Context: an optimization exercise on an open-source flow, tuned for a short achievable clock period and few clock cycles. The choices shown serve that exercise and are no tape-out recipe. RTL that was checked went through simulation tests only; none was proved equivalent to the original. Some runs may be left out. An edit can pass the tests and still lose a function that they never use. Only the layout flow was run in run 2; the RTL was not checked for function there.

run_1/layout.png
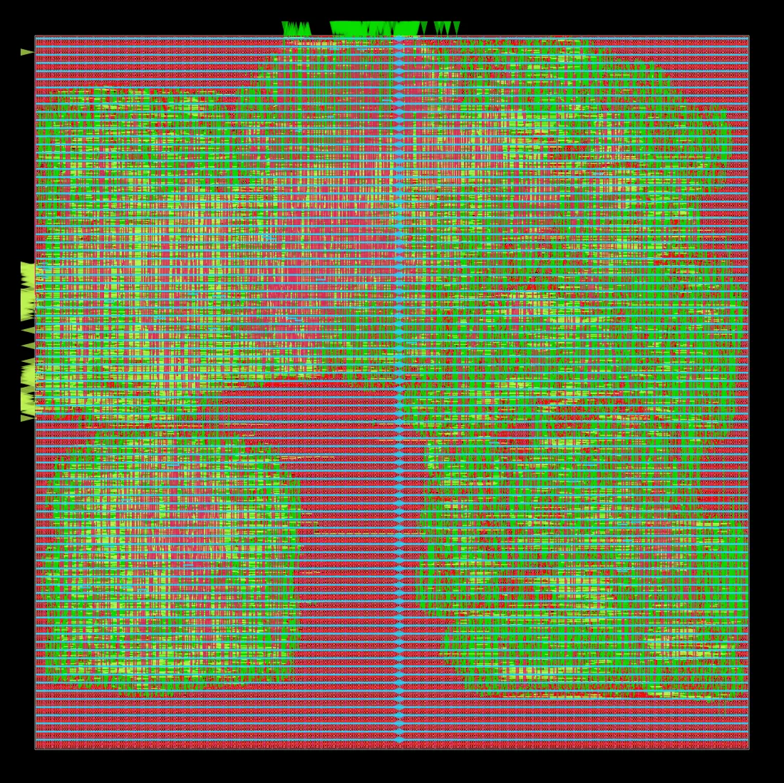
run_1/metal_stack.png
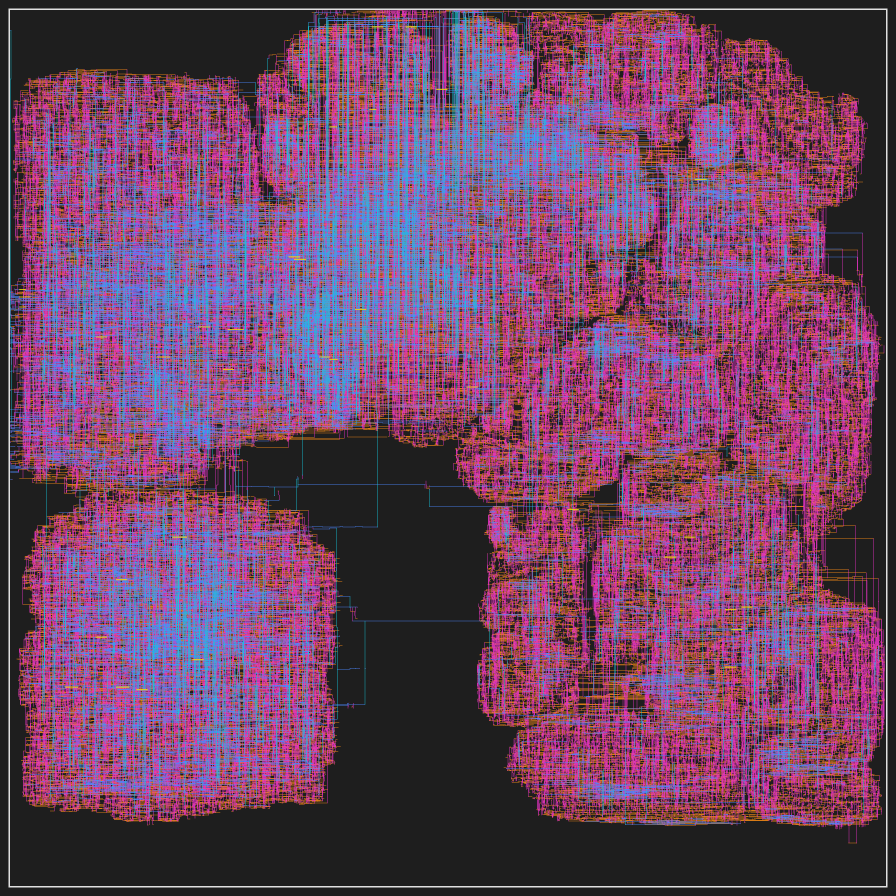
run_1/hierarchy.png
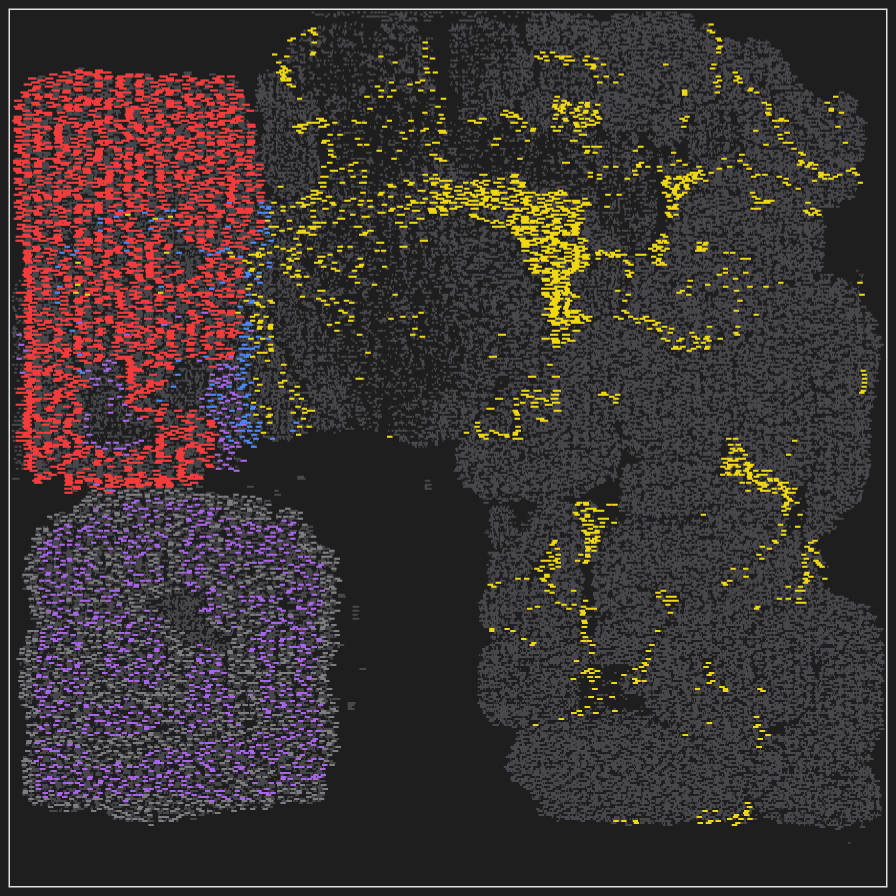
`design/flow/design.v`:
```
    localparam INST_LW     = 6'b00_0001;
    localparam INST_SW     = 6'b00_0000;
    localparam INST_LF     = 6'b10_0001;
    localparam INST_LWR    = 6'b01_0001;
    localparam INST_LFR    = 6'b11_0001;
    localparam INST_SF     = 6'b01_0000;
    localparam INST_ADD    = 6'b00_0010;
    localparam INST_SUB    = 6'b00_0011;
    localparam INST_MUL    = 6'b00_0100;
    localparam INST_XOR    = 6'b00_0101;
    localparam INST_ADDI   = 6'b00_1000;
    localparam INST_SI     = 6'b00_1001;
    localparam INST_ORI    = 6'b00_1010;
    localparam INST_FADD   = 6'b11_0010;
    localparam INST_FSUB   = 6'b11_0011;
    localparam INST_FMUL   = 6'b11_0100;
    localparam INST_FDIV   = 6'b11_0101;
    localparam INST_FNEG   = 6'b11_0110;
    localparam INST_FABS   = 6'b11_0111;
    localparam INST_SQRT   = 6'b11_1000;
    localparam INST_FLOOR  = 6'b11_1001;
    localparam INST_FTOI   = 6'b01_1010;
    localparam INST_ITOF   = 6'b10_1010;
    localparam INST_MOVF   = 6'b11_1010;
    localparam INST_J      = 6'b00_1011;
    localparam INST_JAL    = 6'b00_1100;
    localparam INST_JALR   = 6'b00_1101;
    localparam INST_SLT    = 6'b00_0111;
    localparam INST_SLTF   = 6'b01_0010;
    localparam INST_BNE    = 6'b10_1100;
    localparam INST_BLE    = 6'b10_1110;
    localparam INST_BEQF   = 6'b01_1100;
    localparam INST_BLTF   = 6'b01_1101;
    localparam INST_OUTB   = 6'b00_1110;
    localparam INST_INF    = 6'b11_1111;
    localparam INST_IN     = 6'b00_1111;
    function is_branch_inst(input [5:0] opecode);
        begin
            is_branch_inst = (opecode[5]^opecode[4]) && opecode[3] && opecode[2];
        end
    endfunction
    function is_write_inst(input [5:0] opecode);
        begin
            is_write_inst = opecode[3:0] != 4'b0000 &&
                            opecode != INST_J && opecode != INST_OUTB && ~is_branch_inst(opecode);
        end
    endfunction
    function use_ft_inst(input [5:0] opecode);
        begin
            use_ft_inst = opecode == INST_FADD || opecode == INST_FSUB ||
                          opecode == INST_FMUL || opecode == INST_FDIV;
        end
    endfunction
    function use_fpu_inst(input [5:0] opecode);
        begin
            use_fpu_inst = opecode == INST_FADD || opecode == INST_FSUB ||
                          opecode == INST_FMUL || opecode == INST_FDIV ||
                          opecode == INST_SQRT || opecode == INST_FTOI ||
                          opecode == INST_ITOF || opecode == INST_FLOOR;
        end
    endfunction
module fadd_stage1(
  input wire [31:0] s,
  input wire [31:0] t,
  output wire [26:0] one_mantissa_d_27bit,
  output wire [7:0] relative_scale,
  output wire for_sticky
);
wire [0:0] sign_s, sign_t, sign_d;
wire [7:0] exponent_s, exponent_t, exponent_d;
wire [22:0] mantissa_s, mantissa_t, mantissa_d;
assign sign_s = s[31:31];
assign sign_t = t[31:31];
assign exponent_s = s[30:23];
assign exponent_t = t[30:23];
assign mantissa_s = s[22:0];
assign mantissa_t = t[22:0];
wire s_greater_than_t, s_less_than_t;
assign s_greater_than_t = ({exponent_s, mantissa_s} > {exponent_t, mantissa_t}) ? 1 : 0;
assign s_less_than_t = ({exponent_s, mantissa_s} < {exponent_t, mantissa_t}) ? 1 : 0;
wire is_add, is_sub;
assign is_add = sign_s == sign_t ? 1 : 0;
assign is_sub = sign_s != sign_t ? 1 : 0;
wire [0:0] sign_g, sign_l;
wire [7:0] exponent_g, exponent_l;
wire [22:0] mantissa_g, mantissa_l;
assign sign_g = s_greater_than_t ? sign_s : sign_t;
assign sign_l = s_less_than_t ? sign_s : sign_t;
assign exponent_g = s_greater_than_t ? exponent_s : exponent_t;
assign exponent_l = s_less_than_t ? exponent_s : exponent_t;
assign mantissa_g = s_greater_than_t ? mantissa_s : mantissa_t;
assign mantissa_l = s_less_than_t ? mantissa_s : mantissa_t;
wire [7:0] one_exponent_s, one_exponent_t;
wire [7:0] one_exponent_g, one_exponent_l;
assign one_exponent_g =
    exponent_g;
assign one_exponent_l =
    exponent_l;
wire [24:0] one_mantissa_g, one_mantissa_l;
assign one_mantissa_g = 
    {2'b01, mantissa_g};
assign one_mantissa_l = 
    {2'b01, mantissa_l};
wire [4:0] pre_shift;
wire [55:0] one_mantissa_g_56bit, one_mantissa_l_56bit, one_mantissa_d_56bit;
assign relative_scale = one_exponent_g - one_exponent_l;
assign pre_shift =  (relative_scale > 8'b00011001) ? 5'b11111 : relative_scale[4:0];
assign one_mantissa_g_56bit = {one_mantissa_g, 31'b0};
assign one_mantissa_l_56bit = {one_mantissa_l, 31'b0} >> pre_shift;
wire [26:0] one_mantissa_g_27bit, one_mantissa_l_27bit;
assign one_mantissa_g_27bit = one_mantissa_g_56bit[55:29];
assign one_mantissa_l_27bit = one_mantissa_l_56bit[55:29];
assign one_mantissa_d_27bit =
  is_add ? one_mantissa_g_27bit + one_mantissa_l_27bit : one_mantissa_g_27bit - one_mantissa_l_27bit;
assign for_sticky = |(one_mantissa_l_56bit[28:0]);
endmodule
module fadd_stage2(
  input wire [31:0] s,
  input wire [31:0] t,
  input wire [26:0] one_mantissa_d_27bit,
  input wire [7:0] relative_scale,
  input wire for_sticky,
  output wire [31:0] d
);
wire [0:0] sign_s, sign_t, sign_d;
wire [7:0] exponent_s, exponent_t, exponent_d;
wire [22:0] mantissa_s, mantissa_t, mantissa_d;
assign sign_s = s[31:31];
assign sign_t = t[31:31];
assign exponent_s = s[30:23];
assign exponent_t = t[30:23];
assign mantissa_s = s[22:0];
assign mantissa_t = t[22:0];
wire s_greater_than_t, s_less_than_t;
assign s_greater_than_t = ({exponent_s, mantissa_s} > {exponent_t, mantissa_t}) ? 1 : 0;
assign s_less_than_t = ({exponent_s, mantissa_s} < {exponent_t, mantissa_t}) ? 1 : 0;
wire is_add, is_sub;
assign is_add = sign_s == sign_t ? 1 : 0;
assign is_sub = sign_s != sign_t ? 1 : 0;
wire [0:0] sign_g, sign_l;
wire [7:0] exponent_g, exponent_l;
wire [22:0] mantissa_g, mantissa_l;
assign sign_g = s_greater_than_t ? sign_s : sign_t;
assign sign_l = s_less_than_t ? sign_s : sign_t;
assign exponent_g = s_greater_than_t ? exponent_s : exponent_t;
assign exponent_l = s_less_than_t ? exponent_s : exponent_t;
assign mantissa_g = s_greater_than_t ? mantissa_s : mantissa_t;
assign mantissa_l = s_less_than_t ? mantissa_s : mantissa_t;
wire [7:0] one_exponent_s, one_exponent_t;
wire [7:0] one_exponent_g, one_exponent_l;
assign one_exponent_g =
    exponent_g;
assign one_exponent_l =
    exponent_l;
wire shift_right;
wire [4:0] shift_left, shift;
wire [55:0] one_mantissa_d_scaled;
wire [22:0] mantissa_d_scaled;
wire carry;
wire ulp, guard, round, sticky, flag;
assign carry = one_mantissa_d_27bit[26:26];
assign shift_right = carry;
assign shift = 
    (one_mantissa_d_27bit[25:25] == 1'b1) ? 0 :
    (one_mantissa_d_27bit[24:24] == 1'b1) ? 1 :
    (one_mantissa_d_27bit[23:23] == 1'b1) ? 2 :
    (one_mantissa_d_27bit[22:22] == 1'b1) ? 3 :
    (one_mantissa_d_27bit[21:21] == 1'b1) ? 4 :
    (one_mantissa_d_27bit[20:20] == 1'b1) ? 5 :
    (one_mantissa_d_27bit[19:19] == 1'b1) ? 6 :
    (one_mantissa_d_27bit[18:18] == 1'b1) ? 7 :
    (one_mantissa_d_27bit[17:17] == 1'b1) ? 8 :
    (one_mantissa_d_27bit[16:16] == 1'b1) ? 9 :
    (one_mantissa_d_27bit[15:15] == 1'b1) ? 10 :
    (one_mantissa_d_27bit[14:14] == 1'b1) ? 11 :
    (one_mantissa_d_27bit[13:13] == 1'b1) ? 12 :
    (one_mantissa_d_27bit[12:12] == 1'b1) ? 13 :
    (one_mantissa_d_27bit[11:11] == 1'b1) ? 14 :
    (one_mantissa_d_27bit[10:10] == 1'b1) ? 15 :
    (one_mantissa_d_27bit[9:9] == 1'b1) ? 16 :
    (one_mantissa_d_27bit[8:8] == 1'b1) ? 17 :
    (one_mantissa_d_27bit[7:7] == 1'b1) ? 18 :
    (one_mantissa_d_27bit[6:6] == 1'b1) ? 19 :
    (one_mantissa_d_27bit[5:5] == 1'b1) ? 20 :
    (one_mantissa_d_27bit[4:4] == 1'b1) ? 21 :
    (one_mantissa_d_27bit[3:3] == 1'b1) ? 22 :
    (one_mantissa_d_27bit[2:2] == 1'b1) ? 23 :
    (one_mantissa_d_27bit[1:1] == 1'b1) ? 24 :
    (one_mantissa_d_27bit[0:0] == 1'b1) ? 25 : 26;
assign shift_left =
    shift >= one_exponent_g ? one_exponent_g - 8'd1 : shift;
wire [55:0] d_concat_l;
wire [55:0] d_concat_l_shift;
wire [55:0] one_mantissa_d_56bit;
assign d_concat_l =
  { one_mantissa_d_27bit, 29'd0 };
assign d_concat_l_shift =
  is_add ? d_concat_l >> shift_right : d_concat_l << shift_left;
assign one_mantissa_d_56bit = d_concat_l_shift;
assign one_mantissa_d_scaled =
    one_mantissa_d_56bit[53:31];
wire [23:0] mantissa_d_rounded;  
wire carry_round;
assign ulp = one_mantissa_d_56bit[31:31];
assign guard = one_mantissa_d_56bit[30:30];
assign round = one_mantissa_d_56bit[29:29];
assign sticky = for_sticky || (carry && one_mantissa_d_27bit[0:0]);
assign flag =
    (ulp && guard && (~round) && (~sticky)) ||
    (guard && (~round) && sticky && (sign_s == sign_t)) ||
    (guard && round);
assign mantissa_d_rounded = {1'b0,one_mantissa_d_scaled} + {23'b0, flag};
assign carry_round = mantissa_d_rounded[23:23];
assign sign_d = sign_g;
assign exponent_d =
is_add ? 
    one_exponent_g + {7'b0, shift_right} + {7'b0, carry_round}
:
    one_exponent_g - {3'b0, shift_left} + {7'b0, carry_round};
assign mantissa_d = mantissa_d_rounded[22:0];
wire s_is_nan;
assign s_is_nan =
    exponent_s == 8'd255 && mantissa_s != 8'd0;
wire t_is_nan;
assign t_is_nan =
    exponent_t == 8'd255 && mantissa_t != 8'd0;
wire s_is_inf;
assign s_is_inf =
    exponent_s == 8'd255 && mantissa_s == 8'd0;
wire t_is_inf;
assign t_is_inf =
    exponent_t == 8'd255 && mantissa_t == 8'd0;
wire d_is_inf;
assign d_is_inf =
    exponent_d == 8'd255 && carry == 1'b1;
wire s_is_zero;
assign s_is_zero =
    exponent_s == 8'd0 && mantissa_s == 8'd0;
wire t_is_zero;
assign t_is_zero =
    exponent_t == 8'd0 && mantissa_t == 8'd0;
wire d_is_s, d_is_t, d_is_zero;
assign d_is_s =
    t_is_zero || (s_greater_than_t && relative_scale > 8'b00011000);
assign d_is_t =
    s_is_zero || (s_less_than_t && relative_scale > 8'b00011000);
assign d_is_zero =
    (sign_s != sign_t) && (exponent_s == exponent_t) && (mantissa_s == mantissa_t);
wire d_is_denormalized;
assign d_is_denormalized = 
    ~is_add && (shift_left < shift);
wire [45:0] tmp1, tmp2, tmp3;
wire [22:0] tmp4;
assign tmp1 = {23'b0, mantissa_d} << (exponent_d - 8'b1);
assign tmp2 = is_add ? tmp1 - {23'b1, 23'b0} : tmp1 + {23'b1, 23'b0};
assign tmp3 = tmp2 >> (exponent_d - 8'b1);
assign tmp4 = tmp3[22:0];
assign d = 
    t_is_nan ? {sign_t, 8'd255, mantissa_t} :
    s_is_nan ? {sign_s, 8'd255, mantissa_s} :
    s_is_inf && t_is_inf ? (sign_s == sign_t ? {sign_s, 8'd255, 23'd0} : {1'b0, 8'd255, 1'b1, 22'd0}) :
    s_is_inf ? {sign_s, 8'd255, 23'd0} :
    t_is_inf ? {sign_t, 8'd255, 23'd0} :
    d_is_inf ? {sign_d, 8'd255, 23'b0} :
    d_is_s ? {sign_s, exponent_s, mantissa_s} :
    d_is_t ? {sign_t, exponent_t, mantissa_t} :
    d_is_zero ? {1'b0, 8'b0, 23'b0} :
    d_is_denormalized ? {sign_d, 8'd0, mantissa_d} :
    {sign_d, exponent_d, mantissa_d};
endmodule
module fadd(
  input wire clk,
  input wire [31:0] s,
  input wire [31:0] t,
  output wire [31:0] d
);
reg [31:0] s2_reg, t2_reg;
wire sticky1_reg;
reg sticky2_reg;
wire [26:0] mantissa1_reg;
reg [26:0] mantissa2_reg;
wire [7:0] scale1_reg;
reg [7:0] scale2_reg;
fadd_stage1 u1(s, t, mantissa1_reg, scale1_reg, sticky1_reg);
fadd_stage2 u2(s2_reg,t2_reg,mantissa2_reg,scale2_reg,sticky2_reg,d);
always @(posedge clk) begin
  s2_reg <= s;
  t2_reg <= t;
  mantissa2_reg <= mantissa1_reg;
  scale2_reg <= scale1_reg;
  sticky2_reg <= sticky1_reg;
end
endmodule
module fmul_stage1(
  input wire [31:0] s,
  input wire [31:0] t,
  output wire [47:0] mantissa
);
wire [23:0] one_mantissa_s, one_mantissa_t;
assign one_mantissa_s = {1'b1, s[22:0]};
assign one_mantissa_t = {1'b1, t[22:0]};
assign mantissa = {24'b0, one_mantissa_s} * {24'b0, one_mantissa_t};
endmodule
module fmul_stage2(
  input wire [31:0] s,
  input wire [31:0] t,
  input wire [47:0] one_mantissa_d_48bit,
  output wire [31:0] d
);
wire [0:0] sign_s, sign_t, sign_d;
wire [7:0] exponent_s, exponent_t, exponent_d;
wire [22:0] mantissa_s, mantissa_t, mantissa_d;
wire overflow, underflow;
assign sign_s = s[31:31];
assign sign_t = t[31:31];
assign exponent_s = s[30:23];
assign exponent_t = t[30:23];
assign mantissa_s = s[22:0];
assign mantissa_t = t[22:0];
wire carry;
assign carry = one_mantissa_d_48bit[47:47];
wire [7:0] shift;
wire shift_left;
wire [4:0] shift_right;
assign shift = 
    (one_mantissa_d_48bit[47:47] == 1'b1) ? 0 :
    (one_mantissa_d_48bit[46:46] == 1'b1) ? 0 :
    (one_mantissa_d_48bit[45:45] == 1'b1) ? 1 :
    (one_mantissa_d_48bit[44:44] == 1'b1) ? 2 :
    (one_mantissa_d_48bit[43:43] == 1'b1) ? 3 :
    (one_mantissa_d_48bit[42:42] == 1'b1) ? 4 :
    (one_mantissa_d_48bit[41:41] == 1'b1) ? 5 :
    (one_mantissa_d_48bit[40:40] == 1'b1) ? 6 :
    (one_mantissa_d_48bit[39:39] == 1'b1) ? 7 :
    (one_mantissa_d_48bit[38:38] == 1'b1) ? 8 :
    (one_mantissa_d_48bit[37:37] == 1'b1) ? 9 :
    (one_mantissa_d_48bit[36:36] == 1'b1) ? 10 :
    (one_mantissa_d_48bit[35:35] == 1'b1) ? 11 :
    (one_mantissa_d_48bit[34:34] == 1'b1) ? 12 :
    (one_mantissa_d_48bit[33:33] == 1'b1) ? 13 :
    (one_mantissa_d_48bit[32:32] == 1'b1) ? 14 :
    (one_mantissa_d_48bit[31:31] == 1'b1) ? 15 :
    (one_mantissa_d_48bit[30:30] == 1'b1) ? 16 :
    (one_mantissa_d_48bit[29:29] == 1'b1) ? 17 :
    (one_mantissa_d_48bit[28:28] == 1'b1) ? 18 :
    (one_mantissa_d_48bit[27:27] == 1'b1) ? 19 :
    (one_mantissa_d_48bit[26:26] == 1'b1) ? 20 :
    (one_mantissa_d_48bit[25:25] == 1'b1) ? 21 :
    (one_mantissa_d_48bit[24:24] == 1'b1) ? 22 : 23;
assign shift_right = 5'd0;
assign shift_left =
    {1'b0, exponent_s} + {1'b0, exponent_t} < {1'b0, shift} + 9'd127 ? 8'd0 : shift;
wire [47:0] tmp;
wire [47:0] one_mantissa_d_scaled;
assign tmp = one_mantissa_d_48bit >> shift_right;
assign one_mantissa_d_scaled = tmp << shift_left;
wire [23:0] one_mantissa_d_24bit;
assign one_mantissa_d_24bit =
    carry == 1'b1 ?
    one_mantissa_d_scaled[47:24]:
    one_mantissa_d_scaled[46:23];
wire [23:0] one_mantissa_d;
wire ulp, guard, round, sticky, flag;
assign ulp = (carry == 1'b1) ?
    one_mantissa_d_scaled[24:24] :
    one_mantissa_d_scaled[23:23];
assign guard = (carry == 1'b1) ?
    one_mantissa_d_scaled[23:23] :
    one_mantissa_d_scaled[22:22];
assign round = (carry == 1'b1) ?
    one_mantissa_d_scaled[22:22] :
    one_mantissa_d_scaled[21:21];
assign sticky = (carry == 1'b1) ?
    |(one_mantissa_d_scaled[21:0]) :
    |(one_mantissa_d_scaled[20:0]); 
assign flag = 
    (ulp && guard && (~round) && (~sticky)) ||
    (guard && (~round) && sticky) ||
    (guard && round);
assign one_mantissa_d = one_mantissa_d_24bit + {23'b0, flag};
assign overflow = 
    ({1'b0, exponent_s} + {1'b0, exponent_t} + {8'd0, carry} >= 9'b011111111 + 9'b001111111);
assign underflow = 
    {1'b0, exponent_s} + {1'b0, exponent_t} < 9'b001111111;
assign sign_d = (sign_s == sign_t) ? 0 : 1;
assign exponent_d =
    overflow ?
        8'b11111111
    : underflow ?
        8'b00000000
    : exponent_s + exponent_t + {7'b0, carry} - 8'b01111111 - shift_left;
assign mantissa_d =
    overflow ?
        23'b0
    : underflow ?
        23'b0
    : one_mantissa_d[22:0];
wire s_is_nan;
assign s_is_nan =
    exponent_s == 8'd255 && mantissa_s != 8'd0;
wire t_is_nan;
assign t_is_nan =
    exponent_t == 8'd255 && mantissa_t != 8'd0;
wire s_is_inf;
assign s_is_inf =
    exponent_s == 8'd255 && mantissa_s == 8'd0;
wire t_is_inf;
assign t_is_inf =
    exponent_t == 8'd255 && mantissa_t == 8'd0;
wire s_is_zero;
assign s_is_zero =
    exponent_s == 8'd0 && mantissa_s == 8'd0;
wire t_is_zero;
assign t_is_zero =
    exponent_t == 8'd0 && mantissa_t == 8'd0;
assign d = 
    s_is_nan ?
        {sign_s, exponent_s, 1'b1, mantissa_s[21:0]}
    : t_is_nan ?
        {sign_t, exponent_t, 1'b1, mantissa_t[21:0]}
    : s_is_inf || t_is_inf ?
        {sign_d, 8'd255, 23'b0}
    : s_is_zero ?
        {sign_d, exponent_s, mantissa_s}
    : t_is_zero ?
        {sign_d, exponent_t, mantissa_t}
    : overflow ?
        {sign_d, 8'd255, 23'b0}
    : underflow ?
        {sign_d, 8'd0, 23'b0} 
    : {sign_d, exponent_d, mantissa_d};
endmodule
module fmul(
  input wire clk,
  input wire [31:0] s,
  input wire [31:0] t,
  output wire [31:0] d
);
reg [31:0] s2_reg, t2_reg;
wire [47:0] mantissa1_reg;
reg [47:0] mantissa2_reg;
fmul_stage1 u1(s, t, mantissa1_reg);
fmul_stage2 u2(s2_reg,t2_reg,mantissa2_reg,d);
always @(posedge clk) begin
  s2_reg <= s;
  t2_reg <= t;
  mantissa2_reg <= mantissa1_reg;
end
endmodule
module finv_stage1(
  input wire [31:0] s,
  output wire [63:0] target,
  output wire [63:0] a1,
  output wire [63:0] b1,
  output wire [63:0] x0
);
wire [0:0] sign_s, sign_d;
wire [7:0] exponent_s, exponent_d;
wire [22:0] mantissa_s, mantissa_d;
assign sign_s = s[31:31];
assign exponent_s = s[30:23];
assign mantissa_s = s[22:0];
wire [23:0] one_mantissa_s;
assign one_mantissa_s = {1'b1, mantissa_s};
wire [7:0] upper8;
assign target = {32'b0, one_mantissa_s, 8'b0};
assign upper8 =
mantissa_s[22:15] == 8'b00000000 ? 8'b11111111 :
mantissa_s[22:15] == 8'b00000001 ? 8'b11111110 :
mantissa_s[22:15] == 8'b00000010 ? 8'b11111100 :
mantissa_s[22:15] == 8'b00000011 ? 8'b11111010 :
mantissa_s[22:15] == 8'b00000100 ? 8'b11111000 :
mantissa_s[22:15] == 8'b00000101 ? 8'b11110110 :
mantissa_s[22:15] == 8'b00000110 ? 8'b11110100 :
mantissa_s[22:15] == 8'b00000111 ? 8'b11110010 :
mantissa_s[22:15] == 8'b00001000 ? 8'b11110000 :
mantissa_s[22:15] == 8'b00001001 ? 8'b11101110 :
mantissa_s[22:15] == 8'b00001010 ? 8'b11101100 :
mantissa_s[22:15] == 8'b00001011 ? 8'b11101010 :
mantissa_s[22:15] == 8'b00001100 ? 8'b11101001 :
mantissa_s[22:15] == 8'b00001101 ? 8'b11100111 :
mantissa_s[22:15] == 8'b00001110 ? 8'b11100101 :
mantissa_s[22:15] == 8'b00001111 ? 8'b11100011 :
mantissa_s[22:15] == 8'b00010000 ? 8'b11100001 :
mantissa_s[22:15] == 8'b00010001 ? 8'b11100000 :
mantissa_s[22:15] == 8'b00010010 ? 8'b11011110 :
mantissa_s[22:15] == 8'b00010011 ? 8'b11011100 :
mantissa_s[22:15] == 8'b00010100 ? 8'b11011010 :
mantissa_s[22:15] == 8'b00010101 ? 8'b11011001 :
mantissa_s[22:15] == 8'b00010110 ? 8'b11010111 :
mantissa_s[22:15] == 8'b00010111 ? 8'b11010101 :
mantissa_s[22:15] == 8'b00011000 ? 8'b11010100 :
mantissa_s[22:15] == 8'b00011001 ? 8'b11010010 :
mantissa_s[22:15] == 8'b00011010 ? 8'b11010000 :
mantissa_s[22:15] == 8'b00011011 ? 8'b11001111 :
mantissa_s[22:15] == 8'b00011100 ? 8'b11001101 :
mantissa_s[22:15] == 8'b00011101 ? 8'b11001011 :
mantissa_s[22:15] == 8'b00011110 ? 8'b11001010 :
mantissa_s[22:15] == 8'b00011111 ? 8'b11001000 :
mantissa_s[22:15] == 8'b00100000 ? 8'b11000111 :
mantissa_s[22:15] == 8'b00100001 ? 8'b11000101 :
mantissa_s[22:15] == 8'b00100010 ? 8'b11000011 :
mantissa_s[22:15] == 8'b00100011 ? 8'b11000010 :
mantissa_s[22:15] == 8'b00100100 ? 8'b11000000 :
mantissa_s[22:15] == 8'b00100101 ? 8'b10111111 :
mantissa_s[22:15] == 8'b00100110 ? 8'b10111101 :
mantissa_s[22:15] == 8'b00100111 ? 8'b10111100 :
mantissa_s[22:15] == 8'b00101000 ? 8'b10111010 :
mantissa_s[22:15] == 8'b00101001 ? 8'b10111001 :
mantissa_s[22:15] == 8'b00101010 ? 8'b10110111 :
mantissa_s[22:15] == 8'b00101011 ? 8'b10110110 :
mantissa_s[22:15] == 8'b00101100 ? 8'b10110100 :
mantissa_s[22:15] == 8'b00101101 ? 8'b10110011 :
mantissa_s[22:15] == 8'b00101110 ? 8'b10110010 :
mantissa_s[22:15] == 8'b00101111 ? 8'b10110000 :
mantissa_s[22:15] == 8'b00110000 ? 8'b10101111 :
mantissa_s[22:15] == 8'b00110001 ? 8'b10101101 :
mantissa_s[22:15] == 8'b00110010 ? 8'b10101100 :
mantissa_s[22:15] == 8'b00110011 ? 8'b10101010 :
mantissa_s[22:15] == 8'b00110100 ? 8'b10101001 :
mantissa_s[22:15] == 8'b00110101 ? 8'b10101000 :
mantissa_s[22:15] == 8'b00110110 ? 8'b10100110 :
mantissa_s[22:15] == 8'b00110111 ? 8'b10100101 :
mantissa_s[22:15] == 8'b00111000 ? 8'b10100100 :
mantissa_s[22:15] == 8'b00111001 ? 8'b10100010 :
mantissa_s[22:15] == 8'b00111010 ? 8'b10100001 :
mantissa_s[22:15] == 8'b00111011 ? 8'b10100000 :
mantissa_s[22:15] == 8'b00111100 ? 8'b10011110 :
mantissa_s[22:15] == 8'b00111101 ? 8'b10011101 :
mantissa_s[22:15] == 8'b00111110 ? 8'b10011100 :
mantissa_s[22:15] == 8'b00111111 ? 8'b10011010 :
mantissa_s[22:15] == 8'b01000000 ? 8'b10011001 :
mantissa_s[22:15] == 8'b01000001 ? 8'b10011000 :
mantissa_s[22:15] == 8'b01000010 ? 8'b10010111 :
mantissa_s[22:15] == 8'b01000011 ? 8'b10010101 :
mantissa_s[22:15] == 8'b01000100 ? 8'b10010100 :
mantissa_s[22:15] == 8'b01000101 ? 8'b10010011 :
mantissa_s[22:15] == 8'b01000110 ? 8'b10010010 :
mantissa_s[22:15] == 8'b01000111 ? 8'b10010000 :
mantissa_s[22:15] == 8'b01001000 ? 8'b10001111 :
mantissa_s[22:15] == 8'b01001001 ? 8'b10001110 :
mantissa_s[22:15] == 8'b01001010 ? 8'b10001101 :
mantissa_s[22:15] == 8'b01001011 ? 8'b10001011 :
mantissa_s[22:15] == 8'b01001100 ? 8'b10001010 :
mantissa_s[22:15] == 8'b01001101 ? 8'b10001001 :
mantissa_s[22:15] == 8'b01001110 ? 8'b10001000 :
mantissa_s[22:15] == 8'b01001111 ? 8'b10000111 :
mantissa_s[22:15] == 8'b01010000 ? 8'b10000110 :
mantissa_s[22:15] == 8'b01010001 ? 8'b10000100 :
mantissa_s[22:15] == 8'b01010010 ? 8'b10000011 :
mantissa_s[22:15] == 8'b01010011 ? 8'b10000010 :
mantissa_s[22:15] == 8'b01010100 ? 8'b10000001 :
mantissa_s[22:15] == 8'b01010101 ? 8'b10000000 :
mantissa_s[22:15] == 8'b01010110 ? 8'b01111111 :
mantissa_s[22:15] == 8'b01010111 ? 8'b01111110 :
mantissa_s[22:15] == 8'b01011000 ? 8'b01111101 :
mantissa_s[22:15] == 8'b01011001 ? 8'b01111011 :
mantissa_s[22:15] == 8'b01011010 ? 8'b01111010 :
mantissa_s[22:15] == 8'b01011011 ? 8'b01111001 :
mantissa_s[22:15] == 8'b01011100 ? 8'b01111000 :
mantissa_s[22:15] == 8'b01011101 ? 8'b01110111 :
mantissa_s[22:15] == 8'b01011110 ? 8'b01110110 :
mantissa_s[22:15] == 8'b01011111 ? 8'b01110101 :
mantissa_s[22:15] == 8'b01100000 ? 8'b01110100 :
mantissa_s[22:15] == 8'b01100001 ? 8'b01110011 :
mantissa_s[22:15] == 8'b01100010 ? 8'b01110010 :
mantissa_s[22:15] == 8'b01100011 ? 8'b01110001 :
mantissa_s[22:15] == 8'b01100100 ? 8'b01110000 :
mantissa_s[22:15] == 8'b01100101 ? 8'b01101111 :
mantissa_s[22:15] == 8'b01100110 ? 8'b01101110 :
mantissa_s[22:15] == 8'b01100111 ? 8'b01101101 :
mantissa_s[22:15] == 8'b01101000 ? 8'b01101100 :
mantissa_s[22:15] == 8'b01101001 ? 8'b01101011 :
mantissa_s[22:15] == 8'b01101010 ? 8'b01101010 :
mantissa_s[22:15] == 8'b01101011 ? 8'b01101001 :
mantissa_s[22:15] == 8'b01101100 ? 8'b01101000 :
mantissa_s[22:15] == 8'b01101101 ? 8'b01100111 :
mantissa_s[22:15] == 8'b01101110 ? 8'b01100110 :
mantissa_s[22:15] == 8'b01101111 ? 8'b01100101 :
mantissa_s[22:15] == 8'b01110000 ? 8'b01100100 :
mantissa_s[22:15] == 8'b01110001 ? 8'b01100011 :
mantissa_s[22:15] == 8'b01110010 ? 8'b01100010 :
mantissa_s[22:15] == 8'b01110011 ? 8'b01100001 :
mantissa_s[22:15] == 8'b01110100 ? 8'b01100000 :
mantissa_s[22:15] == 8'b01110101 ? 8'b01011111 :
mantissa_s[22:15] == 8'b01110110 ? 8'b01011110 :
mantissa_s[22:15] == 8'b01110111 ? 8'b01011101 :
mantissa_s[22:15] == 8'b01111000 ? 8'b01011100 :
mantissa_s[22:15] == 8'b01111001 ? 8'b01011011 :
mantissa_s[22:15] == 8'b01111010 ? 8'b01011010 :
mantissa_s[22:15] == 8'b01111011 ? 8'b01011001 :
mantissa_s[22:15] == 8'b01111100 ? 8'b01011000 :
mantissa_s[22:15] == 8'b01111101 ? 8'b01011000 :
mantissa_s[22:15] == 8'b01111110 ? 8'b01010111 :
mantissa_s[22:15] == 8'b01111111 ? 8'b01010110 :
mantissa_s[22:15] == 8'b10000000 ? 8'b01010101 :
mantissa_s[22:15] == 8'b10000001 ? 8'b01010100 :
mantissa_s[22:15] == 8'b10000010 ? 8'b01010011 :
mantissa_s[22:15] == 8'b10000011 ? 8'b01010010 :
mantissa_s[22:15] == 8'b10000100 ? 8'b01010001 :
mantissa_s[22:15] == 8'b10000101 ? 8'b01010000 :
mantissa_s[22:15] == 8'b10000110 ? 8'b01010000 :
mantissa_s[22:15] == 8'b10000111 ? 8'b01001111 :
mantissa_s[22:15] == 8'b10001000 ? 8'b01001110 :
mantissa_s[22:15] == 8'b10001001 ? 8'b01001101 :
mantissa_s[22:15] == 8'b10001010 ? 8'b01001100 :
mantissa_s[22:15] == 8'b10001011 ? 8'b01001011 :
mantissa_s[22:15] == 8'b10001100 ? 8'b01001010 :
mantissa_s[22:15] == 8'b10001101 ? 8'b01001010 :
mantissa_s[22:15] == 8'b10001110 ? 8'b01001001 :
mantissa_s[22:15] == 8'b10001111 ? 8'b01001000 :
mantissa_s[22:15] == 8'b10010000 ? 8'b01000111 :
mantissa_s[22:15] == 8'b10010001 ? 8'b01000110 :
mantissa_s[22:15] == 8'b10010010 ? 8'b01000110 :
mantissa_s[22:15] == 8'b10010011 ? 8'b01000101 :
mantissa_s[22:15] == 8'b10010100 ? 8'b01000100 :
mantissa_s[22:15] == 8'b10010101 ? 8'b01000011 :
mantissa_s[22:15] == 8'b10010110 ? 8'b01000010 :
mantissa_s[22:15] == 8'b10010111 ? 8'b01000010 :
mantissa_s[22:15] == 8'b10011000 ? 8'b01000001 :
mantissa_s[22:15] == 8'b10011001 ? 8'b01000000 :
mantissa_s[22:15] == 8'b10011010 ? 8'b00111111 :
mantissa_s[22:15] == 8'b10011011 ? 8'b00111110 :
mantissa_s[22:15] == 8'b10011100 ? 8'b00111110 :
mantissa_s[22:15] == 8'b10011101 ? 8'b00111101 :
mantissa_s[22:15] == 8'b10011110 ? 8'b00111100 :
mantissa_s[22:15] == 8'b10011111 ? 8'b00111011 :
mantissa_s[22:15] == 8'b10100000 ? 8'b00111011 :
mantissa_s[22:15] == 8'b10100001 ? 8'b00111010 :
mantissa_s[22:15] == 8'b10100010 ? 8'b00111001 :
mantissa_s[22:15] == 8'b10100011 ? 8'b00111000 :
mantissa_s[22:15] == 8'b10100100 ? 8'b00111000 :
mantissa_s[22:15] == 8'b10100101 ? 8'b00110111 :
mantissa_s[22:15] == 8'b10100110 ? 8'b00110110 :
mantissa_s[22:15] == 8'b10100111 ? 8'b00110101 :
mantissa_s[22:15] == 8'b10101000 ? 8'b00110101 :
mantissa_s[22:15] == 8'b10101001 ? 8'b00110100 :
mantissa_s[22:15] == 8'b10101010 ? 8'b00110011 :
mantissa_s[22:15] == 8'b10101011 ? 8'b00110010 :
mantissa_s[22:15] == 8'b10101100 ? 8'b00110010 :
mantissa_s[22:15] == 8'b10101101 ? 8'b00110001 :
mantissa_s[22:15] == 8'b10101110 ? 8'b00110000 :
mantissa_s[22:15] == 8'b10101111 ? 8'b00110000 :
mantissa_s[22:15] == 8'b10110000 ? 8'b00101111 :
mantissa_s[22:15] == 8'b10110001 ? 8'b00101110 :
mantissa_s[22:15] == 8'b10110010 ? 8'b00101110 :
mantissa_s[22:15] == 8'b10110011 ? 8'b00101101 :
mantissa_s[22:15] == 8'b10110100 ? 8'b00101100 :
mantissa_s[22:15] == 8'b10110101 ? 8'b00101011 :
mantissa_s[22:15] == 8'b10110110 ? 8'b00101011 :
mantissa_s[22:15] == 8'b10110111 ? 8'b00101010 :
mantissa_s[22:15] == 8'b10111000 ? 8'b00101001 :
mantissa_s[22:15] == 8'b10111001 ? 8'b00101001 :
mantissa_s[22:15] == 8'b10111010 ? 8'b00101000 :
mantissa_s[22:15] == 8'b10111011 ? 8'b00100111 :
mantissa_s[22:15] == 8'b10111100 ? 8'b00100111 :
mantissa_s[22:15] == 8'b10111101 ? 8'b00100110 :
mantissa_s[22:15] == 8'b10111110 ? 8'b00100101 :
mantissa_s[22:15] == 8'b10111111 ? 8'b00100101 :
mantissa_s[22:15] == 8'b11000000 ? 8'b00100100 :
mantissa_s[22:15] == 8'b11000001 ? 8'b00100011 :
mantissa_s[22:15] == 8'b11000010 ? 8'b00100011 :
mantissa_s[22:15] == 8'b11000011 ? 8'b00100010 :
mantissa_s[22:15] == 8'b11000100 ? 8'b00100001 :
mantissa_s[22:15] == 8'b11000101 ? 8'b00100001 :
mantissa_s[22:15] == 8'b11000110 ? 8'b00100000 :
mantissa_s[22:15] == 8'b11000111 ? 8'b00100000 :
mantissa_s[22:15] == 8'b11001000 ? 8'b00011111 :
mantissa_s[22:15] == 8'b11001001 ? 8'b00011110 :
mantissa_s[22:15] == 8'b11001010 ? 8'b00011110 :
mantissa_s[22:15] == 8'b11001011 ? 8'b00011101 :
mantissa_s[22:15] == 8'b11001100 ? 8'b00011100 :
mantissa_s[22:15] == 8'b11001101 ? 8'b00011100 :
mantissa_s[22:15] == 8'b11001110 ? 8'b00011011 :
mantissa_s[22:15] == 8'b11001111 ? 8'b00011011 :
mantissa_s[22:15] == 8'b11010000 ? 8'b00011010 :
mantissa_s[22:15] == 8'b11010001 ? 8'b00011001 :
mantissa_s[22:15] == 8'b11010010 ? 8'b00011001 :
mantissa_s[22:15] == 8'b11010011 ? 8'b00011000 :
mantissa_s[22:15] == 8'b11010100 ? 8'b00011000 :
mantissa_s[22:15] == 8'b11010101 ? 8'b00010111 :
mantissa_s[22:15] == 8'b11010110 ? 8'b00010110 :
mantissa_s[22:15] == 8'b11010111 ? 8'b00010110 :
mantissa_s[22:15] == 8'b11011000 ? 8'b00010101 :
mantissa_s[22:15] == 8'b11011001 ? 8'b00010101 :
mantissa_s[22:15] == 8'b11011010 ? 8'b00010100 :
mantissa_s[22:15] == 8'b11011011 ? 8'b00010011 :
mantissa_s[22:15] == 8'b11011100 ? 8'b00010011 :
mantissa_s[22:15] == 8'b11011101 ? 8'b00010010 :
mantissa_s[22:15] == 8'b11011110 ? 8'b00010010 :
mantissa_s[22:15] == 8'b11011111 ? 8'b00010001 :
mantissa_s[22:15] == 8'b11100000 ? 8'b00010001 :
mantissa_s[22:15] == 8'b11100001 ? 8'b00010000 :
mantissa_s[22:15] == 8'b11100010 ? 8'b00001111 :
mantissa_s[22:15] == 8'b11100011 ? 8'b00001111 :
mantissa_s[22:15] == 8'b11100100 ? 8'b00001110 :
mantissa_s[22:15] == 8'b11100101 ? 8'b00001110 :
mantissa_s[22:15] == 8'b11100110 ? 8'b00001101 :
mantissa_s[22:15] == 8'b11100111 ? 8'b00001101 :
mantissa_s[22:15] == 8'b11101000 ? 8'b00001100 :
mantissa_s[22:15] == 8'b11101001 ? 8'b00001100 :
mantissa_s[22:15] == 8'b11101010 ? 8'b00001011 :
mantissa_s[22:15] == 8'b11101011 ? 8'b00001010 :
mantissa_s[22:15] == 8'b11101100 ? 8'b00001010 :
mantissa_s[22:15] == 8'b11101101 ? 8'b00001001 :
mantissa_s[22:15] == 8'b11101110 ? 8'b00001001 :
mantissa_s[22:15] == 8'b11101111 ? 8'b00001000 :
mantissa_s[22:15] == 8'b11110000 ? 8'b00001000 :
mantissa_s[22:15] == 8'b11110001 ? 8'b00000111 :
mantissa_s[22:15] == 8'b11110010 ? 8'b00000111 :
mantissa_s[22:15] == 8'b11110011 ? 8'b00000110 :
mantissa_s[22:15] == 8'b11110100 ? 8'b00000110 :
mantissa_s[22:15] == 8'b11110101 ? 8'b00000101 :
mantissa_s[22:15] == 8'b11110110 ? 8'b00000101 :
mantissa_s[22:15] == 8'b11110111 ? 8'b00000100 :
mantissa_s[22:15] == 8'b11111000 ? 8'b00000100 :
mantissa_s[22:15] == 8'b11111001 ? 8'b00000011 :
mantissa_s[22:15] == 8'b11111010 ? 8'b00000011 :
mantissa_s[22:15] == 8'b11111011 ? 8'b00000010 :
mantissa_s[22:15] == 8'b11111100 ? 8'b00000010 :
mantissa_s[22:15] == 8'b11111101 ? 8'b00000001 :
mantissa_s[22:15] == 8'b11111110 ? 8'b00000001 : 00000000;
assign x0 = {33'b1, upper8, 23'b0};
assign a1 = x0 << 8'd1;
assign b1 = (target * x0) >> 8'd31;
endmodule
module finv_stage2(
  input wire [63:0] x0,
  input wire [63:0] a1,
  input wire [63:0] b1,
  output wire [63:0] x1
);
wire [63:0] c1;
assign c1 = (b1 * x0) >> 8'd32;
assign x1 = a1 - c1;
endmodule
module finv_stage3(
  input wire [63:0] x1,
  input wire [63:0] target,
  output wire [63:0] a2,
  output wire [63:0] b2
);
assign a2 = x1 << 8'd1;
assign b2 = (target * x1) >> 8'd31;
endmodule
module finv_stage4(
  input wire [63:0] x1,
  input wire [63:0] a2,
  input wire [63:0] b2,
  output wire [63:0] x2
);
wire [63:0] c2;
assign c2 = (b2 * x1) >> 8'd32;
assign x2 = a2 - c2;
endmodule
module finv_stage5(
  input wire [31:0] s,
  input wire [63:0] x2,
  output wire [31:0] d
);
wire [0:0] sign_s, sign_d;
wire [7:0] exponent_s, exponent_d;
wire [22:0] mantissa_s, mantissa_d;
assign sign_s = s[31:31];
assign exponent_s = s[30:23];
assign mantissa_s = s[22:0];
assign sign_d = sign_s;
assign exponent_d = 
    exponent_s == 8'd254 ? 8'd0 :
    mantissa_s == 23'd0 ? 8'd254 - exponent_s : 8'd253 - exponent_s;
wire ulp, guard, round, sticky, flag;
assign ulp = x2[8:8];
assign guard = x2[7:7];
assign round = x2[6:6];
assign sticky = |(x2[5:0]);
assign flag = 
    (ulp && guard && (~round) && (~sticky)) ||
    (guard && (~round) && sticky) ||
    (guard && round);
assign mantissa_d =
    exponent_s == 8'd253 ? x2[31:9] :
    exponent_s == 8'd254 ? x2[32:10] : 
    mantissa_s == 8'd0 ? mantissa_s : x2[30:8] + {22'b0, flag};
assign d = {sign_d, exponent_d, mantissa_d}; 
endmodule
module finv(
    input wire clk,
    input wire [31:0] s,
    output wire [31:0] d
);
wire [63:0] target1;
wire [63:0] wire_a1, wire_a3;
wire [63:0] wire_b1, wire_b3;
wire [63:0] wire_x1, wire_x22, x5_;
reg [31:0] s2, s3, s4, s5;
reg [63:0] target2, target3;
reg [63:0] a2, a4;
reg [63:0] b2, b4;
reg [63:0] x21, x3, x4, x5;
finv_stage1 u1(s,target1,wire_a1,wire_b1,wire_x1);
finv_stage2 u2(x21,a2,b2,wire_x22);
finv_stage3 u3(x3,target3,wire_a3,wire_b3);
finv_stage4 u4(x4,a4,b4,x5_);
finv_stage5 u5(s5,x5,d);
always @(posedge clk) begin
  s2 <= s;
  s3 <= s2;
  s4 <= s3;
  s5 <= s4;
  a2 <= wire_a1;
  b2 <= wire_b1;
  a4 <= wire_a3;
  b4 <= wire_b3;
  x21 <= wire_x1;
  x3 <= wire_x22;
  x4 <= x3;
  target2 <= target1;
  target3 <= target2;
  x5 <= x5_;
end
endmodule
module fsqrt_stage1(
    input wire [31:0] s,
    output wire [63:0] target,
    output wire [63:0] b1,
    output wire [63:0] c1,
    output wire [63:0] d1
);
wire [0:0] sign_s;
wire [7:0] exponent_s;
wire [22:0] mantissa_s;
assign sign_s = s[31:31];
assign exponent_s = s[30:23];
assign mantissa_s = s[22:0];
wire [23:0] one_mantissa_s;
assign one_mantissa_s = {1'b1, mantissa_s};
assign target = 
  exponent_s[0:0] == 1'b0 ? {31'b0, one_mantissa_s, 9'b0} : {32'b0, one_mantissa_s, 8'b0};
wire [6:0] upper7;
assign upper7 =
exponent_s[0:0] == 1'b1 ? (
mantissa_s[22:16] == 7'b0000000 ? 7'b1111111 :
mantissa_s[22:16] == 7'b0000001 ? 7'b1111111 :
mantissa_s[22:16] == 7'b0000010 ? 7'b1111111 :
mantissa_s[22:16] == 7'b0000011 ? 7'b1111110 :
mantissa_s[22:16] == 7'b0000100 ? 7'b1111110 :
mantissa_s[22:16] == 7'b0000101 ? 7'b1111101 :
mantissa_s[22:16] == 7'b0000110 ? 7'b1111101 :
mantissa_s[22:16] == 7'b0000111 ? 7'b1111100 :
mantissa_s[22:16] == 7'b0001000 ? 7'b1111100 :
mantissa_s[22:16] == 7'b0001001 ? 7'b1111011 :
mantissa_s[22:16] == 7'b0001010 ? 7'b1111011 :
mantissa_s[22:16] == 7'b0001011 ? 7'b1111010 :
mantissa_s[22:16] == 7'b0001100 ? 7'b1111010 :
mantissa_s[22:16] == 7'b0001101 ? 7'b1111001 :
mantissa_s[22:16] == 7'b0001110 ? 7'b1111001 :
mantissa_s[22:16] == 7'b0001111 ? 7'b1111001 :
mantissa_s[22:16] == 7'b0010000 ? 7'b1111000 :
mantissa_s[22:16] == 7'b0010001 ? 7'b1111000 :
mantissa_s[22:16] == 7'b0010010 ? 7'b1110111 :
mantissa_s[22:16] == 7'b0010011 ? 7'b1110111 :
mantissa_s[22:16] == 7'b0010100 ? 7'b1110111 :
mantissa_s[22:16] == 7'b0010101 ? 7'b1110110 :
mantissa_s[22:16] == 7'b0010110 ? 7'b1110110 :
mantissa_s[22:16] == 7'b0010111 ? 7'b1110101 :
mantissa_s[22:16] == 7'b0011000 ? 7'b1110101 :
mantissa_s[22:16] == 7'b0011001 ? 7'b1110101 :
mantissa_s[22:16] == 7'b0011010 ? 7'b1110100 :
mantissa_s[22:16] == 7'b0011011 ? 7'b1110100 :
mantissa_s[22:16] == 7'b0011100 ? 7'b1110011 :
mantissa_s[22:16] == 7'b0011101 ? 7'b1110011 :
mantissa_s[22:16] == 7'b0011110 ? 7'b1110011 :
mantissa_s[22:16] == 7'b0011111 ? 7'b1110010 :
mantissa_s[22:16] == 7'b0100000 ? 7'b1110010 :
mantissa_s[22:16] == 7'b0100001 ? 7'b1110010 :
mantissa_s[22:16] == 7'b0100010 ? 7'b1110001 :
mantissa_s[22:16] == 7'b0100011 ? 7'b1110001 :
mantissa_s[22:16] == 7'b0100100 ? 7'b1110001 :
mantissa_s[22:16] == 7'b0100101 ? 7'b1110000 :
mantissa_s[22:16] == 7'b0100110 ? 7'b1110000 :
mantissa_s[22:16] == 7'b0100111 ? 7'b1110000 :
mantissa_s[22:16] == 7'b0101000 ? 7'b1101111 :
mantissa_s[22:16] == 7'b0101001 ? 7'b1101111 :
mantissa_s[22:16] == 7'b0101010 ? 7'b1101111 :
mantissa_s[22:16] == 7'b0101011 ? 7'b1101110 :
mantissa_s[22:16] == 7'b0101100 ? 7'b1101110 :
mantissa_s[22:16] == 7'b0101101 ? 7'b1101110 :
mantissa_s[22:16] == 7'b0101110 ? 7'b1101101 :
mantissa_s[22:16] == 7'b0101111 ? 7'b1101101 :
mantissa_s[22:16] == 7'b0110000 ? 7'b1101101 :
mantissa_s[22:16] == 7'b0110001 ? 7'b1101100 :
mantissa_s[22:16] == 7'b0110010 ? 7'b1101100 :
mantissa_s[22:16] == 7'b0110011 ? 7'b1101100 :
mantissa_s[22:16] == 7'b0110100 ? 7'b1101011 :
mantissa_s[22:16] == 7'b0110101 ? 7'b1101011 :
mantissa_s[22:16] == 7'b0110110 ? 7'b1101011 :
mantissa_s[22:16] == 7'b0110111 ? 7'b1101011 :
mantissa_s[22:16] == 7'b0111000 ? 7'b1101010 :
mantissa_s[22:16] == 7'b0111001 ? 7'b1101010 :
mantissa_s[22:16] == 7'b0111010 ? 7'b1101010 :
mantissa_s[22:16] == 7'b0111011 ? 7'b1101001 :
mantissa_s[22:16] == 7'b0111100 ? 7'b1101001 :
mantissa_s[22:16] == 7'b0111101 ? 7'b1101001 :
mantissa_s[22:16] == 7'b0111110 ? 7'b1101001 :
mantissa_s[22:16] == 7'b0111111 ? 7'b1101000 :
mantissa_s[22:16] == 7'b1000000 ? 7'b1101000 :
mantissa_s[22:16] == 7'b1000001 ? 7'b1101000 :
mantissa_s[22:16] == 7'b1000010 ? 7'b1100111 :
mantissa_s[22:16] == 7'b1000011 ? 7'b1100111 :
mantissa_s[22:16] == 7'b1000100 ? 7'b1100111 :
mantissa_s[22:16] == 7'b1000101 ? 7'b1100111 :
mantissa_s[22:16] == 7'b1000110 ? 7'b1100110 :
mantissa_s[22:16] == 7'b1000111 ? 7'b1100110 :
mantissa_s[22:16] == 7'b1001000 ? 7'b1100110 :
mantissa_s[22:16] == 7'b1001001 ? 7'b1100110 :
mantissa_s[22:16] == 7'b1001010 ? 7'b1100101 :
mantissa_s[22:16] == 7'b1001011 ? 7'b1100101 :
mantissa_s[22:16] == 7'b1001100 ? 7'b1100101 :
mantissa_s[22:16] == 7'b1001101 ? 7'b1100101 :
mantissa_s[22:16] == 7'b1001110 ? 7'b1100100 :
mantissa_s[22:16] == 7'b1001111 ? 7'b1100100 :
mantissa_s[22:16] == 7'b1010000 ? 7'b1100100 :
mantissa_s[22:16] == 7'b1010001 ? 7'b1100100 :
mantissa_s[22:16] == 7'b1010010 ? 7'b1100011 :
mantissa_s[22:16] == 7'b1010011 ? 7'b1100011 :
mantissa_s[22:16] == 7'b1010100 ? 7'b1100011 :
mantissa_s[22:16] == 7'b1010101 ? 7'b1100011 :
mantissa_s[22:16] == 7'b1010110 ? 7'b1100010 :
mantissa_s[22:16] == 7'b1010111 ? 7'b1100010 :
mantissa_s[22:16] == 7'b1011000 ? 7'b1100010 :
mantissa_s[22:16] == 7'b1011001 ? 7'b1100010 :
mantissa_s[22:16] == 7'b1011010 ? 7'b1100010 :
mantissa_s[22:16] == 7'b1011011 ? 7'b1100001 :
mantissa_s[22:16] == 7'b1011100 ? 7'b1100001 :
mantissa_s[22:16] == 7'b1011101 ? 7'b1100001 :
mantissa_s[22:16] == 7'b1011110 ? 7'b1100001 :
mantissa_s[22:16] == 7'b1011111 ? 7'b1100000 :
mantissa_s[22:16] == 7'b1100000 ? 7'b1100000 :
mantissa_s[22:16] == 7'b1100001 ? 7'b1100000 :
mantissa_s[22:16] == 7'b1100010 ? 7'b1100000 :
mantissa_s[22:16] == 7'b1100011 ? 7'b1100000 :
mantissa_s[22:16] == 7'b1100100 ? 7'b1011111 :
mantissa_s[22:16] == 7'b1100101 ? 7'b1011111 :
mantissa_s[22:16] == 7'b1100110 ? 7'b1011111 :
mantissa_s[22:16] == 7'b1100111 ? 7'b1011111 :
mantissa_s[22:16] == 7'b1101000 ? 7'b1011111 :
mantissa_s[22:16] == 7'b1101001 ? 7'b1011110 :
mantissa_s[22:16] == 7'b1101010 ? 7'b1011110 :
mantissa_s[22:16] == 7'b1101011 ? 7'b1011110 :
mantissa_s[22:16] == 7'b1101100 ? 7'b1011110 :
mantissa_s[22:16] == 7'b1101101 ? 7'b1011110 :
mantissa_s[22:16] == 7'b1101110 ? 7'b1011101 :
mantissa_s[22:16] == 7'b1101111 ? 7'b1011101 :
mantissa_s[22:16] == 7'b1110000 ? 7'b1011101 :
mantissa_s[22:16] == 7'b1110001 ? 7'b1011101 :
mantissa_s[22:16] == 7'b1110010 ? 7'b1011101 :
mantissa_s[22:16] == 7'b1110011 ? 7'b1011100 :
mantissa_s[22:16] == 7'b1110100 ? 7'b1011100 :
mantissa_s[22:16] == 7'b1110101 ? 7'b1011100 :
mantissa_s[22:16] == 7'b1110110 ? 7'b1011100 :
mantissa_s[22:16] == 7'b1110111 ? 7'b1011100 :
mantissa_s[22:16] == 7'b1111000 ? 7'b1011011 :
mantissa_s[22:16] == 7'b1111001 ? 7'b1011011 :
mantissa_s[22:16] == 7'b1111010 ? 7'b1011011 :
mantissa_s[22:16] == 7'b1111011 ? 7'b1011011 :
mantissa_s[22:16] == 7'b1111100 ? 7'b1011011 :
mantissa_s[22:16] == 7'b1111101 ? 7'b1011011 :
mantissa_s[22:16] == 7'b1111110 ? 7'b1011010 : 7'b1011010
) : (
mantissa_s[22:16] == 7'b0000000 ? 7'b1011010 :
mantissa_s[22:16] == 7'b0000001 ? 7'b1011010 :
mantissa_s[22:16] == 7'b0000010 ? 7'b1011001 :
mantissa_s[22:16] == 7'b0000011 ? 7'b1011001 :
mantissa_s[22:16] == 7'b0000100 ? 7'b1011001 :
mantissa_s[22:16] == 7'b0000101 ? 7'b1011000 :
mantissa_s[22:16] == 7'b0000110 ? 7'b1011000 :
mantissa_s[22:16] == 7'b0000111 ? 7'b1011000 :
mantissa_s[22:16] == 7'b0001000 ? 7'b1010111 :
mantissa_s[22:16] == 7'b0001001 ? 7'b1010111 :
mantissa_s[22:16] == 7'b0001010 ? 7'b1010111 :
mantissa_s[22:16] == 7'b0001011 ? 7'b1010110 :
mantissa_s[22:16] == 7'b0001100 ? 7'b1010110 :
mantissa_s[22:16] == 7'b0001101 ? 7'b1010110 :
mantissa_s[22:16] == 7'b0001110 ? 7'b1010101 :
mantissa_s[22:16] == 7'b0001111 ? 7'b1010101 :
mantissa_s[22:16] == 7'b0010000 ? 7'b1010101 :
mantissa_s[22:16] == 7'b0010001 ? 7'b1010101 :
mantissa_s[22:16] == 7'b0010010 ? 7'b1010100 :
mantissa_s[22:16] == 7'b0010011 ? 7'b1010100 :
mantissa_s[22:16] == 7'b0010100 ? 7'b1010100 :
mantissa_s[22:16] == 7'b0010101 ? 7'b1010011 :
mantissa_s[22:16] == 7'b0010110 ? 7'b1010011 :
mantissa_s[22:16] == 7'b0010111 ? 7'b1010011 :
mantissa_s[22:16] == 7'b0011000 ? 7'b1010011 :
mantissa_s[22:16] == 7'b0011001 ? 7'b1010010 :
mantissa_s[22:16] == 7'b0011010 ? 7'b1010010 :
mantissa_s[22:16] == 7'b0011011 ? 7'b1010010 :
mantissa_s[22:16] == 7'b0011100 ? 7'b1010001 :
mantissa_s[22:16] == 7'b0011101 ? 7'b1010001 :
mantissa_s[22:16] == 7'b0011110 ? 7'b1010001 :
mantissa_s[22:16] == 7'b0011111 ? 7'b1010001 :
mantissa_s[22:16] == 7'b0100000 ? 7'b1010000 :
mantissa_s[22:16] == 7'b0100001 ? 7'b1010000 :
mantissa_s[22:16] == 7'b0100010 ? 7'b1010000 :
mantissa_s[22:16] == 7'b0100011 ? 7'b1010000 :
mantissa_s[22:16] == 7'b0100100 ? 7'b1001111 :
mantissa_s[22:16] == 7'b0100101 ? 7'b1001111 :
mantissa_s[22:16] == 7'b0100110 ? 7'b1001111 :
mantissa_s[22:16] == 7'b0100111 ? 7'b1001111 :
mantissa_s[22:16] == 7'b0101000 ? 7'b1001111 :
mantissa_s[22:16] == 7'b0101001 ? 7'b1001110 :
mantissa_s[22:16] == 7'b0101010 ? 7'b1001110 :
mantissa_s[22:16] == 7'b0101011 ? 7'b1001110 :
mantissa_s[22:16] == 7'b0101100 ? 7'b1001110 :
mantissa_s[22:16] == 7'b0101101 ? 7'b1001101 :
mantissa_s[22:16] == 7'b0101110 ? 7'b1001101 :
mantissa_s[22:16] == 7'b0101111 ? 7'b1001101 :
mantissa_s[22:16] == 7'b0110000 ? 7'b1001101 :
mantissa_s[22:16] == 7'b0110001 ? 7'b1001100 :
mantissa_s[22:16] == 7'b0110010 ? 7'b1001100 :
mantissa_s[22:16] == 7'b0110011 ? 7'b1001100 :
mantissa_s[22:16] == 7'b0110100 ? 7'b1001100 :
mantissa_s[22:16] == 7'b0110101 ? 7'b1001100 :
mantissa_s[22:16] == 7'b0110110 ? 7'b1001011 :
mantissa_s[22:16] == 7'b0110111 ? 7'b1001011 :
mantissa_s[22:16] == 7'b0111000 ? 7'b1001011 :
mantissa_s[22:16] == 7'b0111001 ? 7'b1001011 :
mantissa_s[22:16] == 7'b0111010 ? 7'b1001011 :
mantissa_s[22:16] == 7'b0111011 ? 7'b1001010 :
mantissa_s[22:16] == 7'b0111100 ? 7'b1001010 :
mantissa_s[22:16] == 7'b0111101 ? 7'b1001010 :
mantissa_s[22:16] == 7'b0111110 ? 7'b1001010 :
mantissa_s[22:16] == 7'b0111111 ? 7'b1001010 :
mantissa_s[22:16] == 7'b1000000 ? 7'b1001001 :
mantissa_s[22:16] == 7'b1000001 ? 7'b1001001 :
mantissa_s[22:16] == 7'b1000010 ? 7'b1001001 :
mantissa_s[22:16] == 7'b1000011 ? 7'b1001001 :
mantissa_s[22:16] == 7'b1000100 ? 7'b1001001 :
mantissa_s[22:16] == 7'b1000101 ? 7'b1001000 :
mantissa_s[22:16] == 7'b1000110 ? 7'b1001000 :
mantissa_s[22:16] == 7'b1000111 ? 7'b1001000 :
mantissa_s[22:16] == 7'b1001000 ? 7'b1001000 :
mantissa_s[22:16] == 7'b1001001 ? 7'b1001000 :
mantissa_s[22:16] == 7'b1001010 ? 7'b1001000 :
mantissa_s[22:16] == 7'b1001011 ? 7'b1000111 :
mantissa_s[22:16] == 7'b1001100 ? 7'b1000111 :
mantissa_s[22:16] == 7'b1001101 ? 7'b1000111 :
mantissa_s[22:16] == 7'b1001110 ? 7'b1000111 :
mantissa_s[22:16] == 7'b1001111 ? 7'b1000111 :
mantissa_s[22:16] == 7'b1010000 ? 7'b1000111 :
mantissa_s[22:16] == 7'b1010001 ? 7'b1000110 :
mantissa_s[22:16] == 7'b1010010 ? 7'b1000110 :
mantissa_s[22:16] == 7'b1010011 ? 7'b1000110 :
mantissa_s[22:16] == 7'b1010100 ? 7'b1000110 :
mantissa_s[22:16] == 7'b1010101 ? 7'b1000110 :
mantissa_s[22:16] == 7'b1010110 ? 7'b1000101 :
mantissa_s[22:16] == 7'b1010111 ? 7'b1000101 :
mantissa_s[22:16] == 7'b1011000 ? 7'b1000101 :
mantissa_s[22:16] == 7'b1011001 ? 7'b1000101 :
mantissa_s[22:16] == 7'b1011010 ? 7'b1000101 :
mantissa_s[22:16] == 7'b1011011 ? 7'b1000101 :
mantissa_s[22:16] == 7'b1011100 ? 7'b1000101 :
mantissa_s[22:16] == 7'b1011101 ? 7'b1000100 :
mantissa_s[22:16] == 7'b1011110 ? 7'b1000100 :
mantissa_s[22:16] == 7'b1011111 ? 7'b1000100 :
mantissa_s[22:16] == 7'b1100000 ? 7'b1000100 :
mantissa_s[22:16] == 7'b1100001 ? 7'b1000100 :
mantissa_s[22:16] == 7'b1100010 ? 7'b1000100 :
mantissa_s[22:16] == 7'b1100011 ? 7'b1000011 :
mantissa_s[22:16] == 7'b1100100 ? 7'b1000011 :
mantissa_s[22:16] == 7'b1100101 ? 7'b1000011 :
mantissa_s[22:16] == 7'b1100110 ? 7'b1000011 :
mantissa_s[22:16] == 7'b1100111 ? 7'b1000011 :
mantissa_s[22:16] == 7'b1101000 ? 7'b1000011 :
mantissa_s[22:16] == 7'b1101001 ? 7'b1000011 :
mantissa_s[22:16] == 7'b1101010 ? 7'b1000010 :
mantissa_s[22:16] == 7'b1101011 ? 7'b1000010 :
mantissa_s[22:16] == 7'b1101100 ? 7'b1000010 :
mantissa_s[22:16] == 7'b1101101 ? 7'b1000010 :
mantissa_s[22:16] == 7'b1101110 ? 7'b1000010 :
mantissa_s[22:16] == 7'b1101111 ? 7'b1000010 :
mantissa_s[22:16] == 7'b1110000 ? 7'b1000010 :
mantissa_s[22:16] == 7'b1110001 ? 7'b1000001 :
mantissa_s[22:16] == 7'b1110010 ? 7'b1000001 :
mantissa_s[22:16] == 7'b1110011 ? 7'b1000001 :
mantissa_s[22:16] == 7'b1110100 ? 7'b1000001 :
mantissa_s[22:16] == 7'b1110101 ? 7'b1000001 :
mantissa_s[22:16] == 7'b1110110 ? 7'b1000001 :
mantissa_s[22:16] == 7'b1110111 ? 7'b1000001 :
mantissa_s[22:16] == 7'b1111000 ? 7'b1000001 :
mantissa_s[22:16] == 7'b1111001 ? 7'b1000000 :
mantissa_s[22:16] == 7'b1111010 ? 7'b1000000 :
mantissa_s[22:16] == 7'b1111011 ? 7'b1000000 :
mantissa_s[22:16] == 7'b1111100 ? 7'b1000000 :
mantissa_s[22:16] == 7'b1111101 ? 7'b1000000 :
mantissa_s[22:16] == 7'b1111110 ? 7'b1000000 : 7'b1000000
);
wire [63:0] x0, a1;
assign x0 = {33'b0, upper7, 24'b0};
assign a1 = {34'b0, upper7, 23'b0};  
assign b1 = a1 + x0;  
assign c1 = (target * x0) >> 8'd31;  
assign d1 = (x0 * x0) >> 8'd31;  
endmodule
module fsqrt_stage2(
    input wire [63:0] target,
    input wire [63:0] b1,
    input wire [63:0] c1,
    input wire [63:0] d1,
    output wire [63:0] x1
);
wire [63:0] e1;
assign e1 = (c1 * d1) >> 8'd32;  
assign x1 = b1 - e1;    
endmodule
module fsqrt_stage3(
    input wire [63:0] target,
    input wire [63:0] x1,
    output wire [63:0] b2,
    output wire [63:0] c2,
    output wire [63:0] d2
);
wire [63:0] a2;
assign a2 = x1 >> 8'd1;  
assign b2 = a2 + x1;  
assign c2 = (target * x1) >> 8'd31;  
assign d2 = (x1 * x1) >> 8'd31;  
endmodule
module fsqrt_stage4(
    input wire [63:0] b2,
    input wire [63:0] c2,
    input wire [63:0] d2,
    output wire [63:0] x2
);
wire [63:0] e2;
assign e2 = (c2 * d2) >> 8'd32;  
assign x2 = b2 - e2;     
endmodule
module fsqrt_stage5(
    input wire [63:0] target,
    input wire [63:0] x2,
    output wire [63:0] y2
);
assign y2 = (x2 * target) >> 8'd31;
endmodule
module fsqrt_stage6(
    input wire [31:0] s,
    input wire [63:0] y2,
    output wire [31:0] d
);
wire [0:0] sign_s, sign_d;
wire [7:0] exponent_s, exponent_d;
wire [22:0] mantissa_s, mantissa_d;
assign sign_s = s[31:31];
assign exponent_s = s[30:23];
assign mantissa_s = s[22:0];
assign sign_d = 1'b0;
wire [8:0] tmp1, tmp2, tmp3;
assign tmp1 = {1'b0, exponent_s} - 9'd127;
assign tmp2 = tmp1 >> 1'b1;
assign tmp3 = tmp2 + 9'd127;
assign exponent_d = tmp3[7:0];
wire ulp, guard, round, sticky, flag;
assign ulp = y2[8:8];
assign guard = y2[7:7];
assign round = y2[6:6];
assign sticky = |(y2[5:0]);
assign flag = 
    (ulp && guard && (~round) && (~sticky)) ||
    (guard && (~round) && sticky) ||
    (guard && round);
assign mantissa_d = y2[30:8] + {22'b0, flag};
assign d = 
  sign_s == 1'b0 ? {sign_d, exponent_d, mantissa_d}
  : {1'b0, 8'd0, 23'd0};
endmodule
module fsqrt(
  input wire clk,
  input wire [31:0] s,
  output wire [31:0] d
);
wire [63:0] target1;
wire [63:0] wire_b1, wire_b3;
wire [63:0] wire_c1, wire_c3;
wire [63:0] wire_d1, wire_d3;
wire [63:0] wire_x2, x4, y5;
reg [31:0] s2, s3, s4, s5, s6;
reg [63:0] target2, target3, target4, target5;
reg [63:0] b2, b4;
reg [63:0] c2, c4;
reg [63:0] d2, d4;
reg [63:0] x3, x5, y6;
fsqrt_stage1 u1(s,target1,wire_b1,wire_c1,wire_d1);
fsqrt_stage2 u2(target2,b2,c2,d2,wire_x2);
fsqrt_stage3 u3(target3,x3,wire_b3,wire_c3,wire_d3);
fsqrt_stage4 u4(b4,c4,d4,x4);
fsqrt_stage5 u5(target5,x5,y5);
fsqrt_stage6 u6(s6,y6,d);
always @(posedge clk) begin
  s2 <= s;
  s3 <= s2;
  s4 <= s3;
  s5 <= s4;
  s6 <= s5;
  target2 <= target1;
  target3 <= target2;
  target4 <= target3;
  target5 <= target4;
  b2 <= wire_b1;
  c2 <= wire_c1;
  d2 <= wire_d1;
  x3 <= wire_x2;
  b4 <= wire_b3;
  c4 <= wire_c3;
  d4 <= wire_d3;
  x5 <= x4;
  y6 <= y5;
end
endmodule
module ftoi(
  input wire [31:0] s,
  output wire [31:0] d
);
wire sign_s;
wire [7:0] exponent_s, exponent_s_minus127;
wire [22:0] mantissa_s;
wire [23:0] one_mantissa_s;
assign sign_s = s[31:31];
assign exponent_s = s[30:23];
assign exponent_s_minus127 = (exponent_s > 8'd127 ? exponent_s - 8'd127 : 8'd0);
assign mantissa_s = s[22:0];
wire [54:0] mantissa_ex, mantissa_shift;
wire [31:0] mantissa_round, tmp4;
assign mantissa_ex = {32'b1, mantissa_s};
assign mantissa_shift = (mantissa_ex << (exponent_s - 8'd126));
wire ulp, guard, round, sticky, flag, carry;
assign ulp = mantissa_shift[24:24];
assign guard = mantissa_shift[23:23];
assign round = mantissa_shift[22:22];
assign sticky = |(mantissa_shift[21:0]);
assign flag =
    (guard && (~round) && (~sticky)) ||
    (guard && (~round) && sticky) ||
    (guard && round);
assign mantissa_round = {1'b0, mantissa_shift[54:24]} + {31'b0, flag};
wire d_is_inf, d_is_zero;
assign d_is_inf = (exponent_s_minus127 >= 8'd31);
assign d_is_zero = (exponent_s < 8'd126);
assign d =
    d_is_inf ? {1'b1, 31'b0} :
    d_is_zero ? 32'd0 :
    sign_s ? ~mantissa_round + 32'b1 : mantissa_round;
endmodule
module itof(
  input wire clk,
  input wire [31:0] s,
  output wire [31:0] d
);
wire [7:0] exponent_d_minus127, exponent_d, shift;
wire [22:0] mantissa_d;
wire [31:0] abs_s;
assign abs_s = s[31] ? ~s + 32'd1 : s;
assign exponent_d_minus127 =
    abs_s[31] ? 8'd31 :
    abs_s[30] ? 8'd30 :
    abs_s[29] ? 8'd29 :
    abs_s[28] ? 8'd28 :
    abs_s[27] ? 8'd27 :
    abs_s[26] ? 8'd26 :
    abs_s[25] ? 8'd25 :
    abs_s[24] ? 8'd24 :
    abs_s[23] ? 8'd23 :
    abs_s[22] ? 8'd22 :
    abs_s[21] ? 8'd21 :
    abs_s[20] ? 8'd20 :
    abs_s[19] ? 8'd19 :
    abs_s[18] ? 8'd18 :
    abs_s[17] ? 8'd17 :
    abs_s[16] ? 8'd16 :
    abs_s[15] ? 8'd15 :
    abs_s[14] ? 8'd14 :
    abs_s[13] ? 8'd13 :
    abs_s[12] ? 8'd12 :
    abs_s[11] ? 8'd11 :
    abs_s[10] ? 8'd10 :
    abs_s[9] ? 8'd9 :
    abs_s[8] ? 8'd8 :
    abs_s[7] ? 8'd7 :
    abs_s[6] ? 8'd6 :
    abs_s[5] ? 8'd5 :
    abs_s[4] ? 8'd4 :
    abs_s[3] ? 8'd3 :
    abs_s[2] ? 8'd2 :
    abs_s[1] ? 8'd1 : 8'd0;
assign shift = 8'd32 - exponent_d_minus127;
wire [31:0] tmp0;
reg [31:0] tmp, s1, exp1;
assign tmp0 = abs_s << shift;
wire ulp, guard, round, sticky, flag, carry;
assign ulp = tmp[9:9];
assign guard = tmp[8:8];
assign round = tmp[7:7];
assign sticky = |(tmp[6:0]);
assign flag = 
    (ulp && guard && (~round) && (~sticky)) ||
    (guard && (~round) && sticky) ||
    (guard && round);
assign carry = &(tmp[31:9]) && flag;
wire d_is_zero;
assign d_is_zero = (s1 == 32'b0);
assign exponent_d =
    d_is_zero ? 32'b0 : exp1 + 8'd127 + carry;
assign mantissa_d =
    d_is_zero ? 32'b0 : tmp[31:9] + {22'b0, flag};
assign d = {s1[31], exponent_d, mantissa_d};
always @(posedge clk) begin
    tmp <= tmp0;
    s1 <= s;
    exp1 <= exponent_d_minus127;
end
endmodule
module floor(
  input wire [31:0] s,
  output wire [31:0] d
);
wire sign_s, sign_d;
wire [7:0] exponent_s, exponent_s_minus127, exponent_d;
wire [22:0] mantissa_s, mantissa_d;
wire [23:0] one_mantissa_s;
assign sign_s = s[31:31];
assign exponent_s = s[30:23];
assign exponent_s_minus127 = (exponent_s > 8'd127 ? exponent_s - 8'd127 : 8'd0);
assign mantissa_s = s[22:0];
wire [22:0] decimal_part;
wire [22:0] integer_part, integer_part_plusone;
wire flag, carry;
assign decimal_part = mantissa_s << exponent_s_minus127;
assign flag = |(decimal_part) && sign_s;
assign integer_part = mantissa_s >> (8'd23 - exponent_s_minus127);
assign integer_part_plusone = integer_part + {22'd0, flag};
assign carry = sign_s && (mantissa_s != 23'd0) && (mantissa_d == 23'd0); 
assign sign_d = sign_s;
assign exponent_d = exponent_s + {7'd0, carry};
assign mantissa_d = integer_part_plusone << (8'd23 - exponent_s_minus127);
wire d_is_nan, d_is_s, d_is_zero, d_is_minuszero, d_is_minusone;
assign d_is_s = (exponent_s_minus127 >= 8'd24);
assign d_is_zero = (exponent_s <= 8'd126) && ~sign_s;
assign d_is_minuszero = (exponent_s == 8'd0) && sign_s;
assign d_is_minusone = (exponent_s <= 8'd126) && sign_s;
assign d =
    d_is_s ? s :
    d_is_zero ? 32'd0 :
    d_is_minuszero ? {1'b1, 31'b0} :
    d_is_minusone ? {1'b1, 8'd127, 23'b0} :
    {sign_d, exponent_d, mantissa_d};
endmodule
`default_nettype none
module core(
	input wire rfmode1,
	input wire rfmode2,
	input wire[4:0] rreg1,
	input wire[4:0] rreg2,
	output wire[31:0] reg_out1,
	output wire[31:0] reg_out2,
	input wire[4:0] jr_reg,
	output wire[31:0] jr_data,
	input wire wenable,
	input wire wfmode,
	input wire[4:0] wreg,
	input wire[31:0] wdata,
	input wire clk,
	input wire rstn
);
	reg[31:0] greg[31:0], freg[31:0];
	assign reg_out1 = wenable && rfmode1 == wfmode && rreg1 == wreg && (rfmode1 || rreg1 != 5'h0) ? wdata : rfmode1 ? freg[rreg1] : greg[rreg1];
	assign reg_out2 = wenable && rfmode2 == wfmode && rreg2 == wreg && (rfmode2 || rreg2 != 5'h0) ? wdata : rfmode2 ? freg[rreg2] : greg[rreg2];
	assign jr_data = wenable && ~wfmode && jr_reg == wreg && jr_reg != 5'h0 ? wdata : greg[jr_reg];
	always @(posedge clk) begin
		if(~rstn) begin
		end else begin
			if(wenable) begin
				if(wfmode) begin
					freg[wreg] <= wdata;
				end else begin
					greg[wreg] <= wdata;
				end
			end
		end
		greg[0] <= 32'h0;
	end
endmodule  
`default_nettype wire
`default_nettype none
module core_wrapper(
	input wire rfmode1,
	input wire rfmode2,
	input wire[4:0] rreg1,
	input wire[4:0] rreg2,
	output wire[31:0] reg_out1,
	output wire[31:0] reg_out2,
	input wire[4:0] jr_reg,
	output wire[31:0] jr_data,
	input wire wenable,
	input wire wfmode,
	input wire[4:0] wreg,
	input wire[31:0] wdata,
	input wire clk,
	input wire rstn
);
	core u1(
		rfmode1,
		rfmode2,
		rreg1,
		rreg2,
		reg_out1,
		reg_out2,
		jr_reg,
		jr_data,
		wenable,
		wfmode,
		wreg,
		wdata,
		clk,
		rstn
	);
endmodule  
`default_nettype wire
`default_nettype none
module decode_inner(
	input wire enable,
	input wire[31:0] pc,
	input wire[31:0] command,
	output reg[5:0] opecode,
	output reg[15:0] offset,
	output reg[31:0] pc_out,
	output reg[31:0] rs,
	output reg[31:0] rt,
	output reg[4:0] rd_no,
	output reg[4:0] rs_no,
	output reg[4:0] rt_no,
	output reg fmode1_reg,
	output reg fmode2_reg,
	output wire fmode1,
	output wire fmode2,
	output wire[4:0] reg1,
	output wire[4:0] reg2,
	input wire[31:0] reg_out1,
	input wire[31:0] reg_out2,
	input wire clk,
	input wire rstn
);
    localparam INST_LW     = 6'b00_0001;
    localparam INST_SW     = 6'b00_0000;
    localparam INST_LF     = 6'b10_0001;
    localparam INST_LWR    = 6'b01_0001;
    localparam INST_LFR    = 6'b11_0001;
    localparam INST_SF     = 6'b01_0000;
    localparam INST_ADD    = 6'b00_0010;
    localparam INST_SUB    = 6'b00_0011;
    localparam INST_MUL    = 6'b00_0100;
    localparam INST_XOR    = 6'b00_0101;
    localparam INST_ADDI   = 6'b00_1000;
    localparam INST_SI     = 6'b00_1001;
    localparam INST_ORI    = 6'b00_1010;
    localparam INST_FADD   = 6'b11_0010;
    localparam INST_FSUB   = 6'b11_0011;
    localparam INST_FMUL   = 6'b11_0100;
    localparam INST_FDIV   = 6'b11_0101;
    localparam INST_FNEG   = 6'b11_0110;
    localparam INST_FABS   = 6'b11_0111;
    localparam INST_SQRT   = 6'b11_1000;
    localparam INST_FLOOR  = 6'b11_1001;
    localparam INST_FTOI   = 6'b01_1010;
    localparam INST_ITOF   = 6'b10_1010;
    localparam INST_MOVF   = 6'b11_1010;
    localparam INST_J      = 6'b00_1011;
    localparam INST_JAL    = 6'b00_1100;
    localparam INST_JALR   = 6'b00_1101;
    localparam INST_SLT    = 6'b00_0111;
    localparam INST_SLTF   = 6'b01_0010;
    localparam INST_BNE    = 6'b10_1100;
    localparam INST_BLE    = 6'b10_1110;
    localparam INST_BEQF   = 6'b01_1100;
    localparam INST_BLTF   = 6'b01_1101;
    localparam INST_OUTB   = 6'b00_1110;
    localparam INST_INF    = 6'b11_1111;
    localparam INST_IN     = 6'b00_1111;
    function is_branch_inst(input [5:0] opecode);
        begin
            is_branch_inst = (opecode[5]^opecode[4]) && opecode[3] && opecode[2];
        end
    endfunction
    function is_write_inst(input [5:0] opecode);
        begin
            is_write_inst = opecode[3:0] != 4'b0000 &&
                            opecode != INST_J && opecode != INST_OUTB && ~is_branch_inst(opecode);
        end
    endfunction
    function use_ft_inst(input [5:0] opecode);
        begin
            use_ft_inst = opecode == INST_FADD || opecode == INST_FSUB ||
                          opecode == INST_FMUL || opecode == INST_FDIV;
        end
    endfunction
    function use_fpu_inst(input [5:0] opecode);
        begin
            use_fpu_inst = opecode == INST_FADD || opecode == INST_FSUB ||
                          opecode == INST_FMUL || opecode == INST_FDIV ||
                          opecode == INST_SQRT || opecode == INST_FTOI ||
                          opecode == INST_ITOF || opecode == INST_FLOOR;
        end
    endfunction
	assign reg1 = command[20:16];
	assign reg2 = command[29:26] == 4'b0000 || is_branch_inst(command[31:26]) ? command[25:21] : command[15:11];
	assign fmode1 = command[30] && command[29:27] != 3'b000;
	assign fmode2 = command[30] && command[29:26] != 4'b0001;
	always @(posedge clk) begin
		if(~rstn) begin
			opecode <= INST_J;
			offset <= 16'h0;
			pc_out <= 32'h0;
			rs <= 32'h0;
			rt <= 32'h0;
			rd_no <= 5'h0;
			rs_no <= 5'h0;
			rt_no <= 5'h0;
			fmode1_reg <= 1'b0;
			fmode2_reg <= 1'b0;
		end else begin
			if(enable) begin
				opecode <= command[31:26];
				offset <= command[15:0];
				pc_out <= pc;
				rs <= reg_out1;
				rt <= reg_out2;
				rd_no <= command[25:21];
				rs_no <= reg1;
				rt_no <= reg2;
				fmode1_reg <= fmode1;
				fmode2_reg <= fmode2;
			end
		end
	end
endmodule  
`default_nettype wire
`default_nettype none
module decode(
	input wire enable,
	input wire[31:0] pc,
	input wire[31:0] command,
	output wire[5:0] opecode,
	output wire[15:0] offset,
	output wire[31:0] pc_out,
	output wire[31:0] rs,
	output wire[31:0] rt,
	output wire[4:0] rd_no,
	output wire[4:0] rs_no,
	output wire[4:0] rt_no,
	output wire fmode1_reg,
	output wire fmode2_reg,
	output wire fmode1,
	output wire fmode2,
	output wire[4:0] reg1,
	output wire[4:0] reg2,
	input wire[31:0] reg_out1,
	input wire[31:0] reg_out2,
	input wire clk,
	input wire rstn
);
	decode_inner u1(
		enable,
		pc,
		command,
		opecode,
		offset,
		pc_out,
		rs,
		rt,
		rd_no,
		rs_no,
		rt_no,
		fmode1_reg,
		fmode2_reg,
		fmode1,
		fmode2,
		reg1,
		reg2,
		reg_out1,
		reg_out2,
		clk,
		rstn
	);
endmodule  
`default_nettype wire
`default_nettype none
module fetch_inner(
	input wire enable,
	input wire pcenable,
	input wire[31:0] next_pc,
	output reg[31:0] pc,
	output reg[31:0] command,
	output wire[4:0] jr_reg,
	input wire[31:0] jr_data,
	output wire[16:0] inst_addr,
	input wire[31:0] inst_data,
	input wire clk,
	input wire rstn
);
    localparam INST_LW     = 6'b00_0001;
    localparam INST_SW     = 6'b00_0000;
    localparam INST_LF     = 6'b10_0001;
    localparam INST_LWR    = 6'b01_0001;
    localparam INST_LFR    = 6'b11_0001;
    localparam INST_SF     = 6'b01_0000;
    localparam INST_ADD    = 6'b00_0010;
    localparam INST_SUB    = 6'b00_0011;
    localparam INST_MUL    = 6'b00_0100;
    localparam INST_XOR    = 6'b00_0101;
    localparam INST_ADDI   = 6'b00_1000;
    localparam INST_SI     = 6'b00_1001;
    localparam INST_ORI    = 6'b00_1010;
    localparam INST_FADD   = 6'b11_0010;
    localparam INST_FSUB   = 6'b11_0011;
    localparam INST_FMUL   = 6'b11_0100;
    localparam INST_FDIV   = 6'b11_0101;
    localparam INST_FNEG   = 6'b11_0110;
    localparam INST_FABS   = 6'b11_0111;
    localparam INST_SQRT   = 6'b11_1000;
    localparam INST_FLOOR  = 6'b11_1001;
    localparam INST_FTOI   = 6'b01_1010;
    localparam INST_ITOF   = 6'b10_1010;
    localparam INST_MOVF   = 6'b11_1010;
    localparam INST_J      = 6'b00_1011;
    localparam INST_JAL    = 6'b00_1100;
    localparam INST_JALR   = 6'b00_1101;
    localparam INST_SLT    = 6'b00_0111;
    localparam INST_SLTF   = 6'b01_0010;
    localparam INST_BNE    = 6'b10_1100;
    localparam INST_BLE    = 6'b10_1110;
    localparam INST_BEQF   = 6'b01_1100;
    localparam INST_BLTF   = 6'b01_1101;
    localparam INST_OUTB   = 6'b00_1110;
    localparam INST_INF    = 6'b11_1111;
    localparam INST_IN     = 6'b00_1111;
    function is_branch_inst(input [5:0] opecode);
        begin
            is_branch_inst = (opecode[5]^opecode[4]) && opecode[3] && opecode[2];
        end
    endfunction
    function is_write_inst(input [5:0] opecode);
        begin
            is_write_inst = opecode[3:0] != 4'b0000 &&
                            opecode != INST_J && opecode != INST_OUTB && ~is_branch_inst(opecode);
        end
    endfunction
    function use_ft_inst(input [5:0] opecode);
        begin
            use_ft_inst = opecode == INST_FADD || opecode == INST_FSUB ||
                          opecode == INST_FMUL || opecode == INST_FDIV;
        end
    endfunction
    function use_fpu_inst(input [5:0] opecode);
        begin
            use_fpu_inst = opecode == INST_FADD || opecode == INST_FSUB ||
                          opecode == INST_FMUL || opecode == INST_FDIV ||
                          opecode == INST_SQRT || opecode == INST_FTOI ||
                          opecode == INST_ITOF || opecode == INST_FLOOR;
        end
    endfunction
	reg[31:0] pc_history;
	reg[9:0] branch_pc;
	reg is_branch0, is_branch1;
	wire[31:0] pc_;
	wire[5:0] opecode;
	wire[15:0] offset;
	reg set;
	reg[1023:0] branch_prediction;
	reg[1023:0] prediction_miss;
	assign opecode = command[31:26];
	assign offset = command[15:0];
	assign jr_reg = command[20:16];
	assign pc_ = pcenable && pc_history != next_pc ? next_pc :
				 opecode == INST_J || opecode == INST_JAL ? {4'b0000, command[25:0], 2'b00} :									 
				 is_branch_inst(opecode) ? (branch_prediction[pc[11:2]] ? pc + {{14{offset[15]}}, offset, 2'h0} : pc + 32'h4) :	 
				 opecode == INST_JALR ? {jr_data[31:2], 2'b00} : pc + 32'h4;													 
	assign inst_addr = pc_[18:2];
	always @(posedge clk) begin
		if(~rstn) begin
			pc <= 32'hfffffffc;
			pc_history <= 32'hffffffff;
			set <= 1'b0;
			branch_prediction <= {1024{1'b1}};
			prediction_miss <= {1024{1'b1}};
			is_branch0 <= 1'b0;
			is_branch1 <= 1'b0;
			branch_pc <= 10'h0;
		end else begin
			set <= 1'b0;
			if(enable) begin
				pc <= pc_;
				pc_history <= pc;
				set <= 1'b1;
				branch_pc <= pc_history[11:2];
				is_branch0 <= is_branch_inst(opecode);
				is_branch1 <= is_branch0;
				if(is_branch1) begin
					if(pcenable && pc_history != next_pc) begin
						if(prediction_miss[branch_pc]) branch_prediction[branch_pc] <= ~branch_prediction[branch_pc];
						prediction_miss[branch_pc] <= 1'b1;
					end else begin
						prediction_miss[branch_pc] <= 1'b0;
					end
				end
			end
		end
	end
	always @(negedge clk) begin
		if(~rstn) begin
			command <= {INST_J, 26'h0};
		end else begin
			if(set) command <= inst_data;
		end
	end
endmodule  
`default_nettype wire
`default_nettype none
module fetch(
	input wire enable,
	input wire pcenable,
	input wire[31:0] next_pc,
	output wire[31:0] pc,
	output wire[31:0] command,
	output wire[4:0] jr_reg,
	input wire[31:0] jr_data,
	output wire[15:0] inst_addr,
	input wire[31:0] inst_data,
	input wire clk,
	input wire rstn
);
	wire [16:0] inst_addr_;
	assign inst_addr = inst_addr_[15:0];
	fetch_inner u1(
		enable,
		pcenable,
		next_pc,
		pc,
		command,
		jr_reg,
		jr_data,
		inst_addr_,
		inst_data,
		clk,
		rstn
	);
endmodule  
`default_nettype wire
`default_nettype none
module exec_inner(
	input wire enable,
	output reg done,
	output wire stop,
	input wire[5:0] opecode,
	input wire[15:0] offset,
	input wire[31:0] pc,
	input wire[31:0] rs,
	input wire[31:0] rt,
	input wire[4:0] rd_no,
	input wire[4:0] rs_no,
	input wire[4:0] rt_no,
	input wire fmode1,
	input wire fmode2,
	output reg pcenable,
	output reg [31:0] next_pc,
	output reg wenable,
	output reg wfmode,
	output reg [4:0] wreg,
	output reg [31:0] wdata,
	output reg uart_wenable,
	input wire uart_wdone,
	output reg[31:0] uart_wd,
	output reg uart_renable,
	input wire uart_rdone,
	input wire[31:0] uart_rd,
	output wire[18:0] mem_addr,
	output wire[31:0] mem_wdata,
	input wire[31:0] mem_rdata,
	output wire mem_enable,
	output wire[3:0] mem_wea,
	input wire clk,
	input wire rstn
);
    localparam INST_LW     = 6'b00_0001;
    localparam INST_SW     = 6'b00_0000;
    localparam INST_LF     = 6'b10_0001;
    localparam INST_LWR    = 6'b01_0001;
    localparam INST_LFR    = 6'b11_0001;
    localparam INST_SF     = 6'b01_0000;
    localparam INST_ADD    = 6'b00_0010;
    localparam INST_SUB    = 6'b00_0011;
    localparam INST_MUL    = 6'b00_0100;
    localparam INST_XOR    = 6'b00_0101;
    localparam INST_ADDI   = 6'b00_1000;
    localparam INST_SI     = 6'b00_1001;
    localparam INST_ORI    = 6'b00_1010;
    localparam INST_FADD   = 6'b11_0010;
    localparam INST_FSUB   = 6'b11_0011;
    localparam INST_FMUL   = 6'b11_0100;
    localparam INST_FDIV   = 6'b11_0101;
    localparam INST_FNEG   = 6'b11_0110;
    localparam INST_FABS   = 6'b11_0111;
    localparam INST_SQRT   = 6'b11_1000;
    localparam INST_FLOOR  = 6'b11_1001;
    localparam INST_FTOI   = 6'b01_1010;
    localparam INST_ITOF   = 6'b10_1010;
    localparam INST_MOVF   = 6'b11_1010;
    localparam INST_J      = 6'b00_1011;
    localparam INST_JAL    = 6'b00_1100;
    localparam INST_JALR   = 6'b00_1101;
    localparam INST_SLT    = 6'b00_0111;
    localparam INST_SLTF   = 6'b01_0010;
    localparam INST_BNE    = 6'b10_1100;
    localparam INST_BLE    = 6'b10_1110;
    localparam INST_BEQF   = 6'b01_1100;
    localparam INST_BLTF   = 6'b01_1101;
    localparam INST_OUTB   = 6'b00_1110;
    localparam INST_INF    = 6'b11_1111;
    localparam INST_IN     = 6'b00_1111;
    function is_branch_inst(input [5:0] opecode);
        begin
            is_branch_inst = (opecode[5]^opecode[4]) && opecode[3] && opecode[2];
        end
    endfunction
    function is_write_inst(input [5:0] opecode);
        begin
            is_write_inst = opecode[3:0] != 4'b0000 &&
                            opecode != INST_J && opecode != INST_OUTB && ~is_branch_inst(opecode);
        end
    endfunction
    function use_ft_inst(input [5:0] opecode);
        begin
            use_ft_inst = opecode == INST_FADD || opecode == INST_FSUB ||
                          opecode == INST_FMUL || opecode == INST_FDIV;
        end
    endfunction
    function use_fpu_inst(input [5:0] opecode);
        begin
            use_fpu_inst = opecode == INST_FADD || opecode == INST_FSUB ||
                          opecode == INST_FMUL || opecode == INST_FDIV ||
                          opecode == INST_SQRT || opecode == INST_FTOI ||
                          opecode == INST_ITOF || opecode == INST_FLOOR;
        end
    endfunction
function lti(input [31:0] a, input [31:0] b);
	begin
		lti = a[31]^b[31] ? a[31] : a < b;
	end
endfunction
function eqf(input [31:0] a, input [31:0] b);
	begin
		eqf = a[31]^b[31] ? a[30:0] == 31'h0 && b[30:0] == 31'h0 : a == b;
	end
endfunction
function ltf(input [31:0] a, input [31:0] b);
	begin
		ltf = (a[31] == b[31] && ((a[30:0] < b[30:0])^a[31])) || (a[31] != b[31] && a[31] && (b[30:0] != 31'h0 || a[30:0] != 31'h0));
	end
endfunction
function do_forward(input [5:0] opecode, input fmode, input [4:0] rd_no, input [4:0] rs_no);
	begin
		do_forward = is_write_inst(opecode) && opecode[5] == fmode && (fmode || rd_no != 5'h0) && rd_no == rs_no;
	end
endfunction
	reg[31:0] fadd_s, fadd_t, fmul_s, fmul_t, fdiv_s, fdiv_s_2, fdiv_t, sqrt_s, ftoi_s, itof_s, floor_s;
	wire[31:0] fadd_d, fmul_d, finv_d, sqrt_d, ftoi_d, itof_d, floor_d;
	fadd u_fadd(clk, fadd_s, fadd_t, fadd_d);
	fmul u_fmul(clk, fmul_s, fmul_t, fmul_d);
	finv u_finv(clk, fdiv_t, finv_d);
	fsqrt u_fsqrt(clk, sqrt_s, sqrt_d);
	ftoi u_ftoi(ftoi_s, ftoi_d);
	itof u_itof(clk, itof_s, itof_d);
	floor u_floor(floor_s, floor_d);
	reg[5:0] opecode_1, opecode_2, opecode_3;
	reg[31:0] data_1, data_3;
	reg[4:0] rd_no_1, rd_no_2, rd_no_3;
	reg[8:0] wait_1, wait_2;
	wire[31:0] rs_0, rt_0;
	wire[31:0] data_select_1, data_select_2;
	wire[63:0] tmp_srai;
	wire stall;
	reg stalled;
	task nop();
		begin
			opecode_1 <= INST_J;
		end
	endtask
	assign data_select_1 = opecode_1[3:0] == 4'b0001	? mem_rdata :
						   opecode_1 == INST_FADD		? fadd_d :
						   opecode_1 == INST_FSUB		? fadd_d :
						   opecode_1 == INST_FMUL		? fmul_d :
						   opecode_1 == INST_SQRT		? sqrt_d :
						   opecode_1 == INST_FLOOR		? floor_d :
						   opecode_1 == INST_FTOI		? ftoi_d :
						   opecode_1 == INST_ITOF		? itof_d : 32'h0;
	assign data_select_2 = opecode_2[3:0] == 4'b0001	? mem_rdata :
						   opecode_2 == INST_FADD		? fadd_d :
						   opecode_2 == INST_FSUB		? fadd_d :
						   opecode_2 == INST_FMUL		? fmul_d :
						   opecode_2 == INST_SQRT		? sqrt_d :
						   opecode_2 == INST_FLOOR		? floor_d :
						   opecode_2 == INST_FTOI		? ftoi_d :
						   opecode_2 == INST_ITOF		? itof_d : 32'h0;
	assign rs_0 = do_forward(opecode_1, fmode1, rd_no_1, rs_no) ? 
					(wait_1[0] ? data_select_1 : data_1) :
				  do_forward(opecode_2, fmode1, rd_no_2, rs_no) ? wdata :
				  do_forward(opecode_3, fmode1, rd_no_3, rs_no) ? data_3 : rs;
	assign rt_0 = do_forward(opecode_1, fmode2, rd_no_1, rt_no) ?
					(wait_1[0] ? data_select_1 : data_1) :
				  do_forward(opecode_2, fmode2, rd_no_2, rt_no) ? wdata :
				  do_forward(opecode_3, fmode2, rd_no_3, rt_no) ? data_3 : rt;
	assign tmp_srai = {{32{rs_0[31]}}, rs_0} >> offset[4:0];
	assign mem_addr = opecode[4] && opecode[0] ? rs_0 + rt_0 : rs_0 + {{16{offset[15]}}, offset};
	assign mem_wdata = rt_0;
	assign mem_enable = enable && ~stall && ~stalled && ~stop;
	assign mem_wea = opecode[3:0] == 4'h0 ? 4'hf : 4'h0;
	assign stall = (is_branch_inst(opecode_1) || opecode_1 == INST_JALR) && pc != next_pc;
	assign stop = ((do_forward(opecode_1, fmode1, rd_no_1, rs_no) || do_forward(opecode_1, fmode2, rd_no_1, rt_no)) && |wait_1[8:1]) ||
					(opecode_1 == INST_FDIV && opecode == INST_FMUL && wait_1[2]) ||
					((opecode == INST_OUTB || opecode[3:0] == 4'b1111) && (opecode_1 == INST_OUTB || opecode_1[3:0] == 4'b1111) &&
					 wait_1[8] && ~uart_wdone && ~uart_rdone);
	always @(posedge clk) begin
		if(~rstn) begin
			done <= 1'b0;
			pcenable <= 1'b0;
			next_pc <= 32'h0;
			wenable <= 1'b0;
			wfmode <= 1'b0;
			wreg <= 5'h0;
			uart_wenable <= 1'b0;
			uart_wd <= 32'h0;
			uart_renable <= 1'b0;
			opecode_1 <= INST_J;
			data_1 <= 32'h0;
			rd_no_1 <= 5'h0;
			wait_1 <= 9'h0;
			opecode_2 <= INST_J;
			wdata <= 32'h0;
			rd_no_2 <= 5'h0;
			opecode_3 <= INST_J;
			data_3 <= 32'h0;
			rd_no_3 <= 5'h0;
			wait_2 <= 9'h0;
			stalled <= 1'b1;
		end else begin
			uart_renable <= 1'b0;
			uart_wenable <= 1'b0;
			wait_1[7:0] <= {1'b0, wait_1[7:1]};
			wait_2 <= {wait_2[8], 1'b0, wait_2[7:1]};
			done <= 1'b0;
			wenable <= 1'b0;
			if(enable) begin
				pcenable <= 1'b0;
				stalled <= 1'b0;
				opecode_1 <= opecode;
				rd_no_1 <= rd_no;
				wait_1 <= 9'h0;
				opecode_2 <= opecode_1;
				wdata <= data_1;
				rd_no_2 <= rd_no_1;
				opecode_3 <= opecode_2;
				data_3 <= wdata;
				rd_no_3 <= rd_no_2;
				wait_2 <= {wait_1[8], 1'b0, wait_1[7:1]};
				fdiv_s_2 <= fdiv_s;
				if(stalled) begin
					nop();
				end else if(stall) begin
					stalled <= 1'b1;
					nop();
				end else if(stop) begin
					nop();
				end else begin
					next_pc <= pc + 32'h4;
					pcenable <= is_branch_inst(opecode) || opecode == INST_JALR;
					if(opecode[3:0] == 4'b0000) begin
					end else if(opecode[3:0] == 4'b0001) begin
						wait_1 <= 9'h1;
					end else if(opecode == INST_ADD) begin
						data_1 <= rs_0 + rt_0;
					end else if(opecode == INST_SUB) begin
						data_1 <= rs_0 - rt_0;
					end else if(opecode == INST_MUL) begin
						data_1 <= rs_0 * rt_0;
					end else if(opecode == INST_XOR) begin
						data_1 <= rs_0 ^ rt_0;
					end else if(opecode == INST_ADDI) begin
						data_1 <= rs_0 + {{16{offset[15]}}, offset};
					end else if(opecode == INST_SI) begin
						data_1 <= ~offset[5] ? rs_0 << offset[4:0] :
								  ~offset[6] ? rs_0 >> offset[4:0] : tmp_srai[31:0];
					end else if(opecode == INST_ORI) begin
						data_1 <= rs_0 | {16'h0, offset};
					end else if(opecode == INST_FADD) begin
						fadd_s <= rs_0;
						fadd_t <= rt_0;
						wait_1 <= 9'h2;
					end else if(opecode == INST_FSUB) begin
						fadd_s <= rs_0;
						fadd_t <= {~rt_0[31], rt_0[30:0]};
						wait_1 <= 9'h2;
					end else if(opecode == INST_FMUL) begin
						fmul_s <= rs_0;
						fmul_t <= rt_0;
						wait_1 <= 9'h2;
					end else if(opecode == INST_FDIV) begin
						fdiv_s <= rs_0;
						fdiv_t <= rt_0;
						wait_1 <= 9'h40;
					end else if(opecode == INST_FNEG) begin
						data_1 <= {~rs_0[31], rs_0[30:0]};
					end else if(opecode == INST_FABS) begin
						data_1 <= {1'b0, rs_0[30:0]};
					end else if(opecode == INST_SQRT) begin
						sqrt_s <= rs_0;
						wait_1 <= 9'h20;
					end else if(opecode == INST_FLOOR) begin
						floor_s <= rs_0;
						wait_1 <= 9'h1;
					end else if(opecode == INST_FTOI) begin
						ftoi_s <= rs_0;
						wait_1 <= 9'h1;
					end else if(opecode == INST_ITOF) begin
						itof_s <= rs_0;
						wait_1 <= 9'h2;
					end else if(opecode == INST_MOVF) begin
						data_1 <= rs_0;
					end else if(opecode == INST_J) begin
						next_pc <= {4'h0, rd_no, rs_no, offset, 2'h0};
					end else if(opecode == INST_JAL) begin
						next_pc <= {4'h0, rd_no, rs_no, offset, 2'h0};
						data_1 <= pc + 32'h4;
						rd_no_1 <= 5'h1f;
					end else if(opecode == INST_JALR) begin
						next_pc <= {rs_0[31:2], 2'b00};
						data_1 <= pc + 32'h4;
					end else if(opecode == INST_SLT) begin
						data_1 <= {31'h0, lti(rs_0, rt_0)};
					end else if(opecode == INST_SLTF) begin
						data_1 <= {31'h0, ltf(rs_0, rt_0)};
					end else if(opecode == INST_BNE) begin
						next_pc <= rt_0 != rs_0 ? pc + {{14{offset[15]}}, offset, 2'h0} : pc + 32'h4;
					end else if(opecode == INST_BLE) begin
						next_pc <= ~lti(rs_0, rt_0) ? pc + {{14{offset[15]}}, offset, 2'h0} : pc + 32'h4;
					end else if(opecode == INST_BEQF) begin
						next_pc <= eqf(rs_0, rt_0) ? pc + {{14{offset[15]}}, offset, 2'h0} : pc + 32'h4;
					end else if(opecode == INST_BLTF) begin
						next_pc <= ltf(rt_0, rs_0) ? pc + {{14{offset[15]}}, offset, 2'h0} : pc + 32'h4;
					end else if(opecode == INST_OUTB) begin
						uart_wenable <= 1'b1;
						uart_wd <= rs_0;
						wait_1[8] <= 1'b1;
					end else if(opecode[3:0] == 4'b1111) begin
						uart_renable <= 1'b1;
						wait_1[8] <= 1'b1;
					end
				end
			end
			if(enable && (~|wait_1[8:1] || (wait_1[8] && (uart_rdone || uart_wdone)))) begin
				done <= 1'b1;
				wenable <= is_write_inst(opecode_1);
				wfmode <= opecode_1[5];
				wreg <= rd_no_1;
			end 
			if(~enable && (~|wait_2[8:1] || (wait_2[8] && (uart_rdone || uart_wdone)))) begin
				done <= 1'b1;
				wenable <= is_write_inst(opecode_2);
				wfmode <= opecode_2[5];
				wreg <= rd_no_2;
			end
			if(wait_1[0]) begin
				if(enable) begin
					wdata <= data_select_1;
				end else begin
					data_1 <= data_select_1;
				end
			end
			if(wait_2[0]) begin
				wdata <= data_select_2;
			end
			if(opecode_1 == INST_FDIV && wait_1[2]) begin
				fmul_s <= fdiv_s;
				fmul_t <= finv_d;
				if(enable) begin
					opecode_2 <= INST_FMUL;
				end else begin
					opecode_1 <= INST_FMUL;
				end
			end
			if(opecode_2 == INST_FDIV && wait_2[2]) begin
				fmul_s <= fdiv_s_2;
				fmul_t <= finv_d;
				opecode_2 <= INST_FMUL;
			end
			if(uart_rdone) begin
				if(wait_1[8] && !enable) begin
					data_1 <= uart_rd;
					wait_1[8] <= 1'b0;
				end else begin
					wdata <= uart_rd;
					wait_2[8] <= 1'b0;
				end
			end
			if(uart_wdone) begin
				if(wait_1[8] && !enable) begin
					wait_1[8] <= 1'b0;
				end else begin
					wait_2[8] <= 1'b0;
				end
			end
		end
	end
endmodule  
`default_nettype wire
`default_nettype none
module exec(
	output wire done,
	input wire[5:0] opecode,
	input wire[15:0] offset,
	input wire[31:0] pc,
	input wire[31:0] rs,
	input wire[31:0] rt,
	input wire[4:0] rd_no,
	input wire[4:0] rs_no,
	input wire[4:0] rt_no,
	input wire fmode1,
	input wire fmode2,
	output wire pcenable,
	output wire [31:0] next_pc,
	output wire wenable,
	output wire wfmode,
	output wire [4:0] wreg,
	output wire [31:0] wdata,
	output wire uart_wenable,
	input wire uart_wdone,
	output wire[31:0] uart_wd,
	output wire uart_renable,
	input wire uart_rdone,
	input wire[31:0] uart_rd,
	output wire[18:0] mem_addr,
	output wire[31:0] mem_wdata,
	input wire[31:0] mem_rdata,
	output wire mem_enable,
	output wire[3:0] mem_wea,
	input wire clk,
	input wire rstn
);
	wire stop, done_;
	assign done = done_ && ~stop;
	exec_inner u1(
		done_,
		done_,
		stop,
		opecode,
		offset,
		pc,
		rs,
		rt,
		rd_no,
		rs_no,
		rt_no,
		fmode1,
		fmode2,
		pcenable,
		next_pc,
		wenable,
		wfmode,
		wreg,
		wdata,
		uart_wenable,
		uart_wdone,
		uart_wd,
		uart_renable,
		uart_rdone,
		uart_rd,
		mem_addr,
		mem_wdata,
		mem_rdata,
		mem_enable,
		mem_wea,
		clk,
		rstn
	);
endmodule  
`default_nettype wire
`default_nettype none
module cpu(
	input wire clk,
	input wire rstn,
	output wire[15:0] inst_addr,
	input wire[31:0] inst_data,
	output wire[18:0] mem_addr,
	output wire[31:0] mem_wdata,
	input wire[31:0] mem_rdata,
	output wire mem_enable,
	output wire[3:0] mem_wea,
	output wire uart_wenable,
	input wire uart_wdone,
	output wire[31:0] uart_wd,
	output wire uart_renable,
	input wire uart_rdone,
	input wire[31:0] uart_rd
);
	wire done;
	wire[31:0] pc, command;
	wire[4:0] jr_reg;
	wire[31:0] jr_data;
	wire pcenable;
	wire[31:0] next_pc;
	wire[5:0] opecode;
	wire[15:0] offset;
	wire[31:0] pc_out, rs, rt;
	wire[4:0] rd_no, rs_no, rt_no;
	wire fmode1_reg, fmode2_reg;
	wire fmode1, fmode2;
	wire[4:0] reg1, reg2;
	wire[31:0] reg_out1, reg_out2;
	wire wenable, wfmode;
	wire[4:0] wreg;
	wire[31:0] wdata;
	fetch fetch_0(
		done,
		pcenable,
		next_pc,
		pc,
		command,
		jr_reg,
		jr_data,
		inst_addr,
		inst_data,
		clk,
		rstn
	);
	decode decode_0(
		done,
		pc,
		command,
		opecode,
		offset,
		pc_out,
		rs,
		rt,
		rd_no,
		rs_no,
		rt_no,
		fmode1_reg,
		fmode2_reg,
		fmode1,
		fmode2,
		reg1,
		reg2,
		reg_out1,
		reg_out2,
		clk,
		rstn
	);
	exec exec_0(
		done,
		opecode,
		offset,
		pc_out,
		rs,
		rt,
		rd_no,
		rs_no,
		rt_no,
		fmode1_reg,
		fmode2_reg,
		pcenable,
		next_pc,
		wenable,
		wfmode,
		wreg,
		wdata,
		uart_wenable,
		uart_wdone,
		uart_wd,
		uart_renable,
		uart_rdone,
		uart_rd,
		mem_addr,
		mem_wdata,
		mem_rdata,
		mem_enable,
		mem_wea,
		clk,
		rstn
	);
	core_wrapper core_wrapper_0(
		fmode1,
		fmode2,
		reg1,
		reg2,
		reg_out1,
		reg_out2,
		jr_reg,
		jr_data,
		wenable,
		wfmode,
		wreg,
		wdata,
		clk,
		rstn
	);
endmodule
`default_nettype wire
```
`design/flow/constraint.sdc`:
```
create_clock -name core_clock -period 25.0 [get_ports {clk}]
set_input_delay 5.0000 -clock core_clock [delete_from_list [all_inputs] [get_ports {clk}]]
set_output_delay 5.0000 -clock core_clock [all_outputs]
set_load 0.01 [all_outputs]
```
`design/flow/config.mk`:
```
export PLATFORM = sky130hd
export DESIGN_NAME = cpu
export DESIGN_NICKNAME = cpu
export VERILOG_FILES = /design/flow/design.v
export SDC_FILE = /design/flow/constraint.sdc
export NUM_CORES = 8
export LEC_CHECK = 0
export CAP_MARGIN = 30
export CORE_MARGIN = 2
export CORE_UTILIZATION = 40
export SLEW_MARGIN = 30
```
`design/flow/run.sh`:
```
#!/bin/bash
# synth_recipe.tcl (not shown) runs the flow's synth.tcl, then flattens the netlist and writes it again
# the make line also repeats each setting of config.mk as NAME=value (left out here)
make -C /OpenROAD-flow-scripts/flow DESIGN_CONFIG=/design/flow/config.mk WORK_HOME=/design/flow/orfs CLKGATE_MAP_FILE= SYNTH_SCRIPT=/design/flow/synth_recipe.tcl finish
```
==> flow_summary_export.csv, run 1 <==
group,metric,value,unit
setup_path,timing.critical_path.max_delay_family,"compound AO/OA/AOI/OAI gates",
logic_synthesis,post_synthesis_sequential_element_count,5878,
setup_path,worst-r2r-setup-slack,2.31,ns
sta,final-hold-violation-count,0,
finish,antenna_cells,161,
sta,fin_tns_setup,0,ns
setup_path,reg_to_reg_endpoint,"exec_0.u1.data_1[31]$_SDFF_PN0_",
clock_tree,tritoncts,"done",
grt,number_of_antenna_violations_at_the_first_check_in_global_routing,189,
finish,top_area_cell_class,"multi-input combinational cells",
detailed_routing,drt-initial-drc-count,50700,
detailed_routing,vias,441000,
sta,slew_viol_final,0,
sta,timing.final.crit_period,23.97,ns
logic_synthesis,post_synth.cell_area_avg,10.0,µm²
outcome,run_status,"no timing/DRC/antenna violations",
logic_synthesis,syn-instance-count,56100,
logic_synthesis,synth_async_sr_flop_share,0,
setup_path,regToRegStartpoint,"exec_0.u1.u_fadd.t2_reg[27]$_DFF_P_",
floorplan,start_util,0.400,
floorplan,die_height,1190,µm
grt,global_route.usage.total,0.303,
setup_path,crit_slowest_cell,"or4_4",
logic_synthesis,synth_largest_area_cell,"fa_1",
finish,n_fill_cell,134000,
setup_path,timing.critical_path.buf_inv,11,
finish,seq-cell-share,0.231,
logic_synthesis,yosys_warnings,9,
worst_hold_path,cell_depth_of_the_worst_hold_path,0,
clock_tree,post_cts_hold_buffer_count,0,
setup_path,crit_arrival,18.97,ns
finish,num-nonclk-buffers,1648,
detailed_routing,drtAntennaViolNets,0,
grt,grt_first_pass_wirelength,3150000,µm
logic_synthesis,synth_top_area_share,0.262,
finish,layout.buffer.nonclock.area_share,0.0225,
finish,area.growth.synth_to_final,8.66,%
finish,layout.clock.cell_area_share,0.0385,
finish,utilization,0.435,
floorplan,num_tapcells,18600,
placement,place.gp.congestion,1.08,
setup_path,worstSetupPathDepth,66,
logic_synthesis,synth_sequential_area_ratio,0.251,
placement,hpwl,1540000,µm
floorplan,ioPinCount,206,
logic_synthesis,synth_cell_types,144,
finish,multi_input_combinational_area_share,0.617,
sta,timing.max_slew.rel_slack,0.124,
finish,inverters_excl_clock,8419,
clock_tree,max-clock-path-buffers,5,
finish,layout.cells.most_common,"inv_1",
sta,fin_hold_ws,0.283,ns
logic_synthesis,syn_area,563000,µm²
detailed_routing,wl,2180000,µm
grt,vias_in_the_first_global_route,444000,
run,max_capacitance_violation_count,0,
grt,grt.overflow.total,0,
logic_synthesis,synth_top_flop_cell,"dfxtp_1",
logic_synthesis,yosys-top-cells-area,"fa_1 26%, edfxtp_1 13%, dfxtp_1 12%, mux4_2 8.6%, ha_1 6.0%",
setup_path,worst-r2r-cell-count,75,
detailed_routing,route.detailed.drc,0,
finish,number_of_clock_buffers_in_the_layout,897,
finish,mostFrequentLayoutCells,"8,388 x inv_1, 7,378 x fa_1, 7,076 x nand2_1",
sta,final.period_utilization,0.959,
sta,clock_skew,0.196,ns
grt,largest_net_degree_at_the_start_of_global_routing,250,
clock_tree,cts_root_buf,"clkbuf_16",
floorplan,die_w,1190,µm
setup_path,worst_setup_path_start_kind,"flip-flop",
detailed_routing,routedWlPerCell,29.4,µm
setup_path,worst-setup-path-type,"flip-flop to output port",
floorplan,core_area,1410000,µm²
clock_tree,cts_setup_buffers,0,
detailed_routing,via_per_inst,5.97,
setup_path,worst-endpoint-required,20.00,ns
worst_hold_path,timing.hold.worst.class,"flip-flop to flip-flop",
finish,multi_input_area,378000,µm²
finish,seq_cells,5878,
sta,fmax,0.0417,GHz
sta,post-route-worst-setup-slack,1.03,ns
finish,ff_latch_area,142000,µm²
setup_path,max_stage_delay,0.62,ns
sta,grt_setup_unrepaired,"no",
Testbench counts for the RTL of run 1, summed over its fixed seeds: cycles 124,756.
## Picture notes: layout.png
summed area of non-filler cells in the final layout: 612,000 µm²
die footprint: 1,420,000 µm²
count of standard-cell rows: 436

## Picture notes: metal_stack.png
legend:
  yellow:
    layer: met5
    wire_length: 465 µm
  cyan:
    layer: met4
    wire_length: 148 mm
  blue:
    layer: met3
    wire_length: 244 mm
  magenta:
    layer: met2
    wire_length: 953 mm
  orange:
    layer: met1
    wire_length: 830 mm

## Picture notes: hierarchy.png
legend:
  purple:
    scope: fetch_0
    flops: 1,133
  yellow:
    scope: exec_0
    flops: 1,570
  blue:
    scope: decode_0
    flops: 135
  red:
    scope: core_wrapper_0
    flops: 2,016
not coloured: 1,024

## run 1: kinds of logic after synthesis
kind of cell | Yosys count | share of synthesized area
other | 1 | 0.00000666
buffers and inverters | 12300 | 0.0825
adder cells (fa/ha/maj) | 10100 | 0.322
multiplexers | 2856 | 0.0989
AND/OR/NAND/NOR | 14300 | 0.115
AO/OA/AOI/OAI | 9515 | 0.111
flip-flops | 5878 | 0.251
XOR/XNOR | 1186 | 0.0186
## run 1: synth_stat cells (155+ instances only)
cell type,instances
edfxtp_1,2368
ha_1,2705
a211oi_1,496
or3_1,155
nor2_1,2110
xnor2_1,812
clkbuf_1,3259
o311ai_0,1082
mux4_2,2151
nor2b_1,203
xor2_1,365
buf_1,515
a21o_1,256
mux2i_1,558
dfxtp_1,3510
nand3_1,869
o211ai_1,1137
inv_1,8367
nor3_1,510
and3_1,203
o21bai_1,155
nand2_1,7108
a21oi_1,1422
a31oi_1,239
o21ai_0,3114
and2_1,2409
fa_1,7378
## run 1: layer usage
layer	up-vias	GRT usage	routed length [µm]
met3	5452	0.0872	244000
met5	-	0.000167	464
li1	186000	-	-
met4	68	0.168	148000
met2	24100	0.461	953000
met1	226000	0.388	830000
run_1/pins.png
Pins as bars across the die edge, other pins in grey.
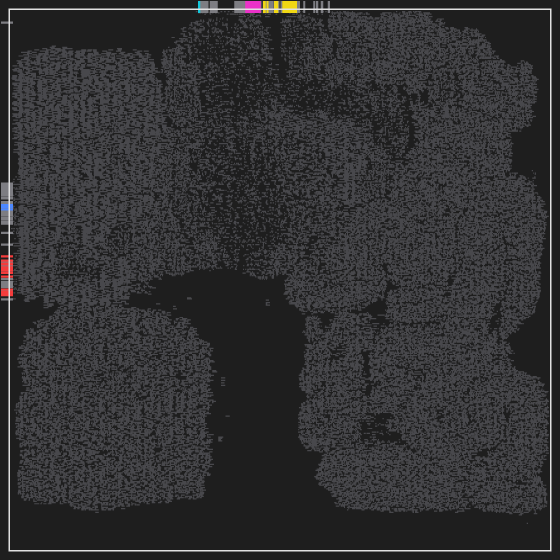

## Run 2: large edit since run 1, in outline
design/flow/design.v: 2314 -> 1795 lines; modules unchanged: 22
  cpu: edited, 119 -> 463 lines
  fpu_itof: new, 5 lines
  fpu_floor: new, 5 lines
  fpu_fadd: new, 5 lines
  fpu_fmul: new, 5 lines
  fpu_fdiv: new, 10 lines
  fpu_sqrt: new, 5 lines
  removed: core, core_wrapper, decode_inner, decode, fetch_inner, fetch, exec_inner, exec
==> module fpu_fmul as of run 2 <==
module fpu_fmul #(parameter N = 2) (input wire clk, input wire [31:0] a, input wire [31:0] b, output reg [31:0] q);
	wire [31:0] d;
	fmul u(clk, a, b, d);
	always @(posedge clk) q <= d;
endmodule
==> module fpu_fdiv as of run 2 <==
module fpu_fdiv #(parameter N = 6) (input wire clk, input wire [31:0] a, input wire [31:0] b, output reg [31:0] q);
	wire [31:0] inv, d;
	reg [31:0] a1, a2, a3, a4;
	finv ui(clk, b, inv);
	fmul um(clk, a4, inv, d);
	always @(posedge clk) begin
		a1 <= a; a2 <= a1; a3 <= a2; a4 <= a3;
		q <= d;
	end
endmodule
==> module fpu_itof as of run 2 <==
module fpu_itof #(parameter N = 2) (input wire clk, input wire [31:0] a, output reg [31:0] q);
	wire [31:0] d;
	itof u(clk, a, d);
	always @(posedge clk) q <= d;
endmodule
==> module fpu_fadd as of run 2 <==
module fpu_fadd #(parameter N = 2) (input wire clk, input wire [31:0] a, input wire [31:0] b, output reg [31:0] q);
	wire [31:0] d;
	fadd u(clk, a, b, d);
	always @(posedge clk) q <= d;
endmodule
==> module fpu_floor as of run 2 <==
module fpu_floor #(parameter N = 1) (input wire clk, input wire [31:0] a, output reg [31:0] q);
	wire [31:0] d;
	floor u(a, d);
	always @(posedge clk) q <= d;
endmodule
==> module fpu_sqrt as of run 2 <==
module fpu_sqrt #(parameter N = 6) (input wire clk, input wire [31:0] a, output reg [31:0] q);
	wire [31:0] d;
	fsqrt u(clk, a, d);
	always @(posedge clk) q <= d;
endmodule
run_2/pins.png
Pins as bars across the die edge, other pins in grey.
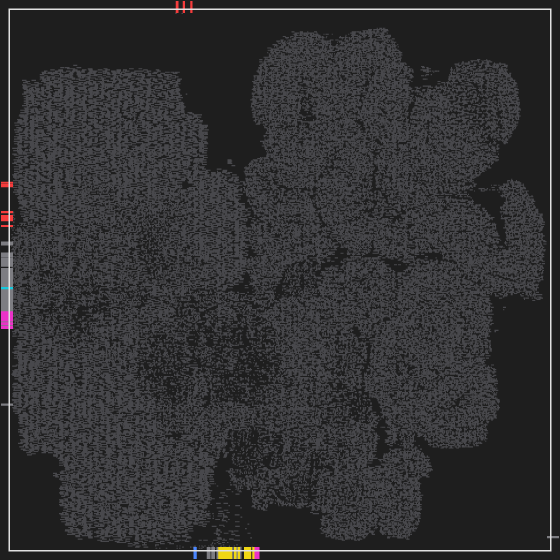
legend:
  cyan:
    port: uart_wdone
    pins: 1
    direction: input
    edge: left
  yellow:
    port: mem_wdata
    pins: 32
    direction: output
    edge: bottom
  blue:
    port: mem_wea
    pins: 4
    direction: output
    edge: bottom
  red:
    port: inst_addr
    pins: 16
    direction: output
    edge: 12 left, 4 top
  magenta:
    port: mem_addr
    pins: 19
    direction: output
    edge: 13 left, 6 bottom

run_2/cts_layout.png
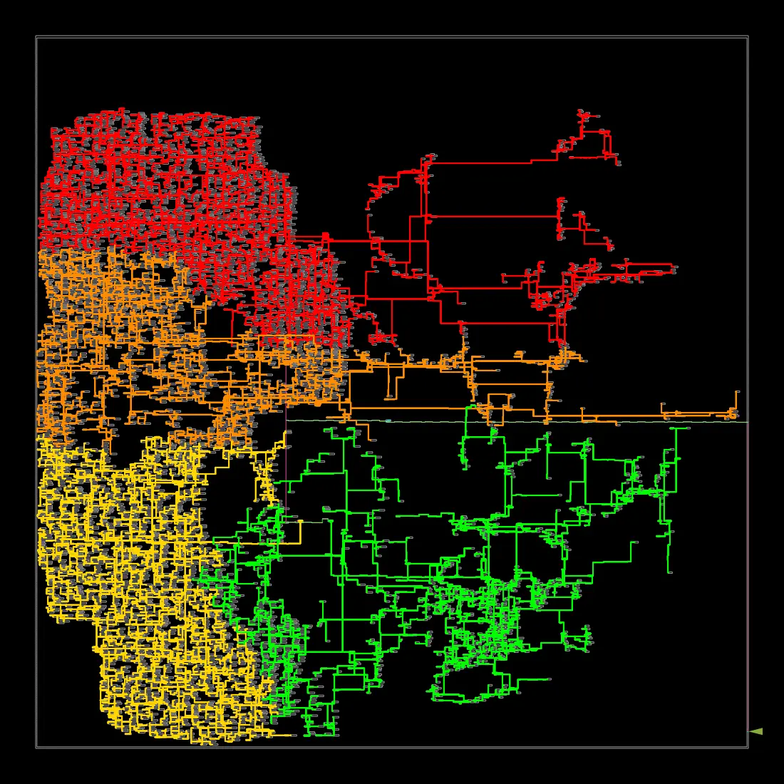
maximum level of the CTS H-tree: 6
Seq cells: 7,208

==> run 2 against run 1 <==
  * The layout now fails its checks (antenna violations)
  * Sequential share of layout area is 5.4 points higher
  * Die area up 15%
  * Clock skew is 0.0072 ns lower
  * Synthesized area is 15% higher
  * Critical path depth fell by 10
  * Worst setup slack better by 9.2 ns
  * Largest cell class unchanged
==> flow_summary_export.csv, run 2 <==
group,metric,value,unit
finish,inverters_excl_clock,9906,
setup_path,crit_slowest_cell,"nor4_1",
detailed_routing,via_per_inst,5.76,
clock_tree,post_cts_hold_buffer_count,0,
finish,layout.buffer.nonclock.area_share,0.0196,
grt,vias_in_the_first_global_route,468000,
clock_tree,cts_resized,0,
sta,slew_viol_final,0,
grt,global_route.usage.total,0.284,
grt,grt.overflow.total,0,
finish,multi_input_area,397000,µm²
detailed_routing,vias,459000,
finish,utilization,0.437,
finish,area.growth.synth_to_final,9.02,%
logic_synthesis,yosys-top-cells-area,"edfxtp_1 26%, fa_1 26%, mux4_2 8.0%, ha_1 6.1%, inv_1 5.7%",
grt,grt_first_pass_wirelength,3350000,µm
sta,grt_setup_unrepaired,"no",
run,max_capacitance_violation_count,0,
sta,setup_viol_count_final,0,
floorplan,start_util,0.401,
setup_path,worst-endpoint-required,26.08,ns
sta,timing.max_slew.rel_slack,0.176,
logic_synthesis,post_synthesis_sequential_element_count,7208,
detailed_routing,route.detailed.drc,0,
logic_synthesis,synth_async_sr_flop_share,0,
floorplan,die_w,1270,µm
logic_synthesis,fraction_of_the_mapped_netlist_area_in_compound_gates,0.0592,
detailed_routing,routedWlPerCell,29.2,µm
placement,placed_cell_area,676000,µm²
sta,fin_hold_ws,0.294,ns
floorplan,num_tapcells,21300,
logic_synthesis,synth_sequential_area_ratio,0.311,
setup_path,reg_to_reg_endpoint,"u_fadd.u.mantissa2_reg[25]$_DFF_P_",
outcome,violatedChecks,"antenna violations",
finish,layout.clock.cell_area_share,0.0383,
finish,antenna_cells,317,
setup_path,worstSetupPathDepth,56,
setup_path,timing.critical_path.max_delay_family,"simple AND/OR/NAND/NOR gates",
setup_path,worst_setup_path_start_kind,"flip-flop",
grt,globalRouteMet2Util,0.439,
worst_hold_path,timing.hold.worst.class,"flip-flop to flip-flop",
setup_path,crit_arrival,15.81,ns
floorplan,core_area,1610000,µm²
outcome,run_status,"failed layout checks",
setup_path,timing.critical_path.buf_inv,11,
logic_synthesis,syn-instance-count,58300,
grt,largest_net_degree_at_the_start_of_global_routing,193,
floorplan,ioPinCount,206,
setup_path,worst-r2r-cell-count,56,
detailed_routing,drt-initial-drc-count,52800,
logic_synthesis,yosys_warnings,17,
clock_tree,clock-sinks,7208,
finish,seq-cell-share,0.285,
sta,fmax,0.0679,GHz
finish,finalInstanceArea,704000,µm²
finish,multi_input_combinational_area_share,0.565,
detailed_routing,wl,2330000,µm
finish,n_fill_cell,150000,
floorplan,fp-row-count,466,
logic_synthesis,synth.most_common_cell,"inv_1",
finish,ff_latch_area,201000,µm²
sta,final-hold-violation-count,0,
logic_synthesis,synth_top_area_share,0.262,
detailed_routing,route.met3.wl,258000,µm
logic_synthesis,synth_top_flop_cell,"edfxtp_1",
logic_synthesis,synth_commonest_cells,"9,858 x inv_1, 8,339 x fa_1, 7,644 x nand2_1",
logic_synthesis,synth-simple-area-share,0.107,
sta,post-route-worst-setup-slack,10.27,ns
grt,grtUsageMet3,0.0755,
logic_synthesis,synth-adder-area-share,0.320,
floorplan,die_height,1270,µm
setup_path,worst-setup-path-type,"flip-flop to flip-flop",
clock_tree,max-clock-path-buffers,5,
sta,clock_skew,0.189,ns
sta,timing.final.crit_period,14.73,ns
finish,layout.cells.most_common,"inv_1",
logic_synthesis,synth_top_family_by_area,"adder cells",
logic_synthesis,synth_largest_area_cell,"edfxtp_1",
grt,grt.busiest_layer,"met2",
clock_tree,cts_root_buf,"clkbuf_16",
placement,hpwl,1650000,µm
finish,top_area_cell_class,"multi-input combinational cells",
floorplan,fp.dieArea,1620000,µm²
grt,global_route.usage.met1,0.366,
finish,number_of_clock_buffers_in_the_layout,952,
grt,number_of_antenna_violations_at_the_first_check_in_global_routing,268,
placement,place.gp.congestion,1.01,
setup_path,regToRegStartpoint,"ex_a[27]$_DFFE_PP_",
setup_path,worst-r2r-setup-slack,10.27,ns
sta,fin_tns_setup,0,ns
finish,mostFrequentLayoutCells,"9,844 x inv_1, 8,339 x fa_1, 7,626 x nand2_1",
logic_synthesis,synth_cell_types,118,
logic_synthesis,syn_area,646000,µm²
detailed_routing,routed.top_layer,"met5",
clock_tree,tritoncts,"done",
logic_synthesis,synth-xor-area-share,0.0205,
finish,num-nonclk-buffers,1691,
setup_path,max_stage_delay,0.77,ns
logic_synthesis,synth.area.mux_share,0.104,
logic_synthesis,post_synth.cell_area_avg,11.1,µm²
clock_tree,cts_setup_buffers,0,
setup_path,endpoint,"u_fadd.u.mantissa2_reg[25]$_DFF_P_",
placement,dpl_worst_slack,10.70,ns
detailed_routing,routed-wl-met2,1030000,µm
detailed_routing,drtAntennaViolNets,1,
sta,final.period_utilization,0.589,
detailed_routing,wl_met1,884000,µm
run_2/metal_stack.png
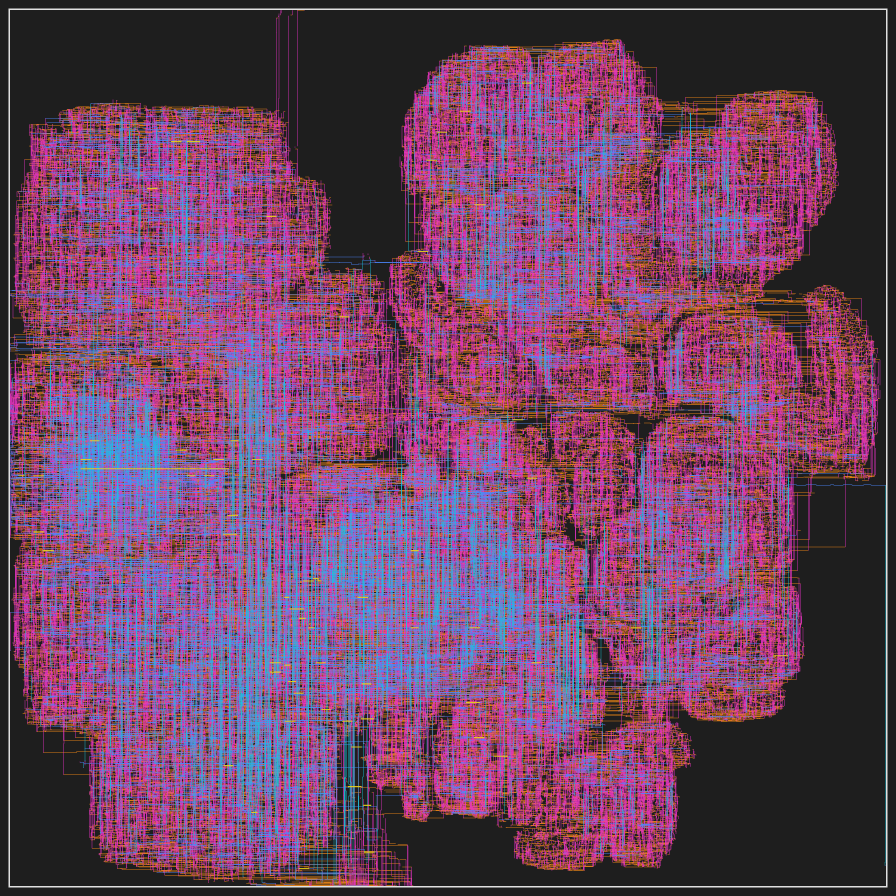
legend:
  orange:
    layer: met1
    wire_length: 884 mm
  blue:
    layer: met3
    wire_length: 258 mm
  magenta:
    layer: met2
    wire_length: 1,030 mm
  cyan:
    layer: met4
    wire_length: 152 mm
  yellow:
    layer: met5
    wire_length: 1,080 µm

## run 2: how the worst min path moves through the flow
| stage | start | to | slack, ns | cells after the start |
|---|---|---|---|---|
| floorplan | u_fdiv.a2[0]$_DFF_P_ | u_fdiv.a3[0]$_DFF_P_ | 0.31 | 0 |
| global placement | u_fdiv.ui.s5[31]$_DFF_P_ | u_fdiv.um.t2_reg[31]$_DFF_P_ | 0.31 | 0 |
| detailed placement | u_sqrt.u.target2[27]$_DFF_P_ | u_sqrt.u.target3[27]$_DFF_P_ | 0.31 | 0 |
| CTS | u_sqrt.u.target4[16]$_DFF_P_ | u_sqrt.u.target5[16]$_DFF_P_ | 0.28 | 0 |
| global route | u_sqrt.u.target2[28]$_DFF_P_ | u_sqrt.u.target3[28]$_DFF_P_ | 0.31 | 0 |
| finish | u_fdiv.ui.s4[6]$_DFF_P_ | u_fdiv.ui.s5[6]$_DFF_P_ | 0.29 | 0 |
## run 2: worst register-to-register path: cells and delay by family (launching register included)
family                     cells  cell delay [ns]
xor gates and xnor gates       1             0.14
buffers and inverters         11             3.07
DFF                            1             0.32
and+or+nand+nor               17             4.94
muxes                          1             0.41
AOI/OAI and AO/OA             23             4.70
adders and majority gates      3             1.03

port drivers added, routing unchanged:
The results above use ideal ports. As a check the final layout listed here was re-extracted and re-timed, cells and wires unchanged. Step 1 assumes that a clkbuf_16 drives the clock port and a buf_2 every other input. Step 2 adds t to the input delays and takes it off the output delays; t is the mean of the earliest and latest rising clock arrival at the registers after step 1. Input paths then give back, and output paths get back, about the clock's delay inside the block. Three values: no drivers, after step 1, after step 2; two values: the first two.
run: run 2
t (ns): 1.377
setup slack, ns: 10.266 / 10.266 / 10.266
worst setup path at the end: register to register
worst register clock-pin slew, ns: 0.08 / 0.08
For run 2, drivers alone change the setup slack by 0.000 ns; drivers and shift together by 0.000 ns.
